This design comes from an exercise in tuning for a short achievable clock period and few clock cycles on the open sky130 flow, not from production work. At most, simulation tests tie the RTL to the original design; equivalence was not proved. Not every run is shown, and edits may drop behaviour that the tests do not exercise. Only the layout flow was run in runs 2 to 5; the RTL was not checked for function there.

**Run 1: metal layers overlaid**

Drawn at 1 px/µm.
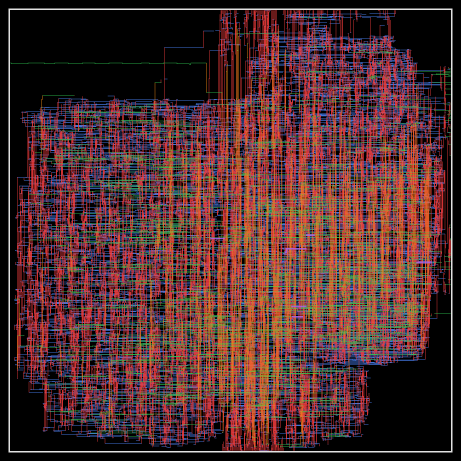
**Run 1: sequential cells grouped by signal name**

Drawn at 1 px/µm. Other sequential cells in the stronger grey, the rest of the logic in the fainter grey.
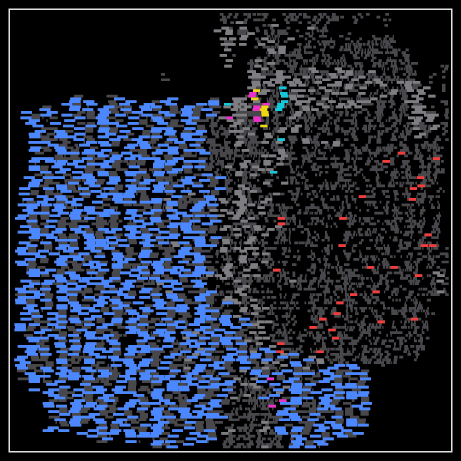
**Run 1: zoomed window**

Window x 201 to 241, y 112 to 152 µm. Cells in grey, sequential cells in the stronger grey; small squares are vias.
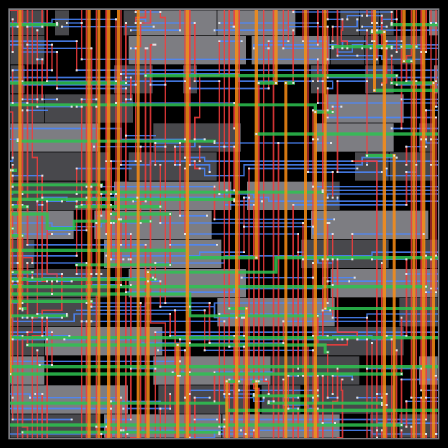
[flow/config.mk]
export PLATFORM = sky130hd
export DESIGN_NAME = Pipelined_CPU
export DESIGN_NICKNAME = Pipelined_CPU
export VERILOG_FILES = /design/flow/design.v
export SDC_FILE = /design/flow/constraint.sdc
export NUM_CORES = 4
export LEC_CHECK = 0
export CAP_MARGIN = 20
export CORE_MARGIN = 2
export CORE_UTILIZATION = 40
export SLEW_MARGIN = 20
[flow/constraint.sdc]
create_clock -name core_clock -period 9.0 [get_ports {clk}]
set_input_delay 1.8000 -clock core_clock [delete_from_list [all_inputs] [get_ports {clk}]]
set_output_delay 1.8000 -clock core_clock [all_outputs]
set_load 0.01 [all_outputs]
[flow/design.v]
`timescale 1ns / 1ps
module ALU(
    input [31:0] num1,
    input [31:0] num2,
	 input [31:0] pc,
    input [10:0] ALU_op,
    output reg[31:0] out,
	 output reg[0:0] branch
    );
	always@(*)begin
		branch = 1'b0;
		out    = 32'd0;
		case(ALU_op[6:0])
			7'b0110111 : out = num2;  
			7'b0010111 : out = pc + num2;  
			7'b1101111, 7'b1100111 : out = pc + 32'h00000004;  
			7'b0010011, 7'b0110011 :begin  
												case(ALU_op[9:7])
													3'b000 : begin
																	if(ALU_op[10]&ALU_op[5] == 1)begin
																		out = num1 - num2;
																	end
																	else begin
																		out = num1 + num2;
																	end
																end
													3'b010 : begin
																	if($signed(num1)<$signed(num2))begin
																		out = 1;
																	end
																	else begin
																		out = 0;
																	end
																end 
													3'b011 : begin
																	if(num1<num2)begin
																		out = 1;
																	end
																	else begin
																		out = 0;
																	end
																end
													3'b100 : out = num1^num2;
													3'b110 : out = num1|num2;
													3'b111 : out = num1&num2;
													3'b001 : out = num1<<num2[4:0];
													3'b101 : begin
																	if(ALU_op[10] == 0)begin
																		out = num1>>num2[4:0];
																	end
																	else begin
																		out = $signed(num1)>>>num2[4:0];
																	end
																end
												endcase
											end
			7'b0000011, 7'b0100011 : out = num1 + num2;  
			7'b1100011 : case(ALU_op[9:7])  
								3'b000:begin
											if(num1 == num2)begin
												branch = 1'b1;
											end
										 end
								3'b001:begin
											if(num1 != num2)begin
												branch = 1'b1;
											end
										 end
								3'b100:begin
											if($signed(num1) < $signed(num2))begin
												branch = 1'b1;
											end
										 end
								3'b101:begin
											if($signed(num1) >= $signed(num2))begin
												branch = 1'b1;
											end
										 end
								3'b110:begin
											if(num1 < num2)begin
												branch = 1'b1;
											end
										 end
								3'b111:begin
											if(num1 >= num2)begin
												branch = 1'b1;
											end
										 end
							endcase
		endcase
	end
endmodule
`timescale 1ns / 1ps
module Decoder(
    input [31:0] instr,
	 output reg[6:0] opcode, 
    output reg[4:0] rs1,
    output reg[4:0] rs2,
    output reg[4:0] rd,
    output reg[31:0] imm,
	 output reg[0:0] ALUsrc,
    output reg[10:0] alu_op  
    );
	always@(*)begin
		rd         = instr[11:7];
		rs1        = instr[19:15];
		rs2        = instr[24:20];
		opcode     = instr[6:0];
		alu_op     = {instr[30], instr[14:12], instr[6:0]};
		ALUsrc     = 1'b0;
		imm        = 32'd0;
		case(instr[6:0])
			7'b0110111             : imm = {instr[31:12], {12{1'b0}}};      
			7'b0010111             : imm = {instr[31:12], {12{1'b0}}};   
			7'b1101111             : imm = {{11{instr[31]}}, 
			                                    instr[31],
                         							instr[19:12],
															instr[20],
															instr[30:21],
															{1{1'b0}}};  
			7'b1100111             : imm = {{20{instr[31]}}, instr[31:20]};  
			7'b1100011             : begin   
												imm = { {19{instr[31]}},    
															 instr[31],
															 instr[7], 
															 instr[30:25], 
															 instr[11:8], 
															 {1{1'b0}}  };
												ALUsrc = 1'b1;
											 end
			7'b0000011, 7'b0010011 : imm = {{20{instr[31]}}, instr[31:20]};  
			7'b0100011             : imm = { {20{instr[31]}},   
															instr[31:25],
															instr[11:7] };
			7'b0110011             : ALUsrc = 1'b1;
		endcase
	end
endmodule
`timescale 1ns / 1ps
module we_generator(
    input [31:0] instr,
	 input [1:0] out,
	 input [31:0] rv2,
    output reg[3:0] we,
    output reg[31:0] dwdata
    );
	 always@(*)begin
		dwdata = rv2;
		we     = 4'b0000;
		case(instr[6:0])
			7'b0100011 : begin  
								case(instr[14:12])
								3'b000 : begin
											we = {out[1]&out[0], out[1]&~out[0],
								               ~out[1]&out[0], ~out[1]&~out[0] };
											dwdata = {rv2[7:0], rv2[7:0], rv2[7:0], rv2[7:0]};
											end
								3'b001 :	begin
											we = {out[1], out[1], ~out[1], ~out[1]};
											dwdata = {rv2[15:0], rv2[15:0]};
											end
								3'b010 : we = 4'b1111;
							   endcase
							 end
		endcase
	end
endmodule
`timescale 1ns / 1ps
module reg_write_generator(
    input [31:0] drdata,
	 input [31:0] alu_out,
	 input [31:0] instr,
	 output reg[31:0] indata,
	 output reg[0:0] Reg_Write
	 );
	always@(*)begin
		indata = alu_out;
		Reg_Write = 1'b0;
		case(instr[6:0])
			7'b0000011 : 	begin
								Reg_Write = 1'b1;
								case(instr[14:12])  
									3'b000 : begin
													case(alu_out[1:0])
														2'b00 : indata = {{24{drdata[7]}},  drdata[7:0]};
														2'b01 : indata = {{24{drdata[15]}}, drdata[15:8]};
														2'b10 : indata = {{24{drdata[23]}}, drdata[23:16]};
														2'b11 : indata = {{24{drdata[31]}}, drdata[31:24]};
													endcase
												end
									3'b001 : begin
													case(alu_out[1])
														1'b0 : indata = {{16{drdata[15]}}, drdata[15:0]};
														1'b1 : indata = {{16{drdata[31]}}, drdata[31:16]};
													endcase
												end
									3'b010 : begin
													indata = drdata;
												end
									3'b100 : begin
													case(alu_out[1:0])
														2'b00 : indata = {{24{1'b0}}, drdata[7:0]};
														2'b01 : indata = {{24{1'b0}}, drdata[15:8]};
														2'b10 : indata = {{24{1'b0}}, drdata[23:16]};
														2'b11 : indata = {{24{1'b0}}, drdata[31:24]};
													endcase
												end
									3'b101 : begin
													case(alu_out[1])
														1'b0 : indata = {{16{1'b0}}, drdata[15:0]};
														1'b1 : indata = {{16{1'b0}}, drdata[31:16]};
													endcase
												end			
								endcase
								end
			7'b0010011, 7'b0110011,
			7'b0110111, 7'b0010111,
			7'b1101111, 7'b1100111 : Reg_Write = 1'b1;   
		endcase
	end
endmodule
`timescale 1ns / 1ps
module Register_file(
    input [4:0] rs1,
    input [4:0] rs2,
    input [4:0] rd,
    output[31:0] rv1,
    output[31:0] rv2,
    input [31:0] indata,
    input [0:0] we,
	 input [0:0] clk
    );
	reg [31:0] reg_file [31:0];
	assign rv1 = (rs1 == 5'd0) ? 32'd0 : reg_file[rs1];
	assign rv2 = (rs2 == 5'd0) ? 32'd0 : reg_file[rs2];
	always@(posedge clk)begin
		if((rd!=0)&&(we==1))begin
			reg_file[rd] <= indata;
		end
	end
endmodule
`timescale 1ns / 1ps
module Stall_signal_generator(
    input [31:0] instr2,
    input [31:0] instr1,
	 input [0:0] instr1_validity,
    output reg [0:0] stall
    );
	 always@(*)begin
		stall = 1'b0;
		if( instr1[6:0] == 7'b0000011 )begin  
			case(instr2[6:0])
				7'b0110011 : if(( instr2[19:15] == instr1[11:7] )  
				              ||( instr2[24:20] == instr1[11:7] ))
								 begin
									stall = (1'b1)&instr1_validity;
								 end
				7'b0010011 : if( instr2[19:15] == instr1[11:7] )begin  
									stall = (1'b1)&instr1_validity;
								 end
				7'b0100011 : if(( instr2[19:15] == instr1[11:7] )  
				              ||( instr2[24:20] == instr1[11:7] ))
								 begin
									stall = (1'b1)&instr1_validity;
								 end
				7'b1100011 : if(( instr2[19:15] == instr1[11:7] )  
				              ||( instr2[24:20] == instr1[11:7] ))
								 begin
									stall = (1'b1)&instr1_validity;
								 end
				7'b0000011 : if( instr2[19:15] == instr1[11:7] )begin  
									stall = (1'b1)&instr1_validity;
								 end
				7'b1100111 : if( instr2[19:15] == instr1[11:7] )begin  
									stall = (1'b1)&instr1_validity;
								 end
			endcase
		end
	 end
endmodule
`timescale 1ns / 1ps
module forward_signal_generator(
	 input [31:0] ex_instr1,
	 input [4:0] ex_rd,
    input [0:0] ex_validity,
    input [31:0] mem_instr1,
	 input [4:0] mem_rd,
    input [0:0] mem_validity,
	 input [31:0] instr2,
	 input [4:0] rs1,
	 input [4:0] rs2,
	 input [0:0] id_validity,
	 input [31:0] ex_instr2,
	 input [4:0] ex_rs1,
	 input [4:0] ex_rs2,
	 output reg [1:0] f_ex,
	 output reg [1:0] f_mem,
	 output reg [0:0] to_mem,  
	 output reg [1:0] str_fwd
 	 );
	 always@(*)begin
	 f_ex    = 2'b00;
	 f_mem   = 2'b00;
	 to_mem  = 1'b0;
	 str_fwd = 2'b00;
		case(ex_validity & (ex_rd != 5'd0))
			1'b1 : case( ex_instr1[6:0] ) 
						7'b0110011,
						7'b0010011,
						7'b0110111,
						7'b0010111,
						7'b1101111,
						7'b1100111 : case( instr2[6:0] ) 
											7'b0110011,
											7'b1100011	: begin   
																if( rs1 == ex_rd )begin
																	f_ex[1] = 1'b1;
																end
																if( rs2 == ex_rd )begin
																	f_ex[0] = 1'b1;
																end
															 end
											7'b0010011,
											7'b0000011	: begin   
																if( rs1 == ex_rd )begin
																	f_ex[1] = 1'b1;
																end
															 end
											7'b0100011 : begin  
																if( rs1 == ex_rd )begin
																	f_ex[1] = 1'b1;
																end
																if( rs2 == ex_rd )begin
																	str_fwd[1] = 1'b1;
																end
															 end
											7'b1100111 : begin  
																if( rs1 == ex_rd )begin
																	f_ex[1] = 1'b1;
																end
															 end
										 endcase
					 endcase
		endcase
		case(mem_validity & (mem_rd != 5'd0))
			1'b1 : case( mem_instr1[6:0] ) 
						7'b0110011,
						7'b0010011,
						7'b0110111,
						7'b0010111,
						7'b1101111,
						7'b1100111 : case( instr2[6:0] ) 
											7'b0110011,
											7'b1100011	: begin   
																if( rs1 == mem_rd )begin
																	f_mem[1] = (1'b1)^f_ex[1];
																end
																if( rs2 == mem_rd )begin
																	f_mem[0] = (1'b1)^f_ex[0];
																end
															 end
											7'b0010011,
											7'b0000011	: begin   
																if( rs1 == mem_rd )begin
																	f_mem[1] = (1'b1)^f_ex[1];
																end
															 end
											7'b0100011 : begin  
																if( rs1 == mem_rd )begin
																	f_mem[1] = (1'b1)^f_ex[1];
																end
																if( rs2 == mem_rd )begin
																	str_fwd[0] = (1'b1)^str_fwd[1];
																end
															 end
											7'b1100111	: begin   
																if( rs1 == mem_rd )begin
																	f_mem[1] = (1'b1)^f_ex[1];
																end
															 end
										 endcase
					   7'b0000011 : begin  
										 case(instr2[6:0])  
											7'b0110011,
											7'b1100011 : begin  
																if( rs1 == mem_rd )begin
																	f_mem[1] = (1'b1)^f_ex[1];
																end
																if( rs2 == mem_rd )begin
																	f_mem[0] = (1'b1)^f_ex[0];
																end
															 end
											7'b0010011 : begin  
																if( rs1 == mem_rd )begin
																	f_mem[1] = (1'b1)^f_ex[1];
																end
															 end
											7'b0100011 : begin  
																if( rs1 == mem_rd )begin
																	f_mem[1] = (1'b1)^f_ex[1];
																end
																if( rs2 == mem_rd )begin
																	str_fwd[0] = (1'b1)^str_fwd[1];
																end
															 end
											7'b0000011 : begin  
																if( rs1 == mem_rd)begin
																	f_mem[1] = (1'b1)^f_ex[1];
																end
															 end
											7'b1100111 : begin  
																if( rs1 == mem_rd)begin
																	f_mem[1] = (1'b1)^f_ex[1];
																end
															 end
										 endcase
										 end
					 endcase
		endcase
	 end
endmodule
`timescale 1ns / 1ps
module generate_next_PC(
    input [31:0] instr,
    input [31:0] pc,
    input [0:0] branch,
    input [31:0] id_instr,
	 input [31:0] alu_out,
	 input [31:0] id_pc,
	 input [0:0] id_validity,
	 output reg[0:0] wrong_jump,
	 output reg[0:0] jalr,
    output reg[31:0] next_PC
    );
	 always@(*)begin
		wrong_jump = 1'b0;
		jalr       = 1'b0;
		if(( id_instr[6:0] == 7'b1100011 )&&( branch == 1'b0 )&&(id_validity == 1'b1))begin
			next_PC    = id_pc + 32'h00000004;  
			wrong_jump = 1'b1;
		end
		else if(( id_instr[6:0] == 7'b1100111 )&&(id_validity == 1'b1))begin
			next_PC = alu_out;
			jalr    = 1'b1;
		end
		else begin
			next_PC = pc + 4;
			case(instr[6:0])
				7'b1101111 : next_PC = pc +      
															{{11{instr[31]}}, 
			                                    instr[31],
                         							instr[19:12],
															instr[20],
															instr[30:21],
															{1{1'b0}}};
				7'b1100111 : next_PC = pc + 32'h00000004;  
				7'b1100011 : next_PC = pc + { {19{instr[31]}},    
															 instr[31],    
															 instr[7],     
															 instr[30:25], 
															 instr[11:8], 
															 {1{1'b0}}  };
			endcase
		end
	 end
endmodule
`timescale 1ns / 1ps
module IF(
    input [31:0] pc,
	 input [31:0] idata,
	 input [0:0] clk,
	 output reg[31:0] instr,
	 output reg[31:0] pc_propogate,  
	 input [0:0] valid,
	 output reg[0:0] valid_propogate
	 );
	 always@(posedge clk)begin
		instr           <= idata;
		pc_propogate    <= pc;
		valid_propogate <= valid;
	 end
endmodule
`timescale 1ns / 1ps
module ID(
	 input [0:0] clk,
    input [31:0] instr,
    input [31:0] pc,
	 input [31:0] rv1_rf,  
	 input [31:0] rv2_rf,  
	output reg [4:0] rs1,
	output reg [4:0] rs2,
	 output reg[31:0] instr_propogate,
	 output reg[31:0] pc_propogate,
    output reg[10:0] alu_opcode,
    output reg[4:0]  rd,
    output reg[6:0]  opcode,
	 output reg[31:0] rv1,
	 output reg[31:0] rv2,
	 output reg[31:0] alu_in,
	 output reg[31:0] imm,
	 output reg[4:0] id_rs1,
	 output reg[4:0] id_rs2,
	input [0:0] valid,
	output reg[0:0] valid_propogate
    );
	 wire[10:0] walu_opcode;
    wire[4:0]  wrs1;
    wire[4:0]  wrs2;
    wire[4:0] wrd;
    wire[0:0] wALUsrc;
    wire[6:0] wopcode;
	 wire[31:0] wimm;
	 Decoder d1 (
    .instr(instr), 
    .opcode(wopcode), 
    .rs1(wrs1), 
    .rs2(wrs2), 
    .rd(wrd), 
    .imm(wimm), 
    .ALUsrc(wALUsrc), 
    .alu_op(walu_opcode)
    );
	 always@(*)begin
		rs1 = wrs1;
		rs2 = wrs2;
	 end
	always@(posedge clk)begin
	 instr_propogate <= instr;
	 pc_propogate    <= pc;
    alu_opcode      <= walu_opcode;
    rd              <= wrd;
    opcode          <= wopcode;
	 imm             <= wimm;
	 rv1             <= rv1_rf;
	 rv2             <= rv2_rf;
	 alu_in          <= ({32{wALUsrc}}&rv2_rf)|({32{~wALUsrc}}&wimm);
	 id_rs1          <= wrs1;
	 id_rs2          <= wrs2;
	 valid_propogate <= valid;
	end
endmodule
`timescale 1ns / 1ps
module EX(
	input [0:0] clk,
   input [31:0] instr,
   input [31:0] pc,
	input [31:0] num1,
   input [31:0] num2,
	input [31:0] rv2,
	input [31:0] imm,
   input [10:0] ALU_op,
	input [4:0]  rd,
   input [6:0]  opcode,
	input [4:0] rs1,
	input [4:0] rs2,
	output reg [31:0] alu_out_comb,
	output reg [31:0] alu_out,
	output reg [3:0]  we,
	output reg [31:0] daddr,
	output reg [31:0] dwdata,
	output reg[31:0] instr_propogate,
	output reg[31:0] pc_propogate,
	output reg[4:0] rd_propogate,
	output reg[0:0] branch,
	output reg[31:0] offset,
	output reg[4:0] ex_rs1,
	output reg[4:0] ex_rs2,
	input [0:0] valid,
	output reg[0:0] valid_propogate
    );
	wire [31:0] out;
	wire [0:0]  wbranch;
	 ALU a1 (
    .num1(num1), 
    .num2(num2),
	 .pc(pc),
    .ALU_op(ALU_op), 
    .out(out), 
    .branch(wbranch)
    );
	wire [3:0]wwe;
	wire [31:0]wdwdata;
	we_generator w1 (
    .instr(instr), 
    .out(out[1:0]), 
    .rv2(rv2), 
    .we(wwe), 
    .dwdata(wdwdata)
    );
	always@(*)begin
		offset  = imm;
		branch = wbranch;
		alu_out_comb = out;
		if( instr[6:0] == 7'b1100111 )begin
			alu_out_comb = (num1 + imm)&(32'hfffffffe);
		end
	end
	always@(posedge clk)begin
		instr_propogate <= instr;
		pc_propogate    <= pc;
		daddr           <= out;
		dwdata          <= wdwdata;
		we              <= wwe;
		alu_out         <= out;
		rd_propogate    <= rd;
		ex_rs1          <= rs1;
		ex_rs2          <= rs2;
		valid_propogate <= valid;
	end
endmodule
`timescale 1ns / 1ps
module MEM(
	 input [0:0] clk,
	 input [31:0] drdata,
	 input [31:0] alu_out,
    input [31:0] instr,
	 input [4:0] rd,
	 output reg[31:0]instr_propogate,
	 output reg[31:0]indata,
	 output reg[4:0]rd_propogate,
	 output reg[0:0]Reg_Write,
	 output reg[31:0] c_indata,
	 output reg[4:0]  c_rd,
	 output reg[0:0]  c_reg_write,
	input [0:0] valid,
	output reg[0:0] valid_propogate
    );
	wire [31:0] windata;
	wire [0:0] wReg_Write;
	reg_write_generator reg_gene (
    .drdata(drdata), 
    .alu_out(alu_out), 
    .instr(instr), 
    .indata(windata), 
    .Reg_Write(wReg_Write)
    );
	always@(*)begin
		c_indata    = windata;
		c_rd        = rd;
		c_reg_write = wReg_Write&valid;
	end
	always@(posedge clk)begin
		instr_propogate <= instr;
		indata          <= windata ;
		Reg_Write       <= wReg_Write&valid;
		rd_propogate    <= rd;
		valid_propogate <= valid;
	end
endmodule
`timescale 1ns / 1ps
module Pipelined_CPU(
input clk,
    input reset,
    output reg[31:0] iaddr,   
    input [31:0] idata,    
    output reg[31:0] daddr,   
    input [31:0] drdata,   
    output reg[31:0] dwdata,  
    output reg[3:0] we,       
    output reg[31:0] pc
    );
	wire [31:0] if_instr;
	wire [31:0] if_pc;
	wire [0:0] stall;
	wire [0:0] if_valid;
	wire [0:0] wrong_jump;  
	wire [0:0] jalr;  
	IF if_id (
    .pc(pc), 
    .idata(idata), 
    .clk(clk), 
    .instr(if_instr), 
    .pc_propogate(if_pc), 
    .valid( (~stall)&(~wrong_jump)&(~jalr) ), 
    .valid_propogate(if_valid)
    );
	 Stall_signal_generator stall_gen (
    .instr2(idata), 
    .instr1(if_instr),
	 .instr1_validity(if_valid),
    .stall(stall)
    );
	wire [4:0] rs1;
	wire [4:0] rs2;
	wire [4:0] rd;
	wire [31:0] rv1;
	wire [31:0] rv2;
	wire [31:0] indata;
	wire [1:0] f_ex;
	wire [1:0] f_mem;
	wire [0:0] to_mem;
	wire [31:0] mem_indata;
	wire [4:0] mem_rd;
	wire [0:0] mem_Reg_Write;
	wire [31:0] reg_indata;
	wire [4:0]  reg_rd;
	wire [0:0]  reg_write;
	Register_file reg_file (
    .rs1(rs1),   
    .rs2(rs2),   
    .rd(reg_rd),     
    .rv1(rv1),   
    .rv2(rv2),   
    .indata(reg_indata),  
    .we(reg_write),     
    .clk(clk)
    );
	wire [31:0] id_instr;
	wire [31:0] id_pc;
	wire [10:0] id_alu_opcode;
   wire [4:0]  id_rd;
   wire [6:0]  id_opcode;
	wire [31:0] id_rv1;
	wire [31:0] id_rv2;
	wire [31:0] id_alu_in;
	wire [0:0] id_valid;
	wire [31:0] id_imm;
	wire [4:0] id_rs1;
	wire [4:0] id_rs2;
	ID id_ex (
    .clk(clk), 
    .instr(if_instr), 
    .pc(if_pc), 
    .rv1_rf(rv1), 
    .rv2_rf(rv2), 
    .rs1(rs1), 
    .rs2(rs2), 
    .instr_propogate(id_instr), 
    .pc_propogate(id_pc), 
    .alu_opcode(id_alu_opcode), 
    .rd(id_rd), 
    .opcode(id_opcode), 
    .rv1(id_rv1), 
    .rv2(id_rv2), 
    .alu_in(id_alu_in),
	 .imm(id_imm),
	 .valid(if_valid&(~wrong_jump)&(~jalr)), 
    .valid_propogate(id_valid),
	 .id_rs1(id_rs1),
	 .id_rs2(id_rs2)
    );
	wire [31:0] ex_alu_out; 
   wire [3:0] ex_we; 
   wire [31:0] ex_daddr; 
   wire [31:0] ex_dwdata;
   wire [31:0] ex_instr; 
   wire [31:0] ex_pc; 
   wire [31:0] ex_rd;
	wire [0:0] ex_valid;
	wire [0:0] ex_branch;
	wire [31:0] ex_offset;
	wire [4:0] ex_rs1;
	wire [4:0] ex_rs2;
	wire [1:0] str_fwd;
	wire [31:0] ex_alu_out_comb;
	EX ex_mem (
    .clk(clk), 
    .instr(id_instr), 
    .pc(id_pc), 
    .num1( (ex_alu_out&{32{f_ex[1]}})|
           (mem_indata&{32{f_mem[1]}})|
			  (id_rv1&{32{(~f_ex[1]&~f_mem[1])}}) ), 
    .num2( (ex_alu_out&{32{f_ex[0]}})|
           (mem_indata&{32{f_mem[0]}})|
			  (id_alu_in&{32{(~f_ex[0]&~f_mem[0])}}) ),
	 .imm(id_imm),
    .rv2( ((id_rv2)&{32{~str_fwd[0]&~str_fwd[1]}})|((ex_alu_out)&{32{str_fwd[1]}})|((mem_indata)&{32{str_fwd[0]}})  ), 
    .ALU_op(id_alu_opcode), 
    .rd(id_rd), 
    .opcode(id_opcode),
	 .rs1(id_rs1),
	 .rs2(id_rs2),
	 .alu_out_comb(ex_alu_out_comb),
    .alu_out(ex_alu_out), 
    .we(ex_we), 
    .daddr(ex_daddr), 
    .dwdata(ex_dwdata), 
    .instr_propogate(ex_instr), 
    .pc_propogate(ex_pc), 
    .rd_propogate(ex_rd),
	 .branch(ex_branch), 
	 .offset(ex_offset),
	 .ex_rs1(ex_rs1),
	 .ex_rs2(ex_rs2),
	 .valid(id_valid), 
    .valid_propogate(ex_valid)
    );
	wire [31:0] mem_instr;
	wire [0:0] mem_valid;
	MEM mem_wb (
    .clk(clk), 
    .drdata(drdata), 
    .alu_out(ex_alu_out), 
    .instr(ex_instr), 
    .rd(ex_rd), 
    .instr_propogate(mem_instr), 
    .indata(mem_indata), 
    .rd_propogate(mem_rd), 
    .Reg_Write(mem_Reg_Write), 
	 .c_indata(reg_indata),
	 .c_rd(reg_rd),
	 .c_reg_write(reg_write),
    .valid(ex_valid), 
    .valid_propogate(mem_valid)
    );
	forward_signal_generator fwd_gen (
    .ex_instr1(ex_instr), 
    .ex_rd(ex_rd), 
    .ex_validity(ex_valid), 
    .mem_instr1(mem_instr), 
    .mem_rd(mem_rd), 
    .mem_validity(mem_valid), 
    .instr2(id_instr), 
    .rs1(id_rs1), 
    .rs2(id_rs2),
	 .id_validity(id_valid),
    .ex_instr2(ex_instr), 
    .ex_rs1(ex_rs1), 
    .ex_rs2(ex_rs2), 
    .f_ex(f_ex), 
    .f_mem(f_mem), 
    .to_mem(to_mem),
	 .str_fwd(str_fwd)
    );
	 wire [31:0] next_PC;
	generate_next_PC nexPC (
    .instr(idata), 
    .pc(pc), 
    .branch(ex_branch), 
    .id_instr(id_instr),
	 .alu_out(ex_alu_out_comb),
    .id_pc(id_pc),
	 .id_validity(id_valid),
	 .wrong_jump(wrong_jump),
	 .jalr(jalr),
    .next_PC(next_PC)
    );
	 always@(*)begin
		daddr  = ex_daddr;
		dwdata = ex_dwdata;
		we     = ex_we&{4{ex_valid}};
		iaddr  = pc;
	end
	 always@(posedge clk)begin
		if( reset == 1)begin
			pc <= 0;
		end
		else if((wrong_jump == 1)||(jalr == 1'b1))begin
			pc <= next_PC;
		end
		else if(stall == 1'b1)begin
			pc <= pc;
		end 
		else begin
			pc <= next_PC;
		end
	 end
endmodule
[flow/run.sh]
#!/bin/bash
# synth_recipe.tcl (not shown) runs the flow's synth.tcl, then flattens the netlist and writes it again
# the make line also repeats each setting of config.mk as NAME=value (left out here)
make -C /OpenROAD-flow-scripts/flow DESIGN_CONFIG=/design/flow/config.mk WORK_HOME=/design/flow/orfs CLKGATE_MAP_FILE= SYNTH_SCRIPT=/design/flow/synth_recipe.tcl finish
==> summary.md, run 1 <==
| Metric | Value |
|---|---|
| Initial core utilization | `between 40 and 50%` |
| TritonRoute pass-1 iters | `8` |
| Final std cells w/o fill | `between 8000 and 9000` |
| Critical-path cell list | `or2_1, o41ai_4, or4_4, nand2b_1, buf_4, o22a_1, o22ai_1, inv_1, ha_1, inv_1, nand3_1, nand4b_1, nor4_1, nor2_1, a41o_1, o211ai_1, buf_4, and2_1, buf_4, nand2_1, o221ai_1, a21oi_1` |
| Met1 wire length | `110000 µm` |
| Setup CP Type | `reg2reg` |
| Area Growth Syn to Fin | `14.04%` |
| PnR worst setup slack | `between 1 and 1.5 ns` |
| Outcome | `complete, no violations` |
| Slowest cell on the critical path | `o22ai_1` |
| Share of cells above drive strength 1 | `between 20% and 30%` |
| Grt peak-use layer | `met2` |
| DR top layer | `met5` |
| Critical path endpoint | `pc[26]$_SDFFE_PP0P_` |
| DRC | `0` |
| Multi-input logic area | `~36000 µm²` |
| Sequential area share after synthesis | `51.07%` |
| Port-buffer cells | `197` |
| Placed Area | `81730 µm²` |
| Total GRT Usage | `between 30 and 40%` |
| CTS tree | `done` |
| Largest net degree at the start of global routing | `between 90 and 100` |
| First-pass GRT wire length | `around 420000 µm` |
| Post-DR vias/cell | `6.464` |
| Hold Path Cell Cnt | `0` |
| Comb_multi_in | `about 3800` |
| Clock network share of area | `6.153%` |
| Ys flop type | `edfxtp_1` |
| FF-to-FF path depth | `22` |
| Share of flip-flops with an asynchronous set or reset | `0%` |
| Worst hold start | `if_id.pc_propogate[17]$_DFF_P_` |
| CP arrival | `8.67 ns` |
| Gr ovfl total | `0` |
| Post-Route WL | `approximately 300000 µm` |
| Fillers | `around 17000` |
| Pre-CTS setup slack | `1.146 ns` |
| Taps Inserted | `around 2500` |
| Slew HR | `about 17%` |
| Clk root buf | `clkbuf_16` |
| Met3 Resource Use GR | `6.172%` |
| Synthesized area per cell | `approximately 13 µm²` |
| Clock Skew | `0.06623 ns` |
| Multi-input gate share of total cell area | `approximately two fifths` |
Testbench counts for the RTL of run 1, summed over its fixed seeds: cycles 64,819.
-- 'metal layers overlaid' (at the start) --
- red: metal 2 (wire length 140 mm)
- blue: metal 1 (wire length 110 mm)
- green: metal 3 (wire length 27.8 mm)
- purple: metal 5 (wire length 80.7 µm)
- orange: metal 4 (wire length 24.1 mm)

-- 'sequential cells grouped by signal name' (at the start) --
- magenta: `ex_mem.instr_propogate` (sequential cells 11)
- yellow: `mem_wb.instr_propogate` (sequential cells 7; where top centre)
- red: `ex_mem.daddr` (sequential cells 32)
- cyan: `id_ex.instr_propogate` (sequential cells 10; where top centre)
- blue: `reg_file.reg_file` (sequential cells 1024)
- not coloured: 353

-- 'zoomed window' (at the start) --
- blue: metal 1
- orange: metal 4
- green: metal 3
- red: metal 2
- cells with their middle in the window: 56
- sequential cells in the window: 21
- most frequent: edfxtp_1 (15), mux4_2 (11), nor2_1 (8)
- netlist names of flops here include: `reg_file.reg_file` (15), `id_ex.rv1` (2), `mem_wb.indata` (2)

--- run 2 (changed files replaced; the others as in run 1) ---
==> flow/design.v <==
`timescale 1ns / 1ps
module Pipelined_CPU(
    input clk,
    input reset,
    output reg [31:0] iaddr,
    input [31:0] idata,
    output reg [31:0] daddr,
    input [31:0] drdata,
    output reg [31:0] dwdata,
    output reg [3:0] we,
    output reg [31:0] pc
    );
    reg [31:0] pc_r;
    reg        d_valid;
    reg [31:0] d_ir;
    reg [31:0] d_pc;
    reg        e_valid;
    reg [31:0] e_a;         
    reg [31:0] e_b;         
    reg [31:0] e_sd;        
    reg [31:0] e_imm;
    reg [31:0] e_pre;       
    reg [31:0] e_alt;       
    reg [4:0]  e_rd;
    reg        e_wen;
    reg        e_load;
    reg        e_store;
    reg        e_br;
    reg        e_jalr;
    reg        e_pred;
    reg [2:0]  e_f3;
    reg        e_sub;
    reg        e_arith;
    reg [8:0]  e_sel;       
    reg        e_fa1, e_fa2, e_fb1, e_fb2, e_fs1, e_fs2;
    reg        m_wen;
    reg        m_load;
    reg [4:0]  m_rd;
    reg [31:0] m_res;
    reg [2:0]  m_f3;
    reg        w_wen;
    reg [4:0]  w_rd;
    reg [31:0] w_res;
    reg [31:0] rf [1:31];
    wire [6:0] op = d_ir[6:0];
    wire [4:0] rs1 = d_ir[19:15];
    wire [4:0] rs2 = d_ir[24:20];
    wire [4:0] rd  = d_ir[11:7];
    wire [2:0] f3  = d_ir[14:12];
    wire is_lui   = (op == 7'b0110111);
    wire is_auipc = (op == 7'b0010111);
    wire is_jal   = (op == 7'b1101111);
    wire is_jalr  = (op == 7'b1100111);
    wire is_br    = (op == 7'b1100011);
    wire is_load  = (op == 7'b0000011);
    wire is_store = (op == 7'b0100011);
    wire is_alui  = (op == 7'b0010011);
    wire is_alur  = (op == 7'b0110011);
    wire use_rs1 = is_jalr | is_br | is_load | is_store | is_alui | is_alur;
    wire use_rs2 = is_br | is_store | is_alur;
    wire rs2_alu = is_br | is_alur;      
    wire wen     = (is_lui | is_auipc | is_jal | is_jalr | is_load | is_alui | is_alur) & (rd != 5'd0);
    wire [31:0] imm_i = {{20{d_ir[31]}}, d_ir[31:20]};
    wire [31:0] imm_s = {{20{d_ir[31]}}, d_ir[31:25], d_ir[11:7]};
    wire [31:0] imm_b = {{19{d_ir[31]}}, d_ir[31], d_ir[7], d_ir[30:25], d_ir[11:8], 1'b0};
    wire [31:0] imm_u = {d_ir[31:12], 12'd0};
    wire [31:0] imm_j = {{11{d_ir[31]}}, d_ir[31], d_ir[19:12], d_ir[20], d_ir[30:21], 1'b0};
    wire [31:0] imm = is_store ? imm_s :
                      (is_lui | is_auipc) ? imm_u : imm_i;
    wire [31:0] poff = is_br ? imm_b : is_jal ? imm_j : imm_u;
    wire [31:0] psum = d_pc + poff;
    wire [31:0] pc4  = d_pc + 32'd4;
    wire [31:0] rf1 = (rs1 == 5'd0) ? 32'd0 : rf[rs1];
    wire [31:0] rf2 = (rs2 == 5'd0) ? 32'd0 : rf[rs2];
    wire [31:0] rv1 = (w_wen && w_rd == rs1) ? w_res : rf1;
    wire [31:0] rv2 = (w_wen && w_rd == rs2) ? w_res : rf2;
    wire hz1 = use_rs1 && e_load && e_wen && (e_rd == rs1);
    wire hz2 = use_rs2 && e_load && e_wen && (e_rd == rs2);
    wire stall = d_valid && e_valid && (hz1 || hz2);
    wire pred = is_jal | (is_br & d_ir[31]);
    wire x1 = e_valid && e_wen;        
    wire x2 = m_wen;                   
    wire fa1 = use_rs1 && x1 && (e_rd == rs1);
    wire fa2 = use_rs1 && x2 && (m_rd == rs1) && !fa1;
    wire fr1 = use_rs2 && x1 && (e_rd == rs2);
    wire fr2 = use_rs2 && x2 && (m_rd == rs2) && !fr1;
    wire alu_sub = (is_alur & d_ir[30] & (f3 == 3'b000)) |
                   ((is_alur | is_alui) & (f3 == 3'b010 || f3 == 3'b011)) |
                   is_br;
    wire alu_op = is_alur | is_alui;
    wire [8:0] sel;
    assign sel[0] = (alu_op & f3 == 3'b000) | is_load | is_store;
    assign sel[1] = alu_op & f3 == 3'b010;
    assign sel[2] = alu_op & f3 == 3'b011;
    assign sel[3] = alu_op & f3 == 3'b100;
    assign sel[4] = alu_op & f3 == 3'b110;
    assign sel[5] = alu_op & f3 == 3'b111;
    assign sel[6] = alu_op & f3 == 3'b001;
    assign sel[7] = alu_op & f3 == 3'b101;
    assign sel[8] = is_lui | is_auipc | is_jal | is_jalr;
    wire [31:0] pre = is_lui ? imm_u : is_auipc ? psum : pc4;
    wire [31:0] a  = e_fa1 ? m_res : e_fa2 ? w_res : e_a;
    wire [31:0] b  = e_fb1 ? m_res : e_fb2 ? w_res : e_b;
    wire [31:0] sd = e_fs1 ? m_res : e_fs2 ? w_res : e_sd;
    wire [31:0] bx = e_sub ? ~b : b;
    wire [32:0] sum = {1'b0, a} + {1'b0, bx} + {32'd0, e_sub};
    wire        ltu = ~sum[32];
    wire        lts = (a[31] ^ b[31]) ? a[31] : sum[31];
    wire        eq  = (a == b);
    wire [31:0] sll = a << b[4:0];
    wire [31:0] srl = $signed({e_arith & a[31], a}) >>> b[4:0];
    wire [31:0] res =
        ({32{e_sel[0]}} & sum[31:0]) |
        ({32{e_sel[1]}} & {31'd0, lts}) |
        ({32{e_sel[2]}} & {31'd0, ltu}) |
        ({32{e_sel[3]}} & (a ^ b)) |
        ({32{e_sel[4]}} & (a | b)) |
        ({32{e_sel[5]}} & (a & b)) |
        ({32{e_sel[6]}} & sll) |
        ({32{e_sel[7]}} & srl) |
        ({32{e_sel[8]}} & e_pre);
    reg taken;
    always @(*) begin
        case (e_f3)
            3'b000: taken = eq;
            3'b001: taken = ~eq;
            3'b100: taken = lts;
            3'b101: taken = ~lts;
            3'b110: taken = ltu;
            3'b111: taken = ~ltu;
            default: taken = 1'b0;
        endcase
    end
    wire mispred = e_valid && e_br && (taken != e_pred);
    wire jump    = e_valid && e_jalr;
    wire ex_redirect = mispred || jump;
    wire [31:0] ex_target = e_jalr ? {sum[31:1], 1'b0} : e_alt;
    reg [3:0]  st_we;
    reg [31:0] st_data;
    always @(*) begin
        st_data = sd;
        st_we   = 4'b0000;
        case (e_f3)
            3'b000: begin
                st_we   = 4'b0001 << sum[1:0];
                st_data = {4{sd[7:0]}};
            end
            3'b001: begin
                st_we   = sum[1] ? 4'b1100 : 4'b0011;
                st_data = {2{sd[15:0]}};
            end
            3'b010: st_we = 4'b1111;
            default: st_we = 4'b0000;
        endcase
    end
    reg [31:0] ld;
    wire [1:0] la = m_res[1:0];
    always @(*) begin
        case (m_f3)
            3'b000: case (la)
                        2'b00: ld = {{24{drdata[7]}},  drdata[7:0]};
                        2'b01: ld = {{24{drdata[15]}}, drdata[15:8]};
                        2'b10: ld = {{24{drdata[23]}}, drdata[23:16]};
                        default: ld = {{24{drdata[31]}}, drdata[31:24]};
                    endcase
            3'b001: ld = la[1] ? {{16{drdata[31]}}, drdata[31:16]} : {{16{drdata[15]}}, drdata[15:0]};
            3'b100: case (la)
                        2'b00: ld = {24'd0, drdata[7:0]};
                        2'b01: ld = {24'd0, drdata[15:8]};
                        2'b10: ld = {24'd0, drdata[23:16]};
                        default: ld = {24'd0, drdata[31:24]};
                    endcase
            3'b101: ld = la[1] ? {16'd0, drdata[31:16]} : {16'd0, drdata[15:0]};
            default: ld = drdata;
        endcase
    end
    wire id_redirect = d_valid && pred && !stall;
    wire [31:0] pc_seq = stall ? pc_r : id_redirect ? psum : pc_r + 32'd4;
    wire [31:0] pc_next = ex_redirect ? ex_target : pc_seq;
    always @(*) begin
        iaddr  = pc_r;
        pc     = pc_r;
        daddr  = m_res;
    end
    always @(posedge clk) begin
        if (reset) pc_r <= 32'd0;
        else       pc_r <= pc_next;
        if (reset || ex_redirect || id_redirect)
            d_valid <= 1'b0;
        else if (!stall)
            d_valid <= 1'b1;
        if (!stall) begin
            d_ir <= idata;
            d_pc <= pc_r;
        end
        if (reset || ex_redirect || stall || !d_valid)
            e_valid <= 1'b0;
        else
            e_valid <= 1'b1;
        e_a     <= rv1;
        e_b     <= rs2_alu ? rv2 : imm;
        e_sd    <= rv2;
        e_imm   <= imm;
        e_pre   <= pre;
        e_alt   <= pred ? pc4 : psum;
        e_rd    <= rd;
        e_wen   <= wen;
        e_load  <= is_load;
        e_store <= is_store;
        e_br    <= is_br;
        e_jalr  <= is_jalr;
        e_pred  <= pred;
        e_f3    <= f3;
        e_sub   <= alu_sub;
        e_arith <= d_ir[30];
        e_sel   <= sel;
        e_fa1   <= fa1;
        e_fa2   <= fa2;
        e_fb1   <= fr1 & rs2_alu;
        e_fb2   <= fr2 & rs2_alu;
        e_fs1   <= fr1;
        e_fs2   <= fr2;
        m_wen  <= !reset && e_valid && e_wen;
        m_load <= e_load;
        m_rd   <= e_rd;
        m_res  <= res;
        m_f3   <= e_f3;
        we     <= (!reset && e_valid && e_store) ? st_we : 4'b0000;
        dwdata <= st_data;
        w_wen <= !reset && m_wen;
        w_rd  <= m_rd;
        w_res <= m_load ? ld : m_res;
        if (w_wen) rf[w_rd] <= w_res;
    end
endmodule
**Run 2: worst path highlighted**

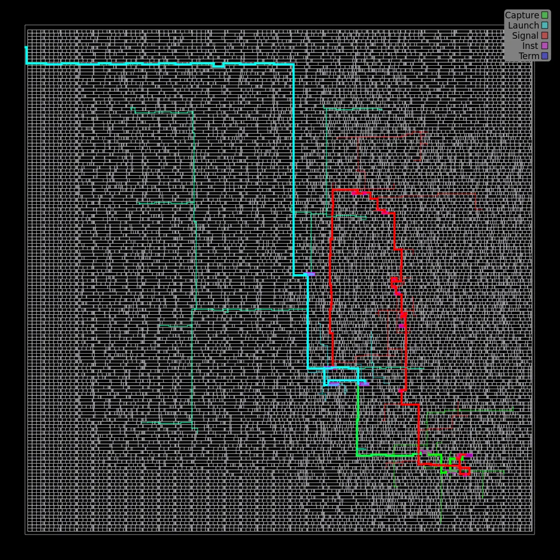
post-layout min period: 6.284 ns
setup_tns: 0 ns
final std cells w/o fill: 7910
final core occ: 45.66%
PnR worst setup slack: 2.716 ns

**Run 2: cell classes on the final placement**

Drawn at 1.5 px/µm.
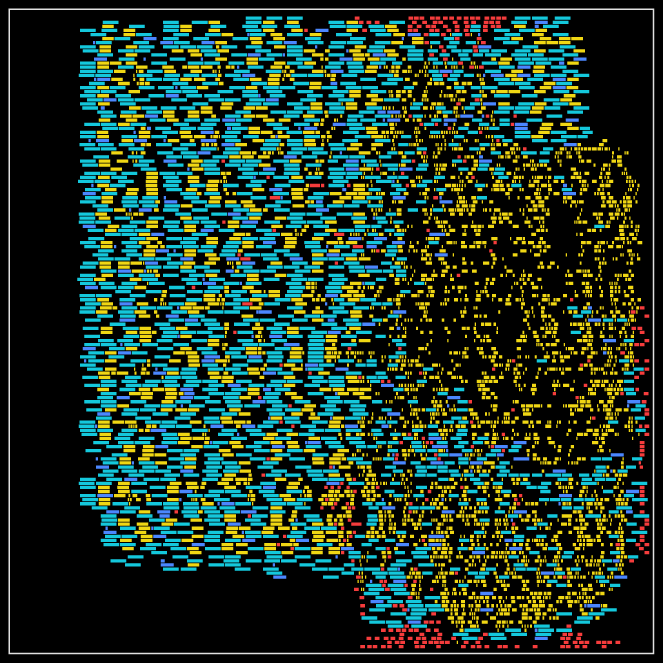
- red: other buffers and delay cells (cells 332)
- yellow: combinational and other logic (cells 3532)
- blue: clock drivers and dummy loads (cells 279)
- cyan: flops (cells 1407)

==> run 2 against run 1 <==
  * Still clean
  * Core utilization shrank 0.20 points
  * Largest cell class unchanged
  * Worst hold slack gained 0.065 ns
  * Worst setup slack gained 1.7 ns
  * Critical path type unchanged
==> summary.md, run 2 <==
| Metric | Value |
|---|---|
| Taps Inserted | `2355 (-6.2%)` |
| Comb_multi_in | `3420 (-9.7%)` |
| Grt peak-use layer | `met2` |
| Warnings from Yosys | `1` |
| Post-Route WL | `270000 µm (-11%)` |
| DR top layer | `met5` |
| Placed Area | `76620 µm² (-6.3%)` |
| Slew HR | `10.53% (-7.0 points)` |
| Worst hold start | `e_load$_DFF_P_` |
| Setup CP Type | `reg2reg` |
| CP arrival | `7.03 ns (-1.64 ns)` |
| Total GRT Usage | `28.85% (-1.8 points)` |
| Critical path endpoint | `pc_r[16]$_SDFFE_PP0P_` |
| Clk root buf | `clkbuf_16` |
| Fillers | `15710 (-6.3%)` |
| CTS tree | `done` |
| TritonRoute pass-1 iters | `8 (unchanged)` |
| Pre-CTS setup slack | `2.788 ns (+1.642 ns)` |
| Critical-path cell list | `buf_4, mux2_2, mux2i_1, inv_1, ha_1, and3_1, nand2_1, or2_2, o22ai_1, nor3_1, mux2_2, a2111oi_2, o31a_1, buf_4, a2111oi_0, a211oi_1` |
| Share of flip-flops with an asynchronous set or reset | `0% (unchanged)` |
| Clock Skew | `0.04618 ns (-0.02005 ns)` |
| Gr ovfl total | `0 (unchanged)` |
| Initial antenna violation count | `12` |
| Ys flop type | `edfxtp_1` |
| Port-buffer cells | `197 (unchanged)` |
| Slowest cell on the critical path | `o31a_1` |
| Share of cells above drive strength 1 | `18.70% (-1.6 points)` |
| I/O Pins | `roughly 200` |
| Initial core utilization | `40.30% (+0.087 points)` |
| Clock transition at path regs | `0.06 ns` |
| Outcome | `complete, no violations` |
| Hold Path Cell Cnt | `0 (unchanged)` |
| Clock network share of area | `6.122% (-0.031 points)` |
| R2R setup slack | `2.72 ns` |
| Multi-input gate share of total cell area | `38.46% (-2.3 points)` |
| DR WL/cell | `34.14 µm` |
| First-pass GRT wire length | `375400 µm (-10%)` |
| FF-to-FF path depth | `16 (-27%)` |
| Synthesized area per cell | `13.42 µm² (+1.4%)` |
| Startpoint types | `register` |
| Gpl congestion | `~1` |
| Multi-input logic area | `31400 µm² (-12%)` |
| Met1 wire length | `101300 µm (-7.9%)` |
| Largest net degree at the start of global routing | `111 (+16%)` |
| Clk Latency, worst-skew pair | `0.83 ns` |
| Die Y | `428.5 µm` |
**Run 2: sequential cells grouped by signal name**

Drawn at 1 px/µm. Other sequential cells in the stronger grey, the rest of the logic in the fainter grey.
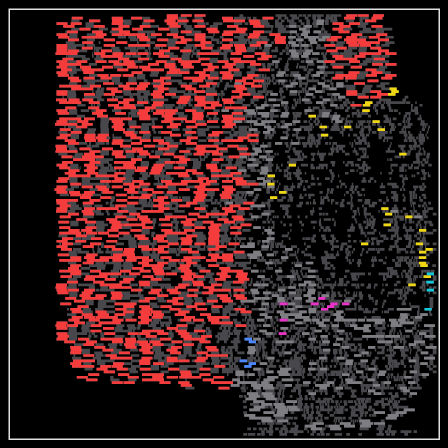
- magenta: `e_sel` (sequential cells 9)
- yellow: `m_res` (sequential cells 32)
- cyan: `we` (sequential cells 4)
- red: `rf` (sequential cells 992)
- blue: `w_rd` (sequential cells 5; where bottom centre)
- not coloured: 365

==> run 3, diff against run 2 <==
--- a/flow/config.mk
+++ b/flow/config.mk
@@ -5,7 +5,9 @@
 export SDC_FILE = /design/flow/constraint.sdc
 export NUM_CORES = 4
 export LEC_CHECK = 0
+export ABC_CLOCK_PERIOD_IN_PS = 3000
 export CAP_MARGIN = 20
 export CORE_MARGIN = 2
 export CORE_UTILIZATION = 40
+export SETUP_SLACK_MARGIN = 5
 export SLEW_MARGIN = 20
**Run 3: placed standard cells**

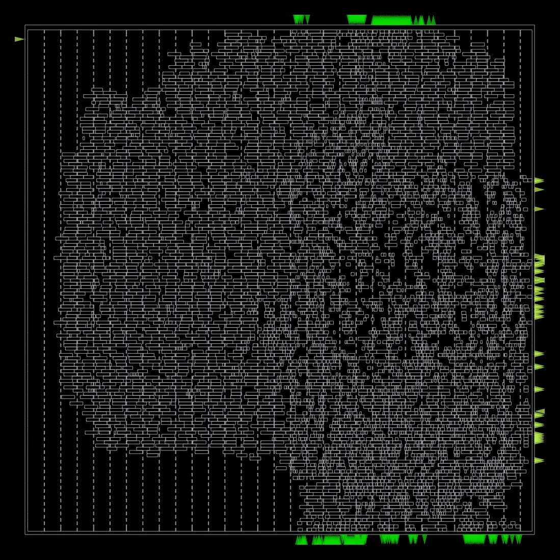
row cnt: 155
Fillers: 15440
Seq/total area: 45.45%
final core occ: 47.83%

**Run 3: metal layers overlaid**

Drawn at 1.5 px/µm.
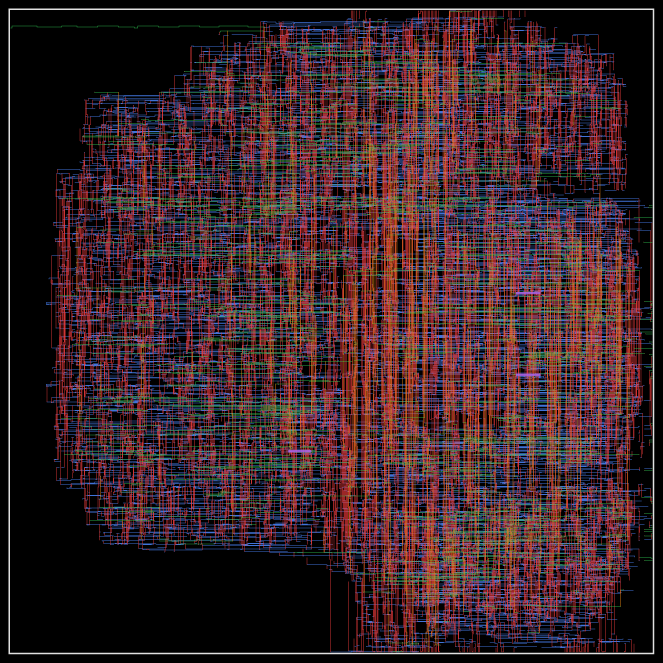
- green: metal 3 (wire length 24.6 mm)
- purple: metal 5 (wire length 43.2 µm)
- orange: metal 4 (wire length 19400 µm)
- blue: metal 1 (wire length 106 mm)
- red: metal 2 (wire length 127 mm)

==> run 3 against run 2 <==
  * Core utilization rose by 2.2 points
  * Global-route usage is 0.78 points higher
  * Synthesized cell count is the same
  * Critical path depth increased by 1
  * Worst setup slack improved by 1.6 ns
  * Routed wire length is 2.8% higher
  * Count of clock-buffer cells in the layout shrank 1
==> summary.md, run 3 <==
| Metric | Value |
|---|---|
| Outcome | `complete, no violations` |
| FF-to-FF path depth | `17 (+1)` |
| Worst hold start | `e_load$_DFF_P_` |
| Met1 wire length | `106200 µm (+4.9%)` |
| Share of flip-flops with an asynchronous set or reset | `0% (unchanged)` |
| I/O Pins | `198 (unchanged)` |
| Slowest cell on the critical path | `dfxtp_4` |
| Startpoint types | `register` |
| Taps Inserted | `2355 (unchanged)` |
| Gpl congestion | `1.044 (+3.7%)` |
| Multi-input logic area | `33180 µm² (+5.7%)` |
| Clock network share of area | `6.069% (-0.053 points)` |
| Largest net degree at the start of global routing | `139 (+25%)` |
| Initial antenna violation count | `13 (+1)` |
| Pre-CTS setup slack | `3.045 ns (+0.2570 ns)` |
| Post-Route WL | `277600 µm (+2.8%)` |
| CTS tree | `done` |
| Setup_tns | `0 ns (unchanged)` |
| Hold Path Cell Cnt | `0 (unchanged)` |
| R2R setup slack | `4.32 ns (+1.61 ns)` |
| Critical path endpoint | `pc_r[5]$_SDFFE_PP0P_` |
| Multi-input gate share of total cell area | `38.79% (+0.33 points)` |
| Clock Skew | `0.04170 ns (-0.004475 ns)` |
| CP arrival | `5.35 ns (-1.68 ns)` |
| Synthesized area per cell | `13.42 µm² (unchanged)` |
| Clk root buf | `clkbuf_16` |
| Critical-path cell list | `buf_12, mux2_4, o21ai_4, buf_4, inv_2, buf_8, o221ai_2, nand3_2, a211oi_4, mux2_4, a2111oi_4, buf_4, o31ai_4, buf_12, buf_12, a211oi_1, a211oi_2` |
| Port-buffer cells | `197 (unchanged)` |
| Die Y | `428.5 µm (unchanged)` |
| Clk Latency, worst-skew pair | `0.84 ns (about the same)` |
| Comb_multi_in | `3421 (+0.029%)` |
| First-pass GRT wire length | `385900 µm (+2.8%)` |
| Gr ovfl total | `0 (unchanged)` |
| Ys flop type | `edfxtp_1` |
| DR top layer | `met5` |
**Run 3: worst path highlighted**

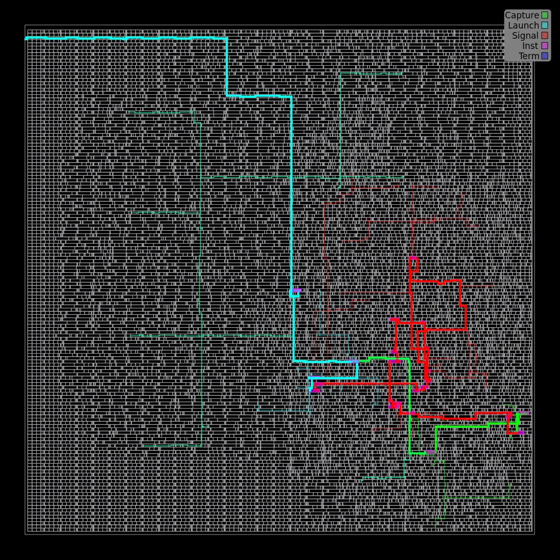
final std cells w/o fill: 8071
PnR worst setup slack: 4.322 ns
post-layout min period: 4.678 ns

--- run 4 (changed files replaced; the others as in run 3) ---
==> flow/design.v <==
`timescale 1ns / 1ps
module Pipelined_CPU(
    input clk,
    input reset,
    output reg [31:0] iaddr,
    input [31:0] idata,
    output reg [31:0] daddr,
    input [31:0] drdata,
    output reg [31:0] dwdata,
    output reg [3:0] we,
    output reg [31:0] pc
    );
    reg [31:0] pc_r;
    reg        d_valid;
    reg [31:0] d_ir;
    reg [31:0] d_pc;
    reg [31:0] d_pc4;
    reg [31:0] d_tb;        
    reg        d_pred;      
    reg        e_valid;
    reg [31:0] e_a;         
    reg [31:0] e_b;         
    reg [31:0] e_sd;        
    reg [31:0] e_pre;       
    reg [31:0] e_alt;       
    reg [4:0]  e_rd;
    reg        e_wen;       
    reg        e_load;
    reg        e_store;
    reg        e_ispre;
    reg        e_jalr;      
    reg [2:0]  e_f3;
    reg        e_sub;
    reg        e_arith;
    reg [7:0]  e_sel;       
    reg        e_m_eq, e_m_ne, e_m_lt, e_m_ge, e_m_ltu, e_m_geu;
    reg        e_am, e_aw, e_ar;
    reg        e_bm, e_bw, e_br;
    reg        e_sm, e_sw, e_sr;
    reg        m_wen;
    reg        m_load;
    reg [4:0]  m_rd;
    reg [31:0] m_res;
    reg [2:0]  m_f3;
    reg        w_wen;
    reg [4:0]  w_rd;
    reg [31:0] w_res;
    reg [31:0] rf [1:31];
    wire [6:0] op = d_ir[6:0];
    wire [4:0] rs1 = d_ir[19:15];
    wire [4:0] rs2 = d_ir[24:20];
    wire [4:0] rd  = d_ir[11:7];
    wire [2:0] f3  = d_ir[14:12];
    wire is_lui   = (op == 7'b0110111);
    wire is_auipc = (op == 7'b0010111);
    wire is_jal   = (op == 7'b1101111);
    wire is_jalr  = (op == 7'b1100111);
    wire is_br    = (op == 7'b1100011);
    wire is_load  = (op == 7'b0000011);
    wire is_store = (op == 7'b0100011);
    wire is_alui  = (op == 7'b0010011);
    wire is_alur  = (op == 7'b0110011);
    wire use_rs1 = is_jalr | is_br | is_load | is_store | is_alui | is_alur;
    wire use_rs2 = is_br | is_store | is_alur;
    wire rs2_alu = is_br | is_alur;      
    wire wen     = (is_lui | is_auipc | is_jal | is_jalr | is_load | is_alui | is_alur) & (rd != 5'd0);
    wire ispre   = is_lui | is_auipc | is_jal | is_jalr;
    wire [31:0] imm_i = {{20{d_ir[31]}}, d_ir[31:20]};
    wire [31:0] imm_s = {{20{d_ir[31]}}, d_ir[31:25], d_ir[11:7]};
    wire [31:0] imm   = is_store ? imm_s : imm_i;
    wire [19:0] auipc_hi = d_pc[31:12] + d_ir[31:12];
    wire [31:0] rf1 = (rs1 == 5'd0) ? 32'd0 : rf[rs1];
    wire [31:0] rf2 = (rs2 == 5'd0) ? 32'd0 : rf[rs2];
    wire w1 = w_wen && (w_rd == rs1);
    wire w2 = w_wen && (w_rd == rs2);
    wire [31:0] rv1 = w1 ? w_res : rf1;
    wire [31:0] rv2 = w2 ? w_res : rf2;
    wire x1a = e_wen && (e_rd == rs1);
    wire x2a = m_wen && (m_rd == rs1);
    wire x1b = e_wen && (e_rd == rs2);
    wire x2b = m_wen && (m_rd == rs2);
    wire stall = d_valid && e_load && ((use_rs1 && x1a) || (use_rs2 && x1b));
    wire jr_rdy = x1a ? e_ispre :
                  x2a ? !m_load :
                  ((rs1 == 5'd0) || w1);
    wire [31:0] jr_base = x1a ? e_pre : x2a ? m_res : (rs1 == 5'd0) ? 32'd0 : w_res;
    wire [31:0] jr_sum  = jr_base + imm_i;
    wire id_jr = d_valid && is_jalr && jr_rdy && !stall;
    wire alu_op  = is_alur | is_alui;
    wire alu_sub = is_alur & d_ir[30] & (f3 == 3'b000);
    wire [7:0] sel;
    assign sel[0] = (alu_op & f3 == 3'b000) | is_load | is_store;
    assign sel[1] = alu_op & f3 == 3'b010;
    assign sel[2] = alu_op & f3 == 3'b011;
    assign sel[3] = alu_op & f3 == 3'b100;
    assign sel[4] = alu_op & f3 == 3'b110;
    assign sel[5] = alu_op & f3 == 3'b111;
    assign sel[6] = alu_op & f3 == 3'b001;
    assign sel[7] = alu_op & f3 == 3'b101;
    wire [31:0] pre = is_lui ? {d_ir[31:12], 12'd0} :
                      is_auipc ? {auipc_hi, d_pc[11:0]} : d_pc4;
    wire bv = d_valid && is_br && !stall;
    wire mt = bv && !d_pred;    
    wire mn = bv && d_pred;     
    wire [31:0] a  = ({32{e_am}} & m_res) | ({32{e_aw}} & w_res) | ({32{e_ar}} & e_a);
    wire [31:0] b  = ({32{e_bm}} & m_res) | ({32{e_bw}} & w_res) | ({32{e_br}} & e_b);
    wire [31:0] sd = ({32{e_sm}} & m_res) | ({32{e_sw}} & w_res) | ({32{e_sr}} & e_sd);
    wire [31:0] bx = e_sub ? ~b : b;
    wire [32:0] sum = {1'b0, a} + {1'b0, bx} + {32'd0, e_sub};
    wire        eq   = (a == b);
    wire        cltu = (a < b);
    wire        clts = ($signed(a) < $signed(b));
    wire [31:0] sll = a << b[4:0];
    wire [31:0] srl = $signed({e_arith & a[31], a}) >>> b[4:0];
    wire [31:0] res =
        ({32{e_sel[0]}} & sum[31:0]) |
        ({32{e_sel[1]}} & {31'd0, clts}) |
        ({32{e_sel[2]}} & {31'd0, cltu}) |
        ({32{e_sel[3]}} & (a ^ b)) |
        ({32{e_sel[4]}} & (a | b)) |
        ({32{e_sel[5]}} & (a & b)) |
        ({32{e_sel[6]}} & sll) |
        ({32{e_sel[7]}} & srl) |
        ({32{e_ispre}}  & e_pre);
    wire mispred = (e_m_eq & eq) | (e_m_ne & ~eq) |
                   (e_m_lt & clts) | (e_m_ge & ~clts) |
                   (e_m_ltu & cltu) | (e_m_geu & ~cltu);
    wire jump    = e_valid && e_jalr;
    wire ex_redirect = mispred || jump;
    wire [31:0] ex_target = e_jalr ? {sum[31:1], 1'b0} : e_alt;
    reg [3:0]  st_we;
    reg [31:0] st_data;
    always @(*) begin
        st_data = sd;
        st_we   = 4'b0000;
        case (e_f3)
            3'b000: begin
                st_we   = 4'b0001 << sum[1:0];
                st_data = {4{sd[7:0]}};
            end
            3'b001: begin
                st_we   = sum[1] ? 4'b1100 : 4'b0011;
                st_data = {2{sd[15:0]}};
            end
            3'b010: st_we = 4'b1111;
            default: st_we = 4'b0000;
        endcase
    end
    reg [31:0] ld;
    wire [1:0] la = m_res[1:0];
    always @(*) begin
        case (m_f3)
            3'b000: case (la)
                        2'b00: ld = {{24{drdata[7]}},  drdata[7:0]};
                        2'b01: ld = {{24{drdata[15]}}, drdata[15:8]};
                        2'b10: ld = {{24{drdata[23]}}, drdata[23:16]};
                        default: ld = {{24{drdata[31]}}, drdata[31:24]};
                    endcase
            3'b001: ld = la[1] ? {{16{drdata[31]}}, drdata[31:16]} : {{16{drdata[15]}}, drdata[15:0]};
            3'b100: case (la)
                        2'b00: ld = {24'd0, drdata[7:0]};
                        2'b01: ld = {24'd0, drdata[15:8]};
                        2'b10: ld = {24'd0, drdata[23:16]};
                        default: ld = {24'd0, drdata[31:24]};
                    endcase
            3'b101: ld = la[1] ? {16'd0, drdata[31:16]} : {16'd0, drdata[15:0]};
            default: ld = drdata;
        endcase
    end
    wire f_jal = (idata[6:0] == 7'b1101111);
    wire f_br  = (idata[6:0] == 7'b1100011);
    wire f_pred = f_jal | (f_br & (idata[31] | idata[12]));
    wire [31:0] f_imm_j = {{11{idata[31]}}, idata[31], idata[19:12], idata[20], idata[30:21], 1'b0};
    wire [31:0] f_imm_b = {{19{idata[31]}}, idata[31], idata[7], idata[30:25], idata[11:8], 1'b0};
    wire [31:0] f_tj  = pc_r + f_imm_j;
    wire [31:0] f_tb  = pc_r + f_imm_b;
    wire [31:0] f_pc4 = pc_r + 32'd4;
    wire [31:0] f_target = idata[3] ? f_tj : f_tb;
    wire [31:0] pc_seq = stall ? pc_r :
                         id_jr ? {jr_sum[31:1], 1'b0} :
                         f_pred ? f_target : f_pc4;
    wire [31:0] pc_next = ex_redirect ? ex_target : pc_seq;
    always @(*) begin
        iaddr  = pc_r;
        pc     = pc_r;
        daddr  = m_res;
    end
    wire e_go = !reset && !ex_redirect && d_valid && !stall;
    always @(posedge clk) begin
        if (reset) pc_r <= 32'd0;
        else       pc_r <= pc_next;
        if (reset || ex_redirect || id_jr)
            d_valid <= 1'b0;
        else if (!stall)
            d_valid <= 1'b1;
        if (!stall) begin
            d_ir   <= idata;
            d_pc   <= pc_r;
            d_pc4  <= f_pc4;
            d_tb   <= f_tb;
            d_pred <= f_pred;
        end
        e_valid <= e_go;
        e_a     <= rv1;
        e_b     <= rs2_alu ? rv2 : imm;
        e_sd    <= rv2;
        e_pre   <= pre;
        e_alt   <= d_pred ? d_pc4 : d_tb;
        e_rd    <= rd;
        e_wen   <= e_go && wen;
        e_load  <= e_go && is_load;
        e_store <= e_go && is_store;
        e_ispre <= ispre;
        e_jalr  <= is_jalr && !jr_rdy;
        e_f3    <= f3;
        e_sub   <= alu_sub;
        e_arith <= d_ir[30];
        e_sel   <= sel;
        e_m_eq  <= e_go && ((mt && f3 == 3'b000) || (mn && f3 == 3'b001));
        e_m_ne  <= e_go && ((mt && f3 == 3'b001) || (mn && f3 == 3'b000));
        e_m_lt  <= e_go && ((mt && f3 == 3'b100) || (mn && f3 == 3'b101));
        e_m_ge  <= e_go && ((mt && f3 == 3'b101) || (mn && f3 == 3'b100));
        e_m_ltu <= e_go && ((mt && f3 == 3'b110) || (mn && f3 == 3'b111));
        e_m_geu <= e_go && ((mt && f3 == 3'b111) || (mn && f3 == 3'b110));
        e_am    <= use_rs1 && x1a;
        e_aw    <= use_rs1 && !x1a && x2a;
        e_ar    <= !(use_rs1 && (x1a || x2a));
        e_bm    <= rs2_alu && x1b;
        e_bw    <= rs2_alu && !x1b && x2b;
        e_br    <= !(rs2_alu && (x1b || x2b));
        e_sm    <= use_rs2 && x1b;
        e_sw    <= use_rs2 && !x1b && x2b;
        e_sr    <= !(use_rs2 && (x1b || x2b));
        m_wen  <= !reset && e_wen;
        m_load <= e_load;
        m_rd   <= e_rd;
        m_res  <= res;
        m_f3   <= e_f3;
        we     <= (!reset && e_store) ? st_we : 4'b0000;
        dwdata <= st_data;
        w_wen <= !reset && m_wen;
        w_rd  <= m_rd;
        w_res <= m_load ? ld : m_res;
        if (w_wen) rf[w_rd] <= w_res;
    end
endmodule
**Run 4: zoomed window**

Window x 202 to 242, y 113 to 153 µm. Cells in grey, sequential cells in the stronger grey; small squares are vias.
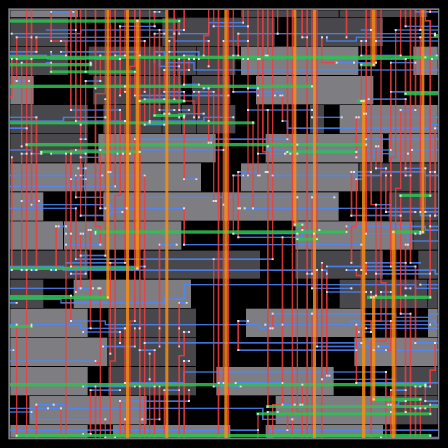
- red: metal 2
- orange: metal 4
- green: metal 3
- blue: metal 1
- sequential cells in the window: 21
- cells with their middle in the window: 49
- most frequent: edfxtp_1 (21), mux4_2 (16), mux2i_1 (3)
- netlist names of flops here include: `rf` (21)

**Run 4: placed standard cells**

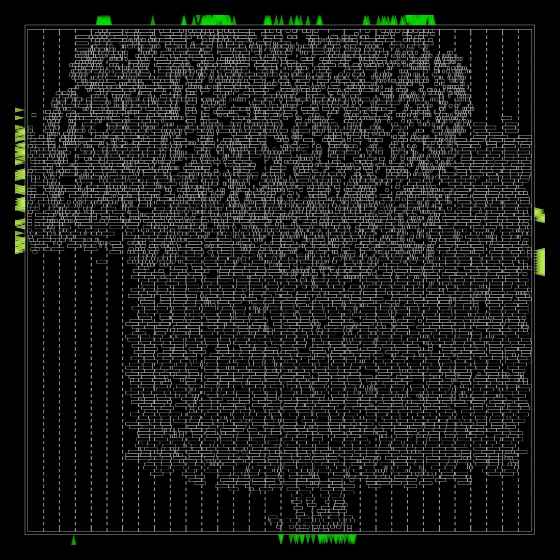
Taps Inserted: 2526
final std cells w/o fill: 8983

**Run 4: metal layers overlaid**

Drawn at 1 px/µm.
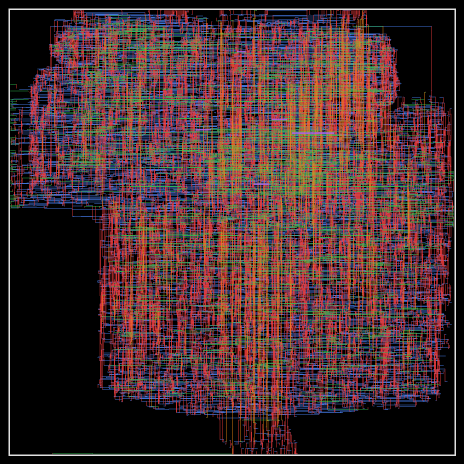
- blue: metal 1 (wire length 122 mm)
- purple: metal 5 (wire length 89.2 µm)
- red: metal 2 (wire length 131 mm)
- green: metal 3 (wire length 35.6 mm)
- orange: metal 4 (wire length 17300 µm)

==> run 4 against run 3 <==
  * Routed wire length grew 11%
  * Clock skew grew 0.024 ns
  * Synthesized cell count grew 12%
  * Core utilization grew 0.26 points
  * Non-clock buffer count grew 107
==> summary.md, run 4 <==
| Metric | Value |
|---|---|
| FF-to-FF path depth | `20 (+3)` |
| Worst min path class | `reg2reg` |
| Clock Skew | `0.06574 ns (+0.02404 ns)` |
| Worst Max-Slew Pin Slew | `around 1.3 ns` |
| Port-buffer cells | `197 (unchanged)` |
| Clock network share of area | `5.915% (-0.15 points)` |
| Main combinational cell family by area after synthesis | `multiplexers` |
| Ys flop type | `edfxtp_1` |
| Vias in the first global route | `around 55000` |
| Inverter count | `~140` |
| Critical path endpoint | `pc_r[28]$_SDFFE_PP0P_` |
| Post-Route WL | `306800 µm (+11%)` |
| CTS tree | `done` |
| Outcome | `complete, no violations` |
| Clk Latency, worst-skew pair | `0.84 ns (about the same)` |
| Post-layout min period | `4.902 ns (+0.2243 ns)` |
| I/O Pins | `198 (unchanged)` |
| Synthesized area per cell | `12.93 µm² (-3.6%)` |
| R2R setup slack | `4.10 ns (-0.22 ns)` |
| PnR worst setup slack | `4.098 ns (-0.2243 ns)` |
| Gpl congestion | `1.037 (-0.62%)` |
| Die Y | `444.4 µm (+3.7%)` |
| Unique masters post-synth | `between 100 and 150` |
| Hold Path Cell Cnt | `0 (unchanged)` |
| Seq/total area | `44.12% (-1.3 points)` |
| Share of flip-flops with an asynchronous set or reset | `0% (unchanged)` |
| Critical-path cell list | `or4_4, buf_12, or2_4, nand2_1, nor2_1, a21oi_2, o21ai_1, ha_1, o21a_1, a2111oi_4, o21ai_2, a41oi_2, a21o_1, a311oi_2, a31oi_2, nor2b_4, or4_4, a31oi_4, or4_4, a21oi_1` |
| # Max-Cap Violations | `0` |
| Clk root buf | `clkbuf_16` |
| DR vias | `a little under 60000` |
| Worst hold start | `e_load$_DFF_P_` |
| Multi-input gate share of total cell area | `39.64% (+0.86 points)` |
| Slowest cell on the critical path | `or4_4` |
| Met2 Wirelength | `131400 µm` |
| DR top layer | `met5` |
| Row cnt | `161 (+3.9%)` |
| First-pass GRT wire length | `423100 µm (+9.6%)` |
| Synth area leaders | `edfxtp_1, mux4_2, dfxtp_1, ha_1, nand2_1` |
| Fillers | `16800 (+8.8%)` |
| Multi-input logic area | `36710 µm² (+11%)` |
| DR WL/cell | `34.15 µm` |
| Startpoint types | `register` |
| Largest net degree at the start of global routing | `128 (-7.9%)` |
| Initial antenna violation count | `21 (+8)` |
| Cts hold-fix bufs | `0` |
| Met1 wire length | `122500 µm (+15%)` |
| Pre-CTS setup slack | `3.151 ns (+0.1058 ns)` |
| Comb_multi_in | `3917 (+14%)` |
| CP arrival | `5.59 ns (+0.24 ns)` |
| Initial core utilization | `approximately two fifths` |
| Gr ovfl total | `0 (unchanged)` |
| Final core occ | `48.09% (+0.26 points)` |
==> run 5, diff against run 4 <==
==> flow/flow/run.sh (new file) <==
#!/bin/bash
set -euo pipefail
bash standard.sh SETUP_SLACK_MARGIN=6.2 finish > standard_make.log 2>&1
==> flow/standard.sh (new file) <==
#!/bin/bash
# synth_recipe.tcl (not shown) runs the flow's synth.tcl, then flattens the netlist and writes it again
# the make line also repeats each setting of config.mk as NAME=value (left out here)
make -C /OpenROAD-flow-scripts/flow DESIGN_CONFIG=/design/flow/config.mk WORK_HOME=/design/flow/orfs CLKGATE_MAP_FILE= SYNTH_SCRIPT=/design/flow/synth_recipe.tcl "${@:-finish}"
--- a/flow/config.mk
+++ b/flow/config.mk
@@ -9,5 +9,4 @@
 export CAP_MARGIN = 20
 export CORE_MARGIN = 2
 export CORE_UTILIZATION = 40
-export SETUP_SLACK_MARGIN = 5
 export SLEW_MARGIN = 20
removed: flow/run.sh
**Run 5: worst path highlighted**

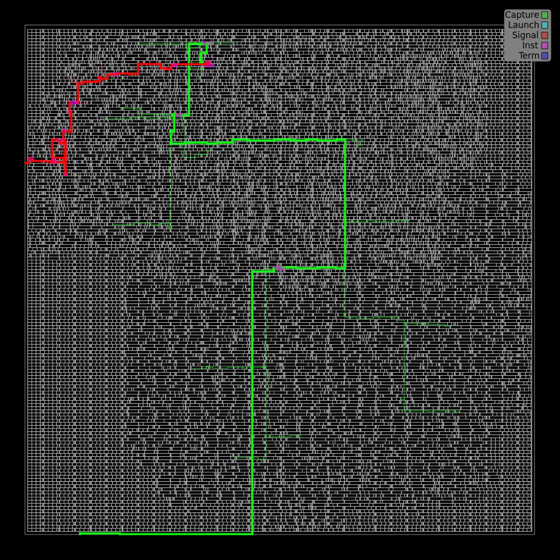
post-layout min period: 4.836 ns
final core occ: 52.68%
final std cells w/o fill: 9446
PnR worst setup slack: 4.164 ns

**Run 5: zoomed window**

Window x 202 to 242, y 113 to 153 µm. Cells in grey, sequential cells in the stronger grey; small squares are vias.
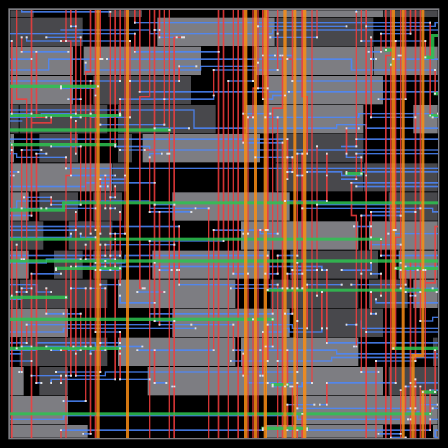
- red: metal 2
- green: metal 3
- orange: metal 4
- blue: metal 1
- sequential cells in the window: 21
- netlist names of flops here include: `rf` (21)
- most frequent: edfxtp_1 (21), mux4_2 (11), a211oi_1 (5)
- cells with their middle in the window: 47

==> run 5 against run 4 <==
  * Count of clock-buffer cells in the layout is 33 lower
  * Global-route usage is 2.9 points higher
  * Sequential share of layout area decreased by 3.6 points
  * Worst setup slack gained 0.067 ns
  * Critical path depth decreased by 6
  * Area after synthesis did not move
  * Routed wire length up 11%
  * Cell count is 5.2% higher
  * Critical path type is now in2reg
==> summary.md, run 5 <==
| Metric | Value |
|---|---|
| Met2 Wirelength | `144300 µm (+9.8%)` |
| Pre-CTS setup slack | `2.940 ns (-0.2111 ns)` |
| Clock Skew | `0.04906 ns (-0.01668 ns)` |
| I/O Pins | `198 (unchanged)` |
| Critical-path cell list | `clkdlybuf4s50_1, ha_1, a21o_1, a211oi_1, o211ai_1, nand3_1, a31oi_1, o21ai_1, a31oi_4, a31oi_1, xor2_1, nor2_1, a2111oi_2, a221oi_1` |
| Inverter count | `146 (+2.1%)` |
| Share of flip-flops with an asynchronous set or reset | `0% (unchanged)` |
| Clk root buf | `clkbuf_16` |
| Seq/total area | `40.49% (-3.6 points)` |
| Comb_multi_in | `3921 (+0.10%)` |
| Unique masters post-synth | `101 (unchanged)` |
| Main combinational cell family by area after synthesis | `multiplexers` |
| Clk Latency, worst-skew pair | `0.85 ns (about the same)` |
| Worst hold start | `e_load$_DFF_P_` |
| Hold Path Cell Cnt | `0 (unchanged)` |
| Slowest cell on the critical path | `clkdlybuf4s50_1` |
| Initial core utilization | `40.29% (unchanged)` |
| Synthesized area per cell | `12.93 µm² (unchanged)` |
| Gr ovfl total | `0 (unchanged)` |
| First-pass GRT wire length | `459000 µm (+8.5%)` |
| Worst Max-Slew Pin Slew | `1.273 ns (-0.02828 ns)` |
| Vias in the first global route | `58260 (+6.1%)` |
| Largest net degree at the start of global routing | `77 (-40%)` |
| Fillers | `15880 (-5.5%)` |
| Worst min path class | `reg2reg` |
| Met1 wire length | `128700 µm (+5.1%)` |
| Critical path endpoint | `pc_r[30]$_SDFFE_PP0P_` |
| Row cnt | `161 (unchanged)` |
| Die Y | `444.4 µm (unchanged)` |
| CTS tree | `done` |
| CP Depth | `14` |
| Startpoint types | `primary input` |
| Outcome | `complete, no violations` |
| Synth area leaders | `edfxtp_1, mux4_2, dfxtp_1, ha_1, nand2_1` |
| DR top layer | `met5` |
| DR vias | `62020 (+6.5%)` |
| DR WL/cell | `36.14 µm (+5.8%)` |
| Post-Route WL | `341400 µm (+11%)` |
| Ys flop type | `edfxtp_1` |
| Port-buffer cells | `197 (unchanged)` |
**Run 5: sequential cells grouped by signal name**

Drawn at 1 px/µm. Other sequential cells in the stronger grey, the rest of the logic in the fainter grey.
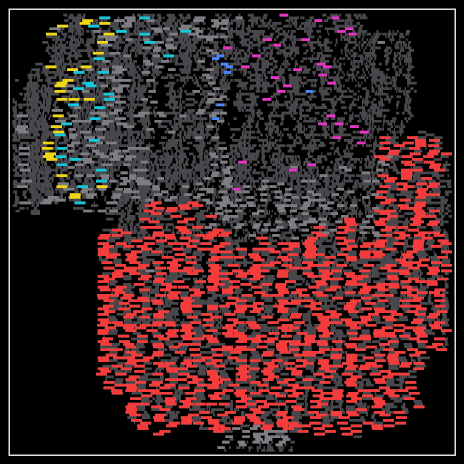
- blue: `e_sel` (sequential cells 8; where top centre)
- magenta: `m_res` (sequential cells 32)
- yellow: `d_tb` (sequential cells 31; where upper left)
- cyan: `d_pc4` (sequential cells 30; where upper left)
- red: `rf` (sequential cells 992)

==> run 6: a larger rewrite; changed files in full <==
removed: flow/flow/run.sh
removed: flow/standard.sh
==> flow/design.v <==
`timescale 1ns / 1ps
module ks_add #(parameter W = 32) (
    input  [W-1:0] a,
    input  [W-1:0] b,
    input          cin,
    output [W-1:0] s,
    output         cout
    );
    reg [W-1:0] x, g, p, gn, pn, c;
    integer d;
    always @(*) begin
        x = a ^ b;
        g = a & b;
        g[0] = g[0] | (x[0] & cin);
        p = x;
        for (d = 1; d < W; d = d * 2) begin
            gn = g | (p & (g << d));
            pn = p & ((p << d) | ((1 << d) - 1));
            g = gn;
            p = pn;
        end
        c = {g[W-2:0], cin};
    end
    assign s = x ^ c;
    assign cout = g[W-1];
endmodule
module lt_tree #(parameter W = 32) (
    input  [W-1:0] a,
    input  [W-1:0] b,
    output         lt
    );
    reg [W-1:0] l, e;
    integer n, k;
    always @(*) begin
        l = ~a & b;
        e = ~(a ^ b);
        for (n = W / 2; n >= 1; n = n / 2) begin
            for (k = 0; k < n; k = k + 1) begin
                l[k] = l[2*k + 1] | (e[2*k + 1] & l[2*k]);
                e[k] = e[2*k + 1] & e[2*k];
            end
        end
    end
    assign lt = l[0];
endmodule
`timescale 1ns / 1ps
module Pipelined_CPU(
    input clk,
    input reset,
    output reg [31:0] iaddr,
    input [31:0] idata,
    output reg [31:0] daddr,
    input [31:0] drdata,
    output reg [31:0] dwdata,
    output reg [3:0] we,
    output reg [31:0] pc
    );
    reg [31:0] pc_r;
    reg        x_kill;      
    reg [31:0] x_a;         
    reg [31:0] x_b;         
    reg [31:0] x_sd;        
    reg [31:0] x_pre;       
    reg [31:0] x_alt;       
    reg [4:0]  x_rd;
    reg        x_wen;       
    reg        x_load;
    reg        x_store;
    reg        x_ispre;
    reg        x_jalr;
    reg [2:0]  x_f3;
    reg        x_sub;
    reg        x_arith;
    reg        x_sadd, x_sslt, x_ssltu, x_sxor, x_sor, x_sand, x_ssll, x_ssr;
    reg        x_m_eq, x_m_ne, x_m_lt, x_m_ge, x_m_ltu, x_m_geu;
    reg        x_fa, x_fb, x_fs;
    reg        m_wen;
    reg        m_load;
    reg [4:0]  m_rd;
    reg [31:0] m_res;
    reg [2:0]  m_f3;
    reg [31:0] daddr_r;
    reg        w_wen;
    reg [4:0]  w_rd;
    reg [31:0] w_res;
    reg [31:0] rf [1:31];
    wire ev = ~x_kill;
    wire [31:0] a  = x_fa ? m_res : x_a;
    wire [31:0] b  = x_fb ? m_res : x_b;
    wire [31:0] sd = x_fs ? m_res : x_sd;
    wire [31:0] bx = x_sub ? ~b : b;
    wire [31:0] sum;
    wire        sum_co;
    ks_add #(32) u_add (.a(a), .b(bx), .cin(x_sub), .s(sum), .cout(sum_co));
    wire        eq = ~|(a ^ b);
    wire        ltu, lts;
    lt_tree #(32) u_ltu (.a(a), .b(b), .lt(ltu));
    lt_tree #(32) u_lts (.a({~a[31], a[30:0]}), .b({~b[31], b[30:0]}), .lt(lts));
    wire [31:0] sll = a << b[4:0];
    wire [31:0] srl = $signed({x_arith & a[31], a}) >>> b[4:0];
    wire [31:0] other =
        ({32{x_sslt}}  & {31'd0, lts}) |
        ({32{x_ssltu}} & {31'd0, ltu}) |
        ({32{x_sxor}}  & (a ^ b)) |
        ({32{x_sor}}   & (a | b)) |
        ({32{x_sand}}  & (a & b)) |
        ({32{x_ssll}}  & sll) |
        ({32{x_ssr}}   & srl) |
        ({32{x_ispre}} & x_pre);
    wire [31:0] res = x_sadd ? sum : other;
    wire mispred = ev & ((x_m_eq & eq) | (x_m_ne & ~eq) |
                         (x_m_lt & lts) | (x_m_ge & ~lts) |
                         (x_m_ltu & ltu) | (x_m_geu & ~ltu));
    wire jump = ev & x_jalr;
    wire x_redirect = mispred | jump;
    wire [31:0] x_target = x_jalr ? {sum[31:1], 1'b0} : x_alt;
    reg [3:0]  st_we;
    reg [31:0] st_data;
    always @(*) begin
        st_data = sd;
        st_we   = 4'b0000;
        case (x_f3)
            3'b000: begin
                st_we   = 4'b0001 << sum[1:0];
                st_data = {4{sd[7:0]}};
            end
            3'b001: begin
                st_we   = sum[1] ? 4'b1100 : 4'b0011;
                st_data = {2{sd[15:0]}};
            end
            3'b010: st_we = 4'b1111;
            default: st_we = 4'b0000;
        endcase
    end
    reg [31:0] ld;
    wire [1:0] la = m_res[1:0];
    always @(*) begin
        case (m_f3)
            3'b000: case (la)
                        2'b00: ld = {{24{drdata[7]}},  drdata[7:0]};
                        2'b01: ld = {{24{drdata[15]}}, drdata[15:8]};
                        2'b10: ld = {{24{drdata[23]}}, drdata[23:16]};
                        default: ld = {{24{drdata[31]}}, drdata[31:24]};
                    endcase
            3'b001: ld = la[1] ? {{16{drdata[31]}}, drdata[31:16]} : {{16{drdata[15]}}, drdata[15:0]};
            3'b100: case (la)
                        2'b00: ld = {24'd0, drdata[7:0]};
                        2'b01: ld = {24'd0, drdata[15:8]};
                        2'b10: ld = {24'd0, drdata[23:16]};
                        default: ld = {24'd0, drdata[31:24]};
                    endcase
            3'b101: ld = la[1] ? {16'd0, drdata[31:16]} : {16'd0, drdata[15:0]};
            default: ld = drdata;
        endcase
    end
    wire [31:0] m_val = m_load ? ld : m_res;    
    wire [31:0] ir = idata;
    wire [6:0] op  = ir[6:0];
    wire [4:0] rs1 = ir[19:15];
    wire [4:0] rs2 = ir[24:20];
    wire [4:0] rd  = ir[11:7];
    wire [2:0] f3  = ir[14:12];
    wire is_lui   = (op == 7'b0110111);
    wire is_auipc = (op == 7'b0010111);
    wire is_jal   = (op == 7'b1101111);
    wire is_jalr  = (op == 7'b1100111);
    wire is_br    = (op == 7'b1100011);
    wire is_load  = (op == 7'b0000011);
    wire is_store = (op == 7'b0100011);
    wire is_alui  = (op == 7'b0010011);
    wire is_alur  = (op == 7'b0110011);
    wire use_rs1 = is_jalr | is_br | is_load | is_store | is_alui | is_alur;
    wire use_rs2 = is_br | is_store | is_alur;
    wire rs2_alu = is_br | is_alur;      
    wire wen     = (is_lui | is_auipc | is_jal | is_jalr | is_load | is_alui | is_alur) & (rd != 5'd0);
    wire ispre   = is_lui | is_auipc | is_jal | is_jalr;
    wire [31:0] imm_i = {{20{ir[31]}}, ir[31:20]};
    wire [31:0] imm_s = {{20{ir[31]}}, ir[31:25], ir[11:7]};
    wire [31:0] imm_b = {{19{ir[31]}}, ir[31], ir[7], ir[30:25], ir[11:8], 1'b0};
    wire [31:0] imm_j = {{11{ir[31]}}, ir[31], ir[19:12], ir[20], ir[30:21], 1'b0};
    wire [31:0] imm   = is_store ? imm_s : imm_i;
    wire [31:0] f_tj, f_tb, f_pc4;
    wire [19:0] auipc_hi;
    wire        f_c1, f_c2, f_c3, f_c4;
    ks_add #(32) u_tj (.a(pc_r), .b(imm_j), .cin(1'b0), .s(f_tj), .cout(f_c1));
    ks_add #(32) u_tb (.a(pc_r), .b(imm_b), .cin(1'b0), .s(f_tb), .cout(f_c2));
    ks_add #(30) u_p4 (.a(pc_r[31:2]), .b(30'd1), .cin(1'b0), .s(f_pc4[31:2]), .cout(f_c3));
    assign f_pc4[1:0] = pc_r[1:0];
    ks_add #(20) u_au (.a(pc_r[31:12]), .b(ir[31:12]), .cin(1'b0), .s(auipc_hi), .cout(f_c4));
    wire f_pred = is_jal | (is_br & (ir[31] | ir[12]));
    wire [31:0] f_target = ir[3] ? f_tj : f_tb;
    wire xw  = x_wen & ev;
    wire p1a = xw && (x_rd == rs1);
    wire p1b = xw && (x_rd == rs2);
    wire p2a = m_wen && (m_rd == rs1);
    wire p2b = m_wen && (m_rd == rs2);
    wire p3a = w_wen && (w_rd == rs1);
    wire p3b = w_wen && (w_rd == rs2);
    wire stall = x_load && ev && ((use_rs1 && p1a) || (use_rs2 && p1b));
    wire [31:0] rf1 = (rs1 == 5'd0) ? 32'd0 : rf[rs1];
    wire [31:0] rf2 = (rs2 == 5'd0) ? 32'd0 : rf[rs2];
    wire [31:0] rv1 = p2a ? m_val : p3a ? w_res : rf1;
    wire [31:0] rv2 = p2b ? m_val : p3b ? w_res : rf2;
    wire alu_op = is_alur | is_alui;
    wire bt = is_br & ~f_pred;    
    wire bn = is_br & f_pred;     
    wire [31:0] pre = is_lui ? {ir[31:12], 12'd0} :
                      is_auipc ? {auipc_hi, pc_r[11:0]} : f_pc4;
    wire [31:0] pc_seq  = stall ? pc_r : f_pred ? f_target : f_pc4;
    wire [31:0] pc_next = x_redirect ? x_target : pc_seq;
    always @(*) begin
        iaddr = pc_r;
        pc    = pc_r;
        daddr = daddr_r;
    end
    wire go = !reset && !stall;    
    always @(posedge clk) begin
        if (reset) pc_r <= 32'd0;
        else       pc_r <= pc_next;
        x_kill  <= x_redirect;
        x_a     <= rv1;
        x_b     <= rs2_alu ? rv2 : imm;
        x_sd    <= rv2;
        x_pre   <= pre;
        x_alt   <= f_pred ? f_pc4 : f_tb;
        x_rd    <= rd;
        x_wen   <= go && wen;
        x_load  <= go && is_load;
        x_store <= go && is_store;
        x_jalr  <= go && is_jalr;
        x_ispre <= ispre;
        x_f3    <= f3;
        x_sub   <= is_alur & ir[30] & (f3 == 3'b000);
        x_arith <= ir[30];
        x_sadd  <= (alu_op & f3 == 3'b000) | is_load | is_store;
        x_sslt  <= alu_op & f3 == 3'b010;
        x_ssltu <= alu_op & f3 == 3'b011;
        x_sxor  <= alu_op & f3 == 3'b100;
        x_sor   <= alu_op & f3 == 3'b110;
        x_sand  <= alu_op & f3 == 3'b111;
        x_ssll  <= alu_op & f3 == 3'b001;
        x_ssr   <= alu_op & f3 == 3'b101;
        x_m_eq  <= go && ((bt && f3 == 3'b000) || (bn && f3 == 3'b001));
        x_m_ne  <= go && ((bt && f3 == 3'b001) || (bn && f3 == 3'b000));
        x_m_lt  <= go && ((bt && f3 == 3'b100) || (bn && f3 == 3'b101));
        x_m_ge  <= go && ((bt && f3 == 3'b101) || (bn && f3 == 3'b100));
        x_m_ltu <= go && ((bt && f3 == 3'b110) || (bn && f3 == 3'b111));
        x_m_geu <= go && ((bt && f3 == 3'b111) || (bn && f3 == 3'b110));
        x_fa    <= use_rs1 && p1a;
        x_fb    <= rs2_alu && p1b;
        x_fs    <= use_rs2 && p1b;
        m_wen   <= !reset && xw;
        m_load  <= x_load;
        m_rd    <= x_rd;
        m_res   <= res;
        m_f3    <= x_f3;
        daddr_r <= sum;
        we      <= (!reset && x_store && ev) ? st_we : 4'b0000;
        dwdata  <= st_data;
        w_wen <= !reset && m_wen;
        w_rd  <= m_rd;
        w_res <= m_val;
        if (w_wen) rf[w_rd] <= w_res;
    end
endmodule
==> flow/run.sh <==
#!/bin/bash
# synth_recipe.tcl (not shown) runs the flow's synth.tcl, then flattens the netlist and writes it again
# the make line also repeats each setting of config.mk as NAME=value (left out here)
make -C /OpenROAD-flow-scripts/flow DESIGN_CONFIG=/design/flow/config.mk WORK_HOME=/design/flow/orfs CLKGATE_MAP_FILE= SYNTH_SCRIPT=/design/flow/synth_recipe.tcl finish
==> flow/config.mk <==
export PLATFORM = sky130hd
export DESIGN_NAME = Pipelined_CPU
export DESIGN_NICKNAME = Pipelined_CPU
export VERILOG_FILES = /design/flow/design.v
export SDC_FILE = /design/flow/constraint.sdc
export NUM_CORES = 4
export LEC_CHECK = 0
export ABC_CLOCK_PERIOD_IN_PS = 3000
export CAP_MARGIN = 20
export CORE_MARGIN = 2
export CORE_UTILIZATION = 40
export SETUP_SLACK_MARGIN = 5
export SLEW_MARGIN = 20
**Run 6: sequential cells grouped by signal name**

Drawn at 1 px/µm. Other sequential cells in the stronger grey, the rest of the logic in the fainter grey.
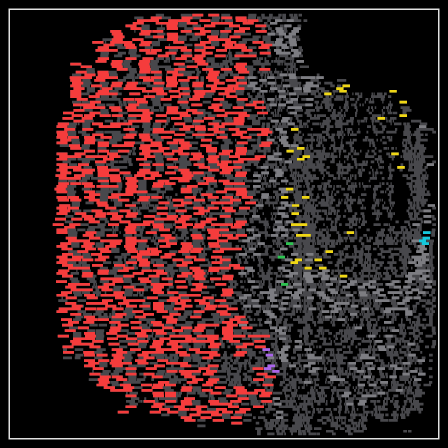
- purple: `w_rd` (sequential cells 5; where bottom centre)
- cyan: `we` (sequential cells 4; where middle right)
- yellow: `m_res` (sequential cells 32)
- green: `m_f3` (sequential cells 3)
- red: `rf` (sequential cells 992)
- not coloured: 329

**Run 6: cell classes on the final placement**

Drawn at 1.5 px/µm.
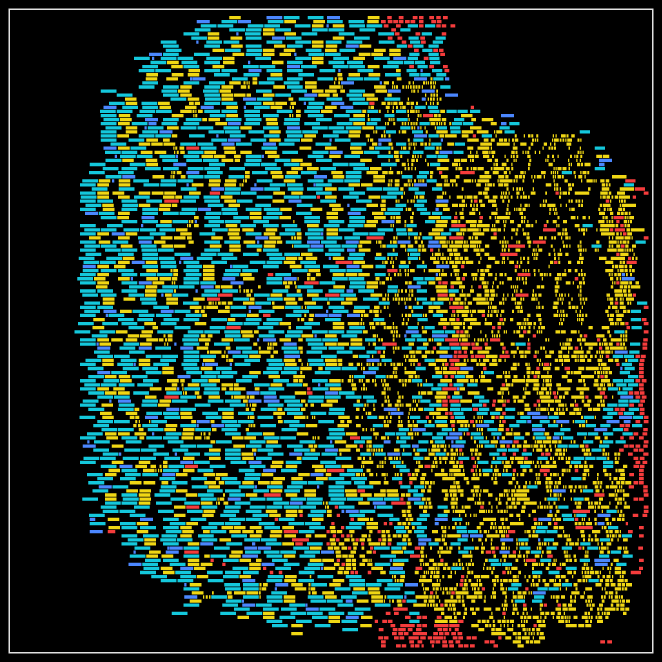
- red: other buffers and delay cells (cells 460)
- blue: clock drivers and dummy loads (cells 266)
- cyan: flops (cells 1365)
- yellow: combinational and other logic (cells 3718)

==> run 6 against run 5 <==
  * Non-clock buffer count fell by 593
  * Core utilization fell by 4.7 points
  * First-iteration DRC count fell by 34%
  * Sequential share of layout area rose by 3.0 points
  * Worst hold slack got worse by 0.020 ns
  * Global-route usage fell by 4.7 points
  * Worst setup slack improved by 0.79 ns
  * Synthesized cell count fell by 8.1%
==> summary.md, run 6 <==
| Metric | Value |
|---|---|
| CTS tree | `done` |
| Outcome | `complete, no violations` |
| DR vias | `51980 (-16%)` |
| Final core occ | `48.00% (-4.7 points)` |
| Vias in the first global route | `50160 (-14%)` |
| Cell class ranked first by area | `flip-flops and latches` |
| Clk root buf | `clkbuf_16` |
| Startpoint types | `primary input` |
| Comb_multi_in | `3550 (-9.5%)` |
| Non-CTS buffers | `460` |
| Ys flop type | `edfxtp_1` |
| DR WL/cell | `33.11 µm (-8.4%)` |
| Met2 Wirelength | `127300 µm (-12%)` |
| Inverter count | `168 (+15%)` |
| Slowest cell on the critical path | `mux2i_1` |
| Post-Route WL | `270500 µm (-21%)` |
| Share of flip-flops with an asynchronous set or reset | `0% (unchanged)` |
| Largest net degree at the start of global routing | `129 (+68%)` |
| Final std cells w/o fill | `8169 (-14%)` |
| Pre-CTS setup slack | `3.054 ns (+0.1139 ns)` |
| Port-buffer cells | `197 (unchanged)` |
| Synthesized area per cell | `13.04 µm² (+0.85%)` |
| I/O Pins | `198 (unchanged)` |
| Post-layout min period | `4.049 ns (-0.7868 ns)` |
| First-pass GRT wire length | `375500 µm (-18%)` |
| Clock Skew | `0.03410 ns (-0.01496 ns)` |
| Row cnt | `155 (-3.7%)` |
| DR top layer | `met5` |
| Unique masters post-synth | `86 (-15%)` |
| Seq/total area | `43.53% (+3.0 points)` |
| Critical path endpoint | `x_b[22]$_DFF_P_` |
| Worst hold start | `x_load$_DFF_P_` |
| Clk Latency, worst-skew pair | `0.82 ns (-0.03 ns)` |
| Worst min path class | `reg2reg` |
| Die Y | `428.0 µm (-3.7%)` |
| Critical-path cell list | `buf_16, buf_12, mux4_2, mux4_2, mux2i_1, o211ai_1, o21ai_0, o21ai_0` |
| Initial core utilization | `40.27% (about the same)` |
| Hold Path Cell Cnt | `0 (unchanged)` |
| Main combinational cell family by area after synthesis | `multiplexers` |
| Worst Max-Slew Pin Slew | `1.109 ns (-0.1632 ns)` |
Testbench counts for the RTL of run 6, summed over its fixed seeds: cycles 61,859.
**Run 6: placed standard cells**

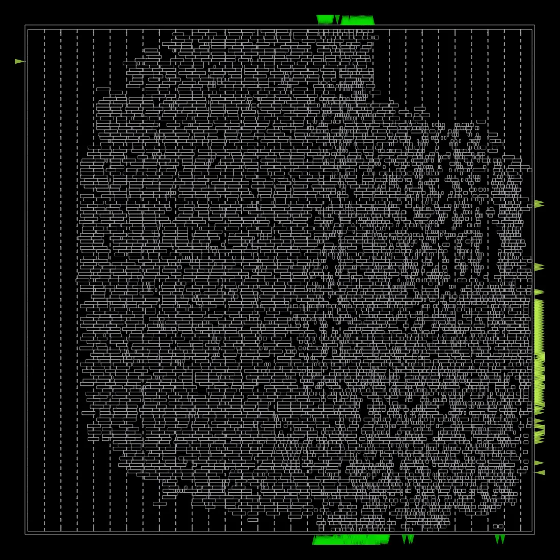
FFs & Latches: 1365
Fillers: 15380

==> run 7, diff against run 6 <==
==> flow/flow/run.sh (new file) <==
#!/bin/bash
set -euo pipefail
bash standard.sh SETUP_SLACK_MARGIN=6 finish > standard_make.log 2>&1
==> flow/standard.sh (new file) <==
#!/bin/bash
# synth_recipe.tcl (not shown) runs the flow's synth.tcl, then flattens the netlist and writes it again
# the make line also repeats each setting of config.mk as NAME=value (left out here)
make -C /OpenROAD-flow-scripts/flow DESIGN_CONFIG=/design/flow/config.mk WORK_HOME=/design/flow/orfs CLKGATE_MAP_FILE= SYNTH_SCRIPT=/design/flow/synth_recipe.tcl "${@:-finish}"
--- a/flow/config.mk
+++ b/flow/config.mk
@@ -5,9 +5,7 @@
 export SDC_FILE = /design/flow/constraint.sdc
 export NUM_CORES = 4
 export LEC_CHECK = 0
-export ABC_CLOCK_PERIOD_IN_PS = 3000
 export CAP_MARGIN = 20
 export CORE_MARGIN = 2
 export CORE_UTILIZATION = 40
-export SETUP_SLACK_MARGIN = 5
 export SLEW_MARGIN = 20
removed: flow/run.sh
**Run 7: cell classes on the final placement**

Drawn at 1.5 px/µm.
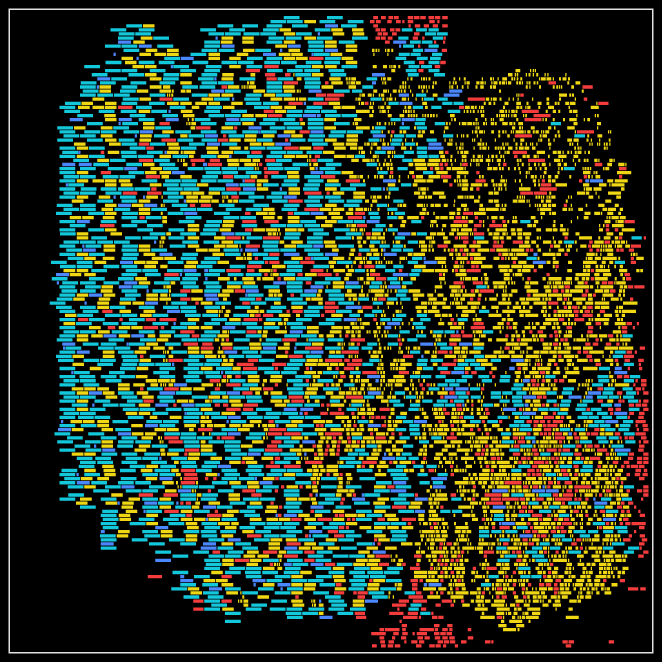
- cyan: flops (cells 1365)
- blue: clock drivers and dummy loads (cells 270)
- red: other buffers and delay cells (cells 976)
- yellow: combinational and other logic (cells 3744)

**Run 7: metal layers overlaid**

Drawn at 1.5 px/µm.
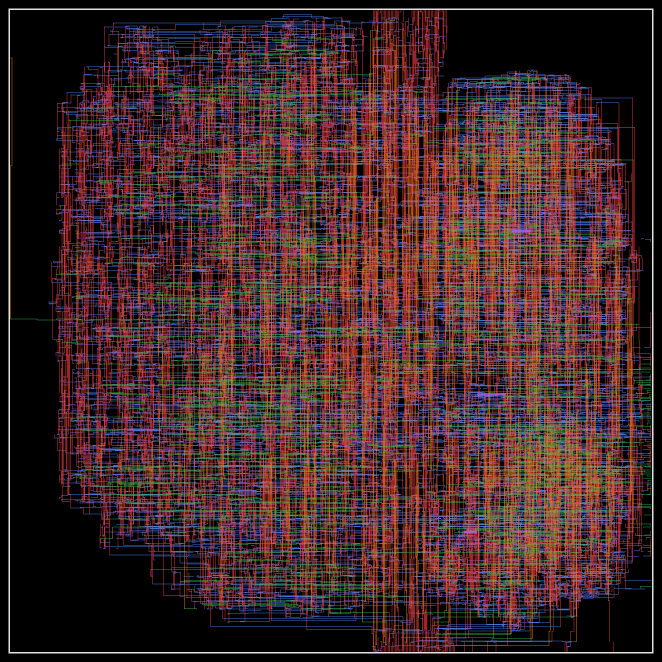
- blue: metal 1 (wire length 111 mm)
- red: metal 2 (wire length 143 mm)
- purple: metal 5 (wire length 35.9 µm)
- orange: metal 4 (wire length 30.1 mm)
- green: metal 3 (wire length 31.7 mm)

==> run 7 against run 6 <==
  * Still clean
  * Die area unchanged
  * Via count increased by 9.5%
  * First-iteration DRC count is 20% higher
  * Worst hold slack improved by 0.020 ns
  * Count of clock-buffer cells in the layout down 10
  * Worst setup slack got worse by 0.45 ns
  * Non-clock buffer count up 516
  * Critical path depth up 9
  * Highest routed layer unchanged
==> summary.md, run 7 <==
| Metric | Value |
|---|---|
| Final setup fails | `0` |
| Ys flop type | `edfxtp_1` |
| Pre-CTS setup slack | `2.694 ns (-0.3595 ns)` |
| FFs & Latches | `1365 (unchanged)` |
| Critical path endpoint | `pc_r[10]$_SDFFE_PP0P_` |
| Share of flip-flops with an asynchronous set or reset | `0% (unchanged)` |
| Cts hold-fix bufs | `0` |
| Slowest cell on the critical path | `o211ai_1` |
| Main combinational cell family by area after synthesis | `multiplexers` |
| Clk Latency, worst-skew pair | `0.85 ns (+0.03 ns)` |
| Critical-path cell list | `buf_12, buf_12, buf_16, mux2i_4, ha_4, or4_4, nor4_4, buf_4, buf_6, a21oi_4, nor2_4, mux2i_4, buf_6, buf_8, o211ai_1, o211ai_1, a21oi_1` |
| Non-CTS buffers | `976 (+110%)` |
| Top-area cell type share of the netlist area | `41.42%` |
| Clock Skew | `0.06199 ns (+0.02789 ns)` |
| Maximum clock path buffer count | `3` |
| Fmax | `222.1 MHz` |
| Worst min path class | `reg2reg` |
| CTS tree | `done` |
| RSZ-0062 raised after global routing | `true` |
| Row cnt | `155 (unchanged)` |
| Outcome | `complete, no violations` |
| Seq/total area | `38.55% (-5.0 points)` |
| DR top layer | `met5` |
| Initial core utilization | `40.27% (unchanged)` |
| Vias in the first global route | `55260 (+10%)` |
| Data buffer area share | `13.06%` |
| DR WL/cell | `36.20 µm (+9.3%)` |
| DR vias | `56940 (+9.5%)` |
| Cell class ranked first by area | `multi-input combinational cells` |
| Unique masters post-synth | `86 (unchanged)` |
| Fillers | `14160 (-8.0%)` |
| Met2 Wirelength | `143400 µm (+13%)` |
| Startpoint types | `register` |
| Worst Max-Slew Pin Slew | `1.253 ns (+0.1438 ns)` |
| Hold Path Cell Cnt | `0 (unchanged)` |
| Synth Area in Simple Gates | `between 6 and 7%` |
| Die Y | `428.0 µm (unchanged)` |
| Port-buffer cells | `197 (unchanged)` |
| Req. time, crit path | `approximately 9.7 ns` |
| Largest net degree at the start of global routing | `63 (-51%)` |
| Sequential area share after synthesis | `between 50% and 60%` |
| Synthesized area per cell | `13.04 µm² (unchanged)` |
| Placed Area | `77760 µm²` |
| Comb_multi_in | `3574 (+0.68%)` |
| Worst hold start | `x_load$_DFF_P_` |
| Metal3 WL | `between 30000 and 40000 µm` |
| Num Clock Sinks | `approximately 1400` |
| Warnings from Yosys | `5` |
| I/O Pins | `198 (unchanged)` |
**Run 7: worst path highlighted**

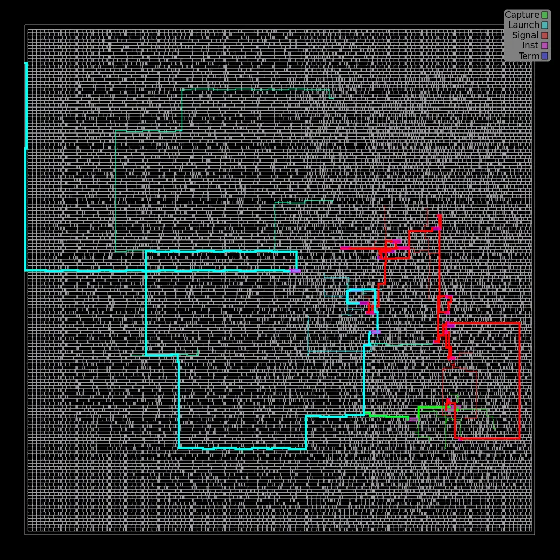
PnR worst setup slack: 4.497 ns
post-layout min period: 4.503 ns
final core occ: 54.43%
final std cells w/o fill: 8722

**Run 7: zoomed window**

Window x 194 to 234, y 108 to 148 µm. Cells in grey, sequential cells in the stronger grey; small squares are vias.
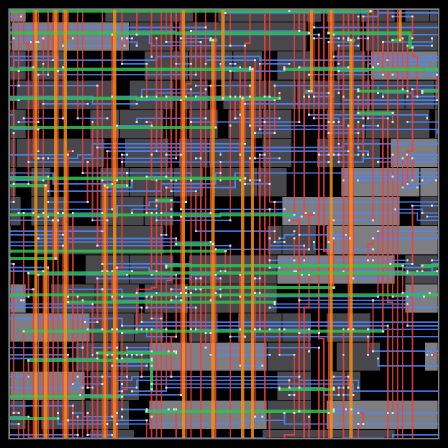

==> run 8, diff against run 7 <==
==> flow/flow/run.sh (replaced) <==
#!/bin/bash
set -euo pipefail
bash standard.sh SETUP_SLACK_MARGIN=5.5 finish > standard_make.log 2>&1
**Run 8: zoomed window**

Window x 194 to 234, y 108 to 148 µm. Cells in grey, sequential cells in the stronger grey; small squares are vias.
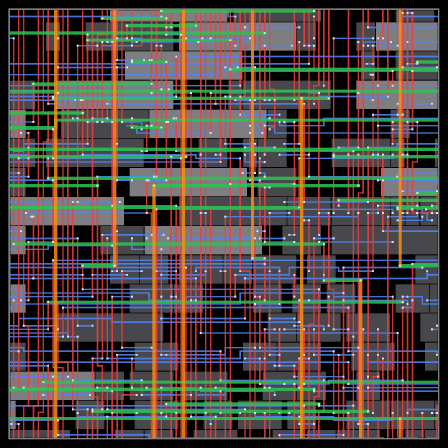
- green: metal 3
- orange: metal 4
- blue: metal 1
- red: metal 2
- cells with their middle in the window: 72
- netlist names of flops here include: `rf` (8), `w_res` (2)
- sequential cells in the window: 11
- most frequent: nor2_4 (16), buf_4 (14), edfxtp_1 (8)

**Run 8: metal layers overlaid**

Drawn at 1.5 px/µm.
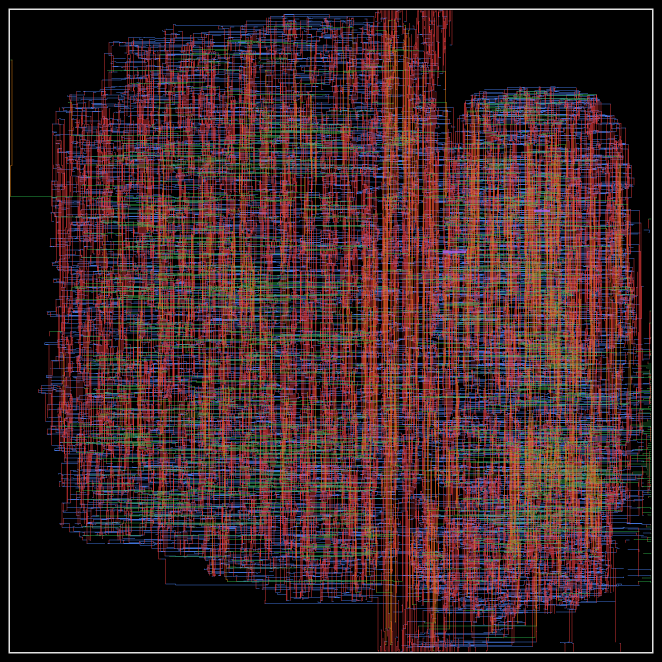
- green: metal 3 (wire length 28.6 mm)
- blue: metal 1 (wire length 107 mm)
- purple: metal 5 (wire length 23.0 µm)
- red: metal 2 (wire length 139 mm)
- orange: metal 4 (wire length 22.7 mm)

==> run 8 against run 7 <==
  * Still clean
  * Flip-flop and latch count is the same
  * Register-to-register slack gained 0.44 ns
  * Via count shrank 4.4%
  * Maximum frequency grew 11%
  * Die area is the same
  * Area after synthesis is the same
  * Worst setup slack gained 0.44 ns
  * Cell count shrank 2.8%
  * Routed wire length shrank 6.1%
  * Critical path type unchanged
==> summary.md, run 8 <==
| Metric | Value |
|---|---|
| Outcome | `complete, no violations` |
| Vias in the first global route | `52800 (-4.4%)` |
| Slowest cell on the critical path | `dfxtp_4` |
| Fmax | `245.9 MHz (+11%)` |
| Largest net degree at the start of global routing | `63 (unchanged)` |
| CTS tree | `done` |
| Sequential area share after synthesis | `51.80% (unchanged)` |
| Met3 Resource Use GR | `~6.4%` |
| Row cnt | `155 (unchanged)` |
| Data buffer area share | `9.690% (-3.4 points)` |
| Share of flip-flops with an asynchronous set or reset | `0% (unchanged)` |
| Met2 Wirelength | `138500 µm (-3.4%)` |
| Cell class ranked first by area | `flip-flops and latches` |
| Worst hold start | `x_load$_DFF_P_` |
| Worst Max-Slew Pin Slew | `1.210 ns (-0.04353 ns)` |
| Seq/total area | `40.74% (+2.2 points)` |
| Pre-CTS setup slack | `2.492 ns (-0.2016 ns)` |
| RSZ-0062 raised after global routing | `true` |
| Cts hold-fix bufs | `0 (unchanged)` |
| PnR worst setup slack | `4.934 ns (+0.4367 ns)` |
| Final std cells w/o fill | `8477 (-2.8%)` |
| Comb_multi_in | `3558 (-0.45%)` |
| DR WL/cell | `34.98 µm (-3.4%)` |
| Req. time, crit path | `9.70 ns (-0.02 ns)` |
| Clk Latency, worst-skew pair | `0.80 ns (-0.05 ns)` |
| Taps Inserted | `~2400` |
| Die Y | `428.0 µm (unchanged)` |
| Metal3 WL | `28550 µm (-9.9%)` |
| Commonest non-fill, non-tap cells in the layout | `edfxtp_1, mux4_2, nor2_1` |
| Port-buffer cells | `197 (unchanged)` |
| Num Clock Sinks | `1365 (unchanged)` |
| Hold Path Cell Cnt | `0 (unchanged)` |
| Top-area cell type share of the netlist area | `41.42% (unchanged)` |
| Placed Area | `76990 µm² (-0.99%)` |
| Ys flop type | `edfxtp_1` |
| Clkbuf count | `just under 200` |
| Main combinational cell family by area after synthesis | `multiplexers` |
| DR top layer | `met5` |
| Startpoint types | `register` |
| FFs & Latches | `1365 (unchanged)` |
| Critical-path cell list | `buf_12, buf_12, mux2i_4, buf_6, ha_4, nor4_4, nand3_2, a21oi_4, a2111oi_4, a31o_4, nand3b_1, mux2i_4, o21ai_4, buf_6, inv_8, buf_6, mux2_4, a211oi_2` |
| Gpl congestion | `about 1.0` |
| DR vias | `54460 (-4.4%)` |
| I/O Pins | `198 (unchanged)` |
| Worst min path class | `reg2reg` |
| Synth Area in Simple Gates | `6.823% (unchanged)` |
| Synthesized area per cell | `13.04 µm² (unchanged)` |
| Non-CTS buffers | `750 (-23%)` |
| Fillers | `14740 (+4.1%)` |
| Final setup fails | `0 (unchanged)` |
| Warnings from Yosys | `5 (unchanged)` |
**Run 8: worst path highlighted**

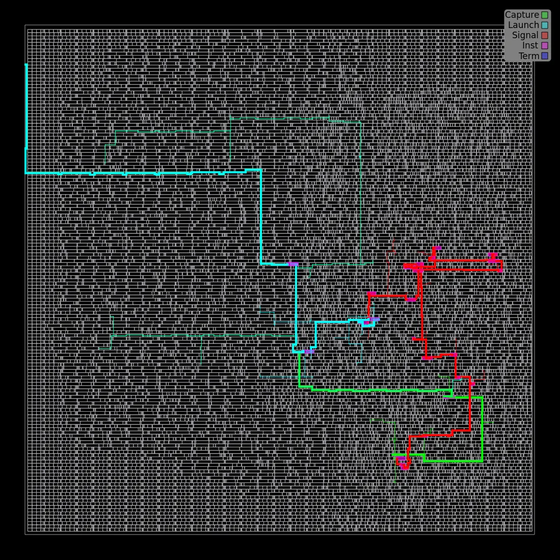
post-layout min period: 4.066 ns
final core occ: 51.43%

==> run 9, diff against run 8 <==
==> flow/flow/run.sh (replaced) <==
#!/bin/bash
set -euo pipefail
bash standard.sh SETUP_SLACK_MARGIN=5.25 finish > standard_make.log 2>&1
**Run 9: sequential cells grouped by signal name**

Drawn at 1 px/µm. Other sequential cells in the stronger grey, the rest of the logic in the fainter grey.
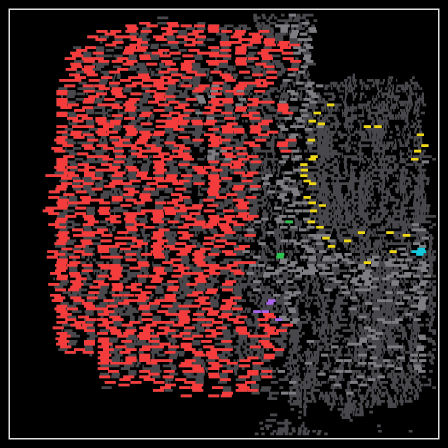
- yellow: `m_res` (sequential cells 32)
- purple: `w_rd` (sequential cells 5)
- green: `m_f3` (sequential cells 3)
- cyan: `we` (sequential cells 4; where middle right)
- red: `rf` (sequential cells 992)
- not coloured: 329

**Run 9: placed standard cells**

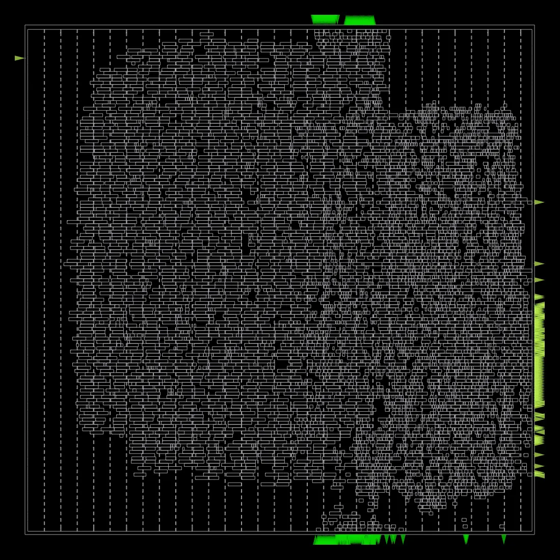
Seq/total area: 42.39%
final core occ: 49.34%
CORE AREA: 178600 µm²
Taps Inserted: 2355
final std cells w/o fill: 8327

**Run 9: cell classes on the final placement**

Drawn at 1.5 px/µm.
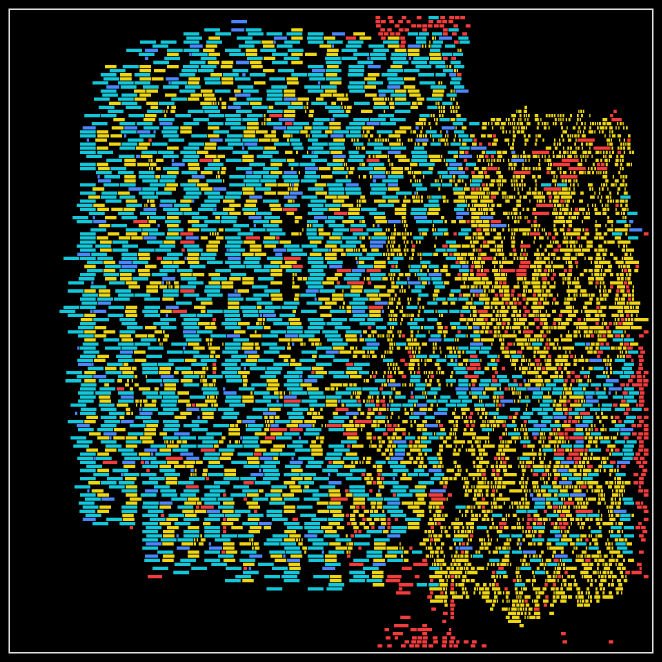
- red: other buffers and delay cells (cells 602)
- blue: clock drivers and dummy loads (cells 270)
- yellow: combinational and other logic (cells 3727)
- cyan: flops (cells 1365)

==> run 9 against run 8 <==
  * Cell area decreased by 4.1%
  * Worst hold slack improved by 0.0013 ns
  * Critical path depth decreased by 2
  * Die area unchanged
  * First-iteration DRC count increased by 1.2%
  * Flip-flop and latch count unchanged
  * Synthesized cell count unchanged
  * Routed wire length decreased by 4.1%
  * Critical endpoint is now pc_r[27]$_SDFFE_PP0P_
==> summary.md, run 9 <==
| Metric | Value |
|---|---|
| PnR worst setup slack | `4.819 ns (-0.1148 ns)` |
| Critical-path cell list | `mux2i_2, ha_1, nor4_4, nand3_2, a21oi_2, a2111oi_2, a31o_4, nand3b_1, buf_4, mux2i_4, buf_6, buf_12, buf_8, o21ai_1, o32ai_2, a2111oi_2` |
| Synthesized area per cell | `13.04 µm² (unchanged)` |
| Warnings from Yosys | `5 (unchanged)` |
| Metal3 WL | `29220 µm (+2.3%)` |
| Synth Area in Simple Gates | `6.823% (unchanged)` |
| I/O Pins | `198 (unchanged)` |
| Data buffer area share | `7.651% (-2.0 points)` |
| Hold Path Cell Cnt | `0 (unchanged)` |
| Non-CTS buffers | `602 (-20%)` |
| Gpl congestion | `1.051 (+0.92%)` |
| DR vias | `54020 (-0.80%)` |
| Met2 Wirelength | `129500 µm (-6.6%)` |
| DR WL/cell | `34.14 µm (-2.4%)` |
| Fmax | `239.2 MHz (-2.7%)` |
| Slowest cell on the critical path | `mux2i_2` |
| Fillers | `15130 (+2.7%)` |
| Ys flop type | `edfxtp_1` |
| Cell class ranked first by area | `flip-flops and latches` |
| Port-buffer cells | `197 (unchanged)` |
| Largest net degree at the start of global routing | `123 (+95%)` |
| CTS tree | `done` |
| Worst hold start | `x_load$_DFF_P_` |
| Top-area cell type share of the netlist area | `41.42% (unchanged)` |
| RSZ-0062 raised after global routing | `true` |
| Placed Area | `76970 µm² (about the same)` |
| Worst Max-Slew Pin Slew | `1.141 ns (-0.06906 ns)` |
| Sequential area share after synthesis | `51.80% (unchanged)` |
| Outcome | `complete, no violations` |
| Clkbuf count | `191 (-2.1%)` |
| FFs & Latches | `1365 (unchanged)` |
==> run 10, diff against run 9 <==
--- a/flow/design.v
+++ b/flow/design.v
@@ -74,6 +74,9 @@
     reg        x_sadd, x_sslt, x_ssltu, x_sxor, x_sor, x_sand, x_ssll, x_ssr;
     reg        x_m_eq, x_m_ne, x_m_lt, x_m_ge, x_m_ltu, x_m_geu;
     reg        x_fa, x_fb, x_fs;
+    reg        x_addi;
+    reg [31:0] x_nimm;
+    reg [19:0] x_pre_p1, x_pre_m1;
     reg        m_wen;
     reg        m_load;
     reg [4:0]  m_rd;
@@ -187,7 +190,23 @@
     ks_add #(30) u_p4 (.a(pc_r[31:2]), .b(30'd1), .cin(1'b0), .s(f_pc4[31:2]), .cout(f_c3));
     assign f_pc4[1:0] = pc_r[1:0];
     ks_add #(20) u_au (.a(pc_r[31:12]), .b(ir[31:12]), .cin(1'b0), .s(auipc_hi), .cout(f_c4));
-    wire f_pred = is_jal | (is_br & (ir[31] | ir[12]));
+    wire [19:0] pc_hi_m1, au_p1, au_m1, lui_p1, lui_m1, pc4_p1, pc4_m1;
+    wire        cx1, cx2, cx3, cx4, cx5, cx6, cx7;
+    ks_add #(20) u_pcm (.a(pc_r[31:12]), .b({20{1'b1}}), .cin(1'b0), .s(pc_hi_m1), .cout(cx1));
+    ks_add #(20) u_aup (.a(pc_r[31:12]), .b(ir[31:12]),  .cin(1'b1), .s(au_p1),    .cout(cx2));
+    ks_add #(20) u_aum (.a(pc_hi_m1),    .b(ir[31:12]),  .cin(1'b0), .s(au_m1),    .cout(cx3));
+    ks_add #(20) u_lup (.a(ir[31:12]),   .b(20'd1),      .cin(1'b0), .s(lui_p1),   .cout(cx4));
+    ks_add #(20) u_lum (.a(ir[31:12]),   .b({20{1'b1}}), .cin(1'b0), .s(lui_m1),   .cout(cx5));
+    ks_add #(20) u_p4p (.a(f_pc4[31:12]), .b(20'd1),      .cin(1'b0), .s(pc4_p1),   .cout(cx6));
+    ks_add #(20) u_p4m (.a(f_pc4[31:12]), .b({20{1'b1}}), .cin(1'b0), .s(pc4_m1),   .cout(cx7));
+    wire [19:0] pre_p1 = is_lui ? lui_p1 : is_auipc ? au_p1 : pc4_p1;
+    wire [19:0] pre_m1 = is_lui ? lui_m1 : is_auipc ? au_m1 : pc4_m1;
+    wire eqz_r = ~|(x_a ^ x_nimm);
+    wire eqz_m = ~|(m_res ^ x_nimm);
+    wire addi_zero = x_fa ? eqz_m : eqz_r;
+    wire fuse = is_br && (f3[2:1] == 2'b00) && x_addi && ev &&
+                (((rs1 == x_rd) && (rs2 == 5'd0)) || ((rs2 == x_rd) && (rs1 == 5'd0)));
+    wire f_pred = is_jal | (is_br & (fuse ? (addi_zero ^ f3[0]) : (ir[31] | ir[12])));
     wire [31:0] f_target = ir[3] ? f_tj : f_tb;
     wire xw  = x_wen & ev;
     wire p1a = xw && (x_rd == rs1);
@@ -206,7 +225,13 @@
     wire bn = is_br & f_pred;     
     wire [31:0] pre = is_lui ? {ir[31:12], 12'd0} :
                       is_auipc ? {auipc_hi, pc_r[11:0]} : f_pc4;
-    wire [31:0] pc_seq  = stall ? pc_r : f_pred ? f_target : f_pc4;
+    wire        jf = is_jalr && x_ispre && p1a;
+    wire [11:0] jf_lo;
+    wire        jf_c;
+    ks_add #(12) u_jf (.a(x_pre[11:0]), .b(ir[31:20]), .cin(1'b0), .s(jf_lo), .cout(jf_c));
+    wire [19:0] jf_hi = (ir[31] == jf_c) ? x_pre[31:12] : jf_c ? x_pre_p1 : x_pre_m1;
+    wire [31:0] jf_target = {jf_hi, jf_lo[11:1], 1'b0};
+    wire [31:0] pc_seq  = stall ? pc_r : jf ? jf_target : f_pred ? f_target : f_pc4;
     wire [31:0] pc_next = x_redirect ? x_target : pc_seq;
     always @(*) begin
         iaddr = pc_r;
@@ -222,12 +247,16 @@
         x_b     <= rs2_alu ? rv2 : imm;
         x_sd    <= rv2;
         x_pre   <= pre;
+        x_pre_p1 <= pre_p1;
+        x_pre_m1 <= pre_m1;
+        x_addi  <= go && wen && is_alui && (f3 == 3'b000);
+        x_nimm  <= ~imm_i + 32'd1;
         x_alt   <= f_pred ? f_pc4 : f_tb;
         x_rd    <= rd;
         x_wen   <= go && wen;
         x_load  <= go && is_load;
         x_store <= go && is_store;
-        x_jalr  <= go && is_jalr;
+        x_jalr  <= go && is_jalr && !jf;
         x_ispre <= ispre;
         x_f3    <= f3;
         x_sub   <= is_alur & ir[30] & (f3 == 3'b000);
==> flow/run.sh (new file) <==
#!/bin/bash
# synth_recipe.tcl (not shown) runs the flow's synth.tcl, then flattens the netlist and writes it again
# the make line also repeats each setting of config.mk as NAME=value (left out here)
make -C /OpenROAD-flow-scripts/flow DESIGN_CONFIG=/design/flow/config.mk WORK_HOME=/design/flow/orfs CLKGATE_MAP_FILE= SYNTH_SCRIPT=/design/flow/synth_recipe.tcl finish
--- a/flow/config.mk
+++ b/flow/config.mk
@@ -5,7 +5,9 @@
 export SDC_FILE = /design/flow/constraint.sdc
 export NUM_CORES = 4
 export LEC_CHECK = 0
+export ABC_CLOCK_PERIOD_IN_PS = 3000
 export CAP_MARGIN = 20
 export CORE_MARGIN = 2
 export CORE_UTILIZATION = 40
+export SETUP_SLACK_MARGIN = 5
 export SLEW_MARGIN = 20
removed: flow/flow/run.sh
removed: flow/standard.sh
**Run 10: zoomed window**

Window x 204 to 244, y 114 to 154 µm. Cells in grey, sequential cells in the stronger grey; small squares are vias.
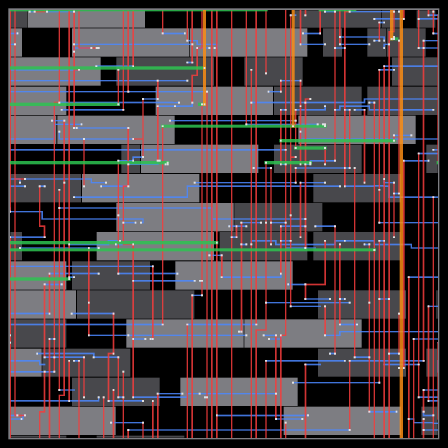
- blue: metal 1
- orange: metal 4
- green: metal 3
- red: metal 2
- netlist names of flops here include: `rf` (18)
- sequential cells in the window: 18
- cells with their middle in the window: 44
- most frequent: edfxtp_1 (18), mux4_2 (12), a21oi_1 (3)

**Run 10: metal layers overlaid**

Drawn at 1 px/µm.
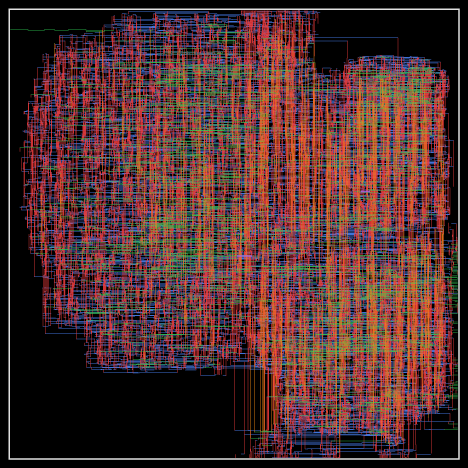
- green: metal 3 (wire length 31.2 mm)
- orange: metal 4 (wire length 27.7 mm)
- blue: metal 1 (wire length 118 mm)
- purple: metal 5 (wire length 21.2 µm)
- red: metal 2 (wire length 145 mm)

**Run 10: placed standard cells**

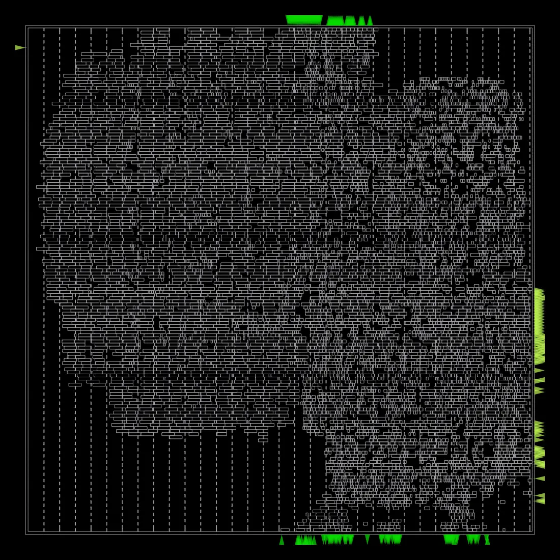
Seq/total area: 40.42%
FFs & Latches: 1435
Fillers: 17080
CORE AREA: 196800 µm²
Taps Inserted: 2640

==> run 10 against run 9 <==
  * Still clean on timing, DRC and antenna
  * Routed wire length increased by 14%
  * Core utilization fell by 0.66 points
  * Flip-flop and latch count is 70 higher
  * Critical path depth is 1 higher
  * Highest routed layer unchanged
==> summary.md, run 10 <==
| Metric | Value |
|---|---|
| Worst Max-Slew Pin Slew | `1.185 ns (+0.04431 ns)` |
| Hold Path Sink | `m_load$_DFF_P_` |
| Metal3 WL | `31180 µm (+6.7%)` |
| Iteration-0 DRC count of the detailed router | `about 8000` |
| Worst hold start | `x_load$_DFF_P_` |
| RSZ-0062 raised after global routing | `true` |
| Largest net degree at the start of global routing | `86 (-30%)` |
| Met2 Wirelength | `145400 µm (+12%)` |
| Final setup fails | `0` |
| Critical-path cell list | `buf_12, buf_16, mux2i_4, ha_4, nor4_4, nand4_1, or4b_4, o211ai_1, mux2i_1, buf_4, buf_6, and4_4, buf_6, nor2_4, buf_12, o221a_4, a22o_1` |
| Data buffer area share | `7.219% (-0.43 points)` |
| Hold Path Cell Cnt | `0 (unchanged)` |
| Final std cells w/o fill | `9524 (+14%)` |
| Met2 usage | `48.81%` |
| Port-buffer cells | `197 (unchanged)` |
| Slew HR | `just over 20%` |
| Delay-heaviest family, CP | `simple AND/OR/NAND/NOR gates` |
| Outcome | `complete, no violations` |
| I/O Pins | `198 (unchanged)` |
| Non-CTS buffers | `601 (-0.17%)` |
| Row cnt | `about 160` |
| Placed Area | `84020 µm² (+9.2%)` |
| DR WL/cell | `33.88 µm (-0.75%)` |
| Gpl congestion | `1.051 (about the same)` |
| Top-area cell type share of the netlist area | `37.73% (-3.7 points)` |
| Number of inserted diodes | `4` |
| Fmax | `230.1 MHz (-3.8%)` |
| CTS tree | `done` |
| Clkbuf count | `221 (+16%)` |
| Warnings from Yosys | `6 (+1)` |
| Synth Area in Simple Gates | `8.230% (+1.4 points)` |
| Slowest cell on the critical path | `or4b_4` |
| DR vias | `60690 (+12%)` |
| PnR worst setup slack | `4.653 ns (-0.1656 ns)` |
| R2r endpoint | `pc_r[22]$_SDFFE_PP0P_` |
| Synthesized area per cell | `12.17 µm² (-6.7%)` |
| Ys flop type | `edfxtp_1` |
| Sequential area share after synthesis | `48.97% (-2.8 points)` |
| Final core occ | `48.67% (-0.66 points)` |
Testbench counts for the RTL of run 10, summed over its fixed seeds: cycles 59,984.
==> run 11, diff against run 10 <==
--- a/flow/design.v
+++ b/flow/design.v
@@ -56,6 +56,7 @@
     output reg [31:0] pc
     );
     reg [31:0] pc_r;
+    reg [31:0] pc_o;        
     reg        x_kill;      
     reg [31:0] x_a;         
     reg [31:0] x_b;         
@@ -234,14 +235,15 @@
     wire [31:0] pc_seq  = stall ? pc_r : jf ? jf_target : f_pred ? f_target : f_pc4;
     wire [31:0] pc_next = x_redirect ? x_target : pc_seq;
     always @(*) begin
-        iaddr = pc_r;
-        pc    = pc_r;
+        iaddr = pc_o;
+        pc    = pc_o;
         daddr = daddr_r;
     end
     wire go = !reset && !stall;    
     always @(posedge clk) begin
         if (reset) pc_r <= 32'd0;
         else       pc_r <= pc_next;
+        pc_o <= pc_next & {32{~reset}};
         x_kill  <= x_redirect;
         x_a     <= rv1;
         x_b     <= rs2_alu ? rv2 : imm;
==> flow/flow/run.sh (new file) <==
#!/bin/bash
set -euo pipefail
bash standard.sh SETUP_SLACK_MARGIN=5.5 finish > standard_make.log 2>&1
==> flow/standard.sh (new file) <==
#!/bin/bash
# synth_recipe.tcl (not shown) runs the flow's synth.tcl, then flattens the netlist and writes it again
# the make line also repeats each setting of config.mk as NAME=value (left out here)
make -C /OpenROAD-flow-scripts/flow DESIGN_CONFIG=/design/flow/config.mk WORK_HOME=/design/flow/orfs CLKGATE_MAP_FILE= SYNTH_SCRIPT=/design/flow/synth_recipe.tcl "${@:-finish}"
--- a/flow/config.mk
+++ b/flow/config.mk
@@ -5,9 +5,7 @@
 export SDC_FILE = /design/flow/constraint.sdc
 export NUM_CORES = 4
 export LEC_CHECK = 0
-export ABC_CLOCK_PERIOD_IN_PS = 3000
 export CAP_MARGIN = 20
 export CORE_MARGIN = 2
 export CORE_UTILIZATION = 40
-export SETUP_SLACK_MARGIN = 5
 export SLEW_MARGIN = 20
removed: flow/run.sh
==> run 11 against run 10 <==
  * Global-route usage increased by 1.4 points
  * Register-to-register slack gained 0.12 ns
  * Critical path depth fell by 1
  * Worst setup slack gained 0.12 ns
  * Maximum frequency up 2.9%
  * Routed wire length rose by 7.6%
  * Count of clock-buffer cells in the layout decreased by 25
  * Synthesized cell count up 2.2%
  * Highest routed layer unchanged
==> summary.md, run 11 <==
| Metric | Value |
|---|---|
| Outcome | `complete, no violations` |
| Non-CTS buffers | `938 (+56%)` |
| Data buffer area share | `10.78% (+3.6 points)` |
| Sequential area share after synthesis | `48.75% (-0.21 points)` |
| I/O Pins | `198 (unchanged)` |
| Unique masters post-synth | `between 100 and 150` |
| Critical path endpoint | `m_res[30]$_DFF_P_` |
| Hold Path Cell Cnt | `0 (unchanged)` |
| Most common cell after layout, fill and taps aside | `edfxtp_1` |
| CTS tree | `done` |
| Fmax | `236.6 MHz (+2.9%)` |
| Slowest cell on the critical path | `dfxtp_4` |
| RSZ-0062 raised after global routing | `true` |
| Area leader, netlist | `edfxtp_1` |
| Metal3 WL | `36300 µm (+16%)` |
| CORE AREA | `200100 µm² (+1.7%)` |
| R2r endpoint | `m_res[30]$_DFF_P_` |
| Gpl congestion | `1.028 (-2.1%)` |
| Cell class ranked first by area | `multi-input combinational cells` |
| Row cnt | `164 (+0.61%)` |
| Largest net degree at the start of global routing | `77 (-10%)` |
| Delay-heaviest family, CP | `compound AO/OA/AOI/OAI gates` |
| Final std cells w/o fill | `10020 (+5.2%)` |
| Synth Area in Simple Gates | `8.314% (+0.084 points)` |
| Die ar. | `about 210000 µm²` |
| Iteration-0 DRC count of the detailed router | `9449 (+18%)` |
| Warnings from Yosys | `6 (unchanged)` |
| Final setup fails | `0 (unchanged)` |
| Worst Max-Slew Pin Slew | `1.136 ns (-0.04894 ns)` |
| Worst hold start | `x_rd[3]$_DFF_P_` |
| FFs & Latches | `1467 (+2.2%)` |
| Fillers | `16600 (-2.8%)` |
| WP buf/inv | `6` |
| Met2 usage | `51.42% (+2.6 points)` |
| Top-area cell type share of the netlist area | `36.96% (-0.78 points)` |
| DR vias | `65250 (+7.5%)` |
| Met2 Wirelength | `157800 µm (+8.5%)` |
| Clock Skew | `between 0.06 and 0.07 ns` |
| Port-buffer cells | `197 (unchanged)` |
| Taps Inserted | `2656 (+0.61%)` |
| # H-tree levels | `4` |
| Ys flop type | `edfxtp_1` |
| Critical-path cell list | `buf_8, buf_4, mux2i_4, buf_4, xnor2_1, ha_1, a21o_1, o311a_1, o311a_1, o31ai_4, buf_6, a311o_1, o211ai_1, buf_4, buf_4, mux2_4` |
| Placed Area | `86550 µm² (+3.0%)` |
| Seq/total area | `37.66% (-2.8 points)` |
| Clkbuf count | `196 (-11%)` |
Testbench counts for the RTL of run 11, summed over its fixed seeds: cycles 59,984.
**Run 11: metal layers overlaid**

Drawn at 1 px/µm.
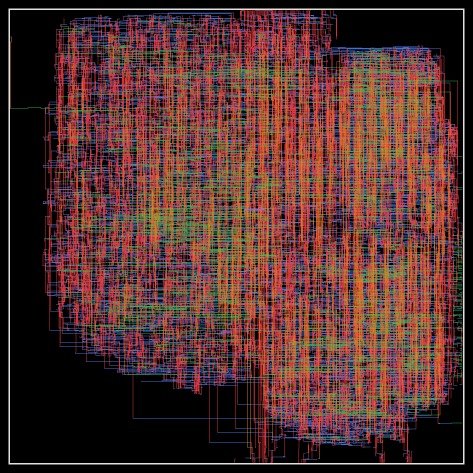
- green: metal 3 (wire length 36.3 mm)
- blue: metal 1 (wire length 121 mm)
- orange: metal 4 (wire length 31.7 mm)
- red: metal 2 (wire length 158 mm)
- purple: metal 5 (wire length 28.5 µm)

**Run 11: worst path highlighted**

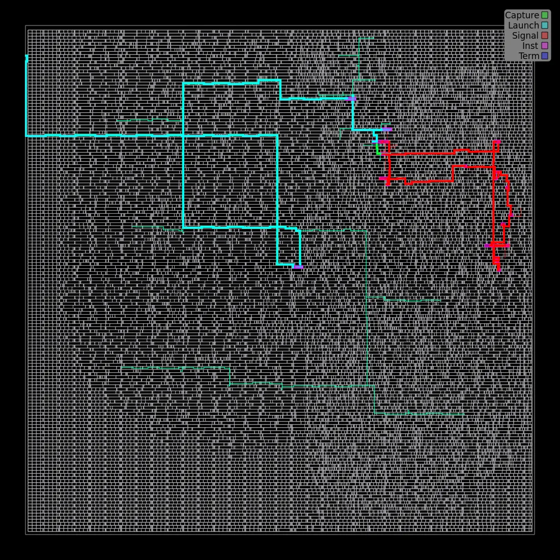
PnR worst setup slack: 4.774 ns
final core occ: 52.26%

**Run 11: zoomed window**

Window x 206 to 246, y 116 to 156 µm. Cells in grey, sequential cells in the stronger grey; small squares are vias.
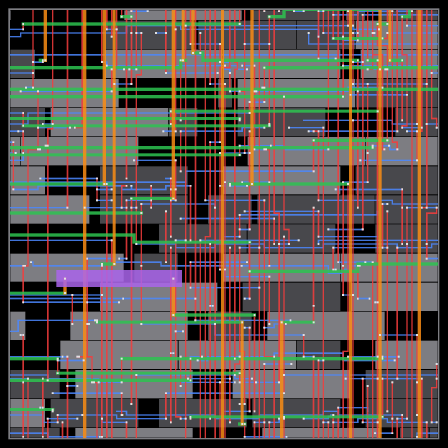
- blue: metal 1
- purple: metal 5
- orange: metal 4
- green: metal 3
- red: metal 2
- sequential cells in the window: 24
- cells with their middle in the window: 50
- netlist names of flops here include: `rf` (24)
- most frequent: edfxtp_1 (24), mux4_2 (14), buf_6 (4)

[what the ideal ports hide]
How much do the figures lean on ideal ports? The routed layouts below were timed once more, with nothing changed but the port constraints.
Step 1: set_driving_cell puts a clkbuf_16 on clk and a buf_2 on each other input, an assumption about the parent block.
Step 2 moves the port delays by t, midway between the first and last clock arrival at a register: inputs arrive t later, outputs are due t later. That takes back most of the time a late clock gives input paths.
Slacks: ideal / step 1 / step 2; pairs: ideal / step 1.
| run | t, ns | setup WS [ns] | worst setup path after step 2 |
|---|---|---|---|
| run 1 | 0.865 | 1.005 / 1.005 / 1.005 | register to register |
| run 2 | 0.903 | 2.716 / 2.716 / 2.716 | register to register |
| run 3 | 0.916 | 4.322 / 4.322 / 4.168 | input to register |
| run 4 | 0.893 | 4.098 / 4.098 / 3.494 | input to register |
| run 5 | 0.915 | 4.164 / 4.226 / 3.310 | input to register |
| run 6 | 0.877 | 4.951 / 4.725 / 3.848 | input to register |
| run 7 | 0.895 | 4.497 / 4.497 / 4.127 | input to register |
| run 8 | 0.853 | 4.934 / 4.884 / 4.031 | input to register |
| run 9 | 0.864 | 4.819 / 4.814 / 3.950 | input to register |
| run 10 | 0.908 | 4.653 / 4.653 / 3.797 | input to register |
| run 11 | 0.925 | 4.774 / 4.774 / 3.897 | input to register |
After both steps setup and hold are still met in every run listed. For run 6, which loses most, drivers alone change the setup slack by -0.226 ns; drivers and shift together by -1.103 ns.
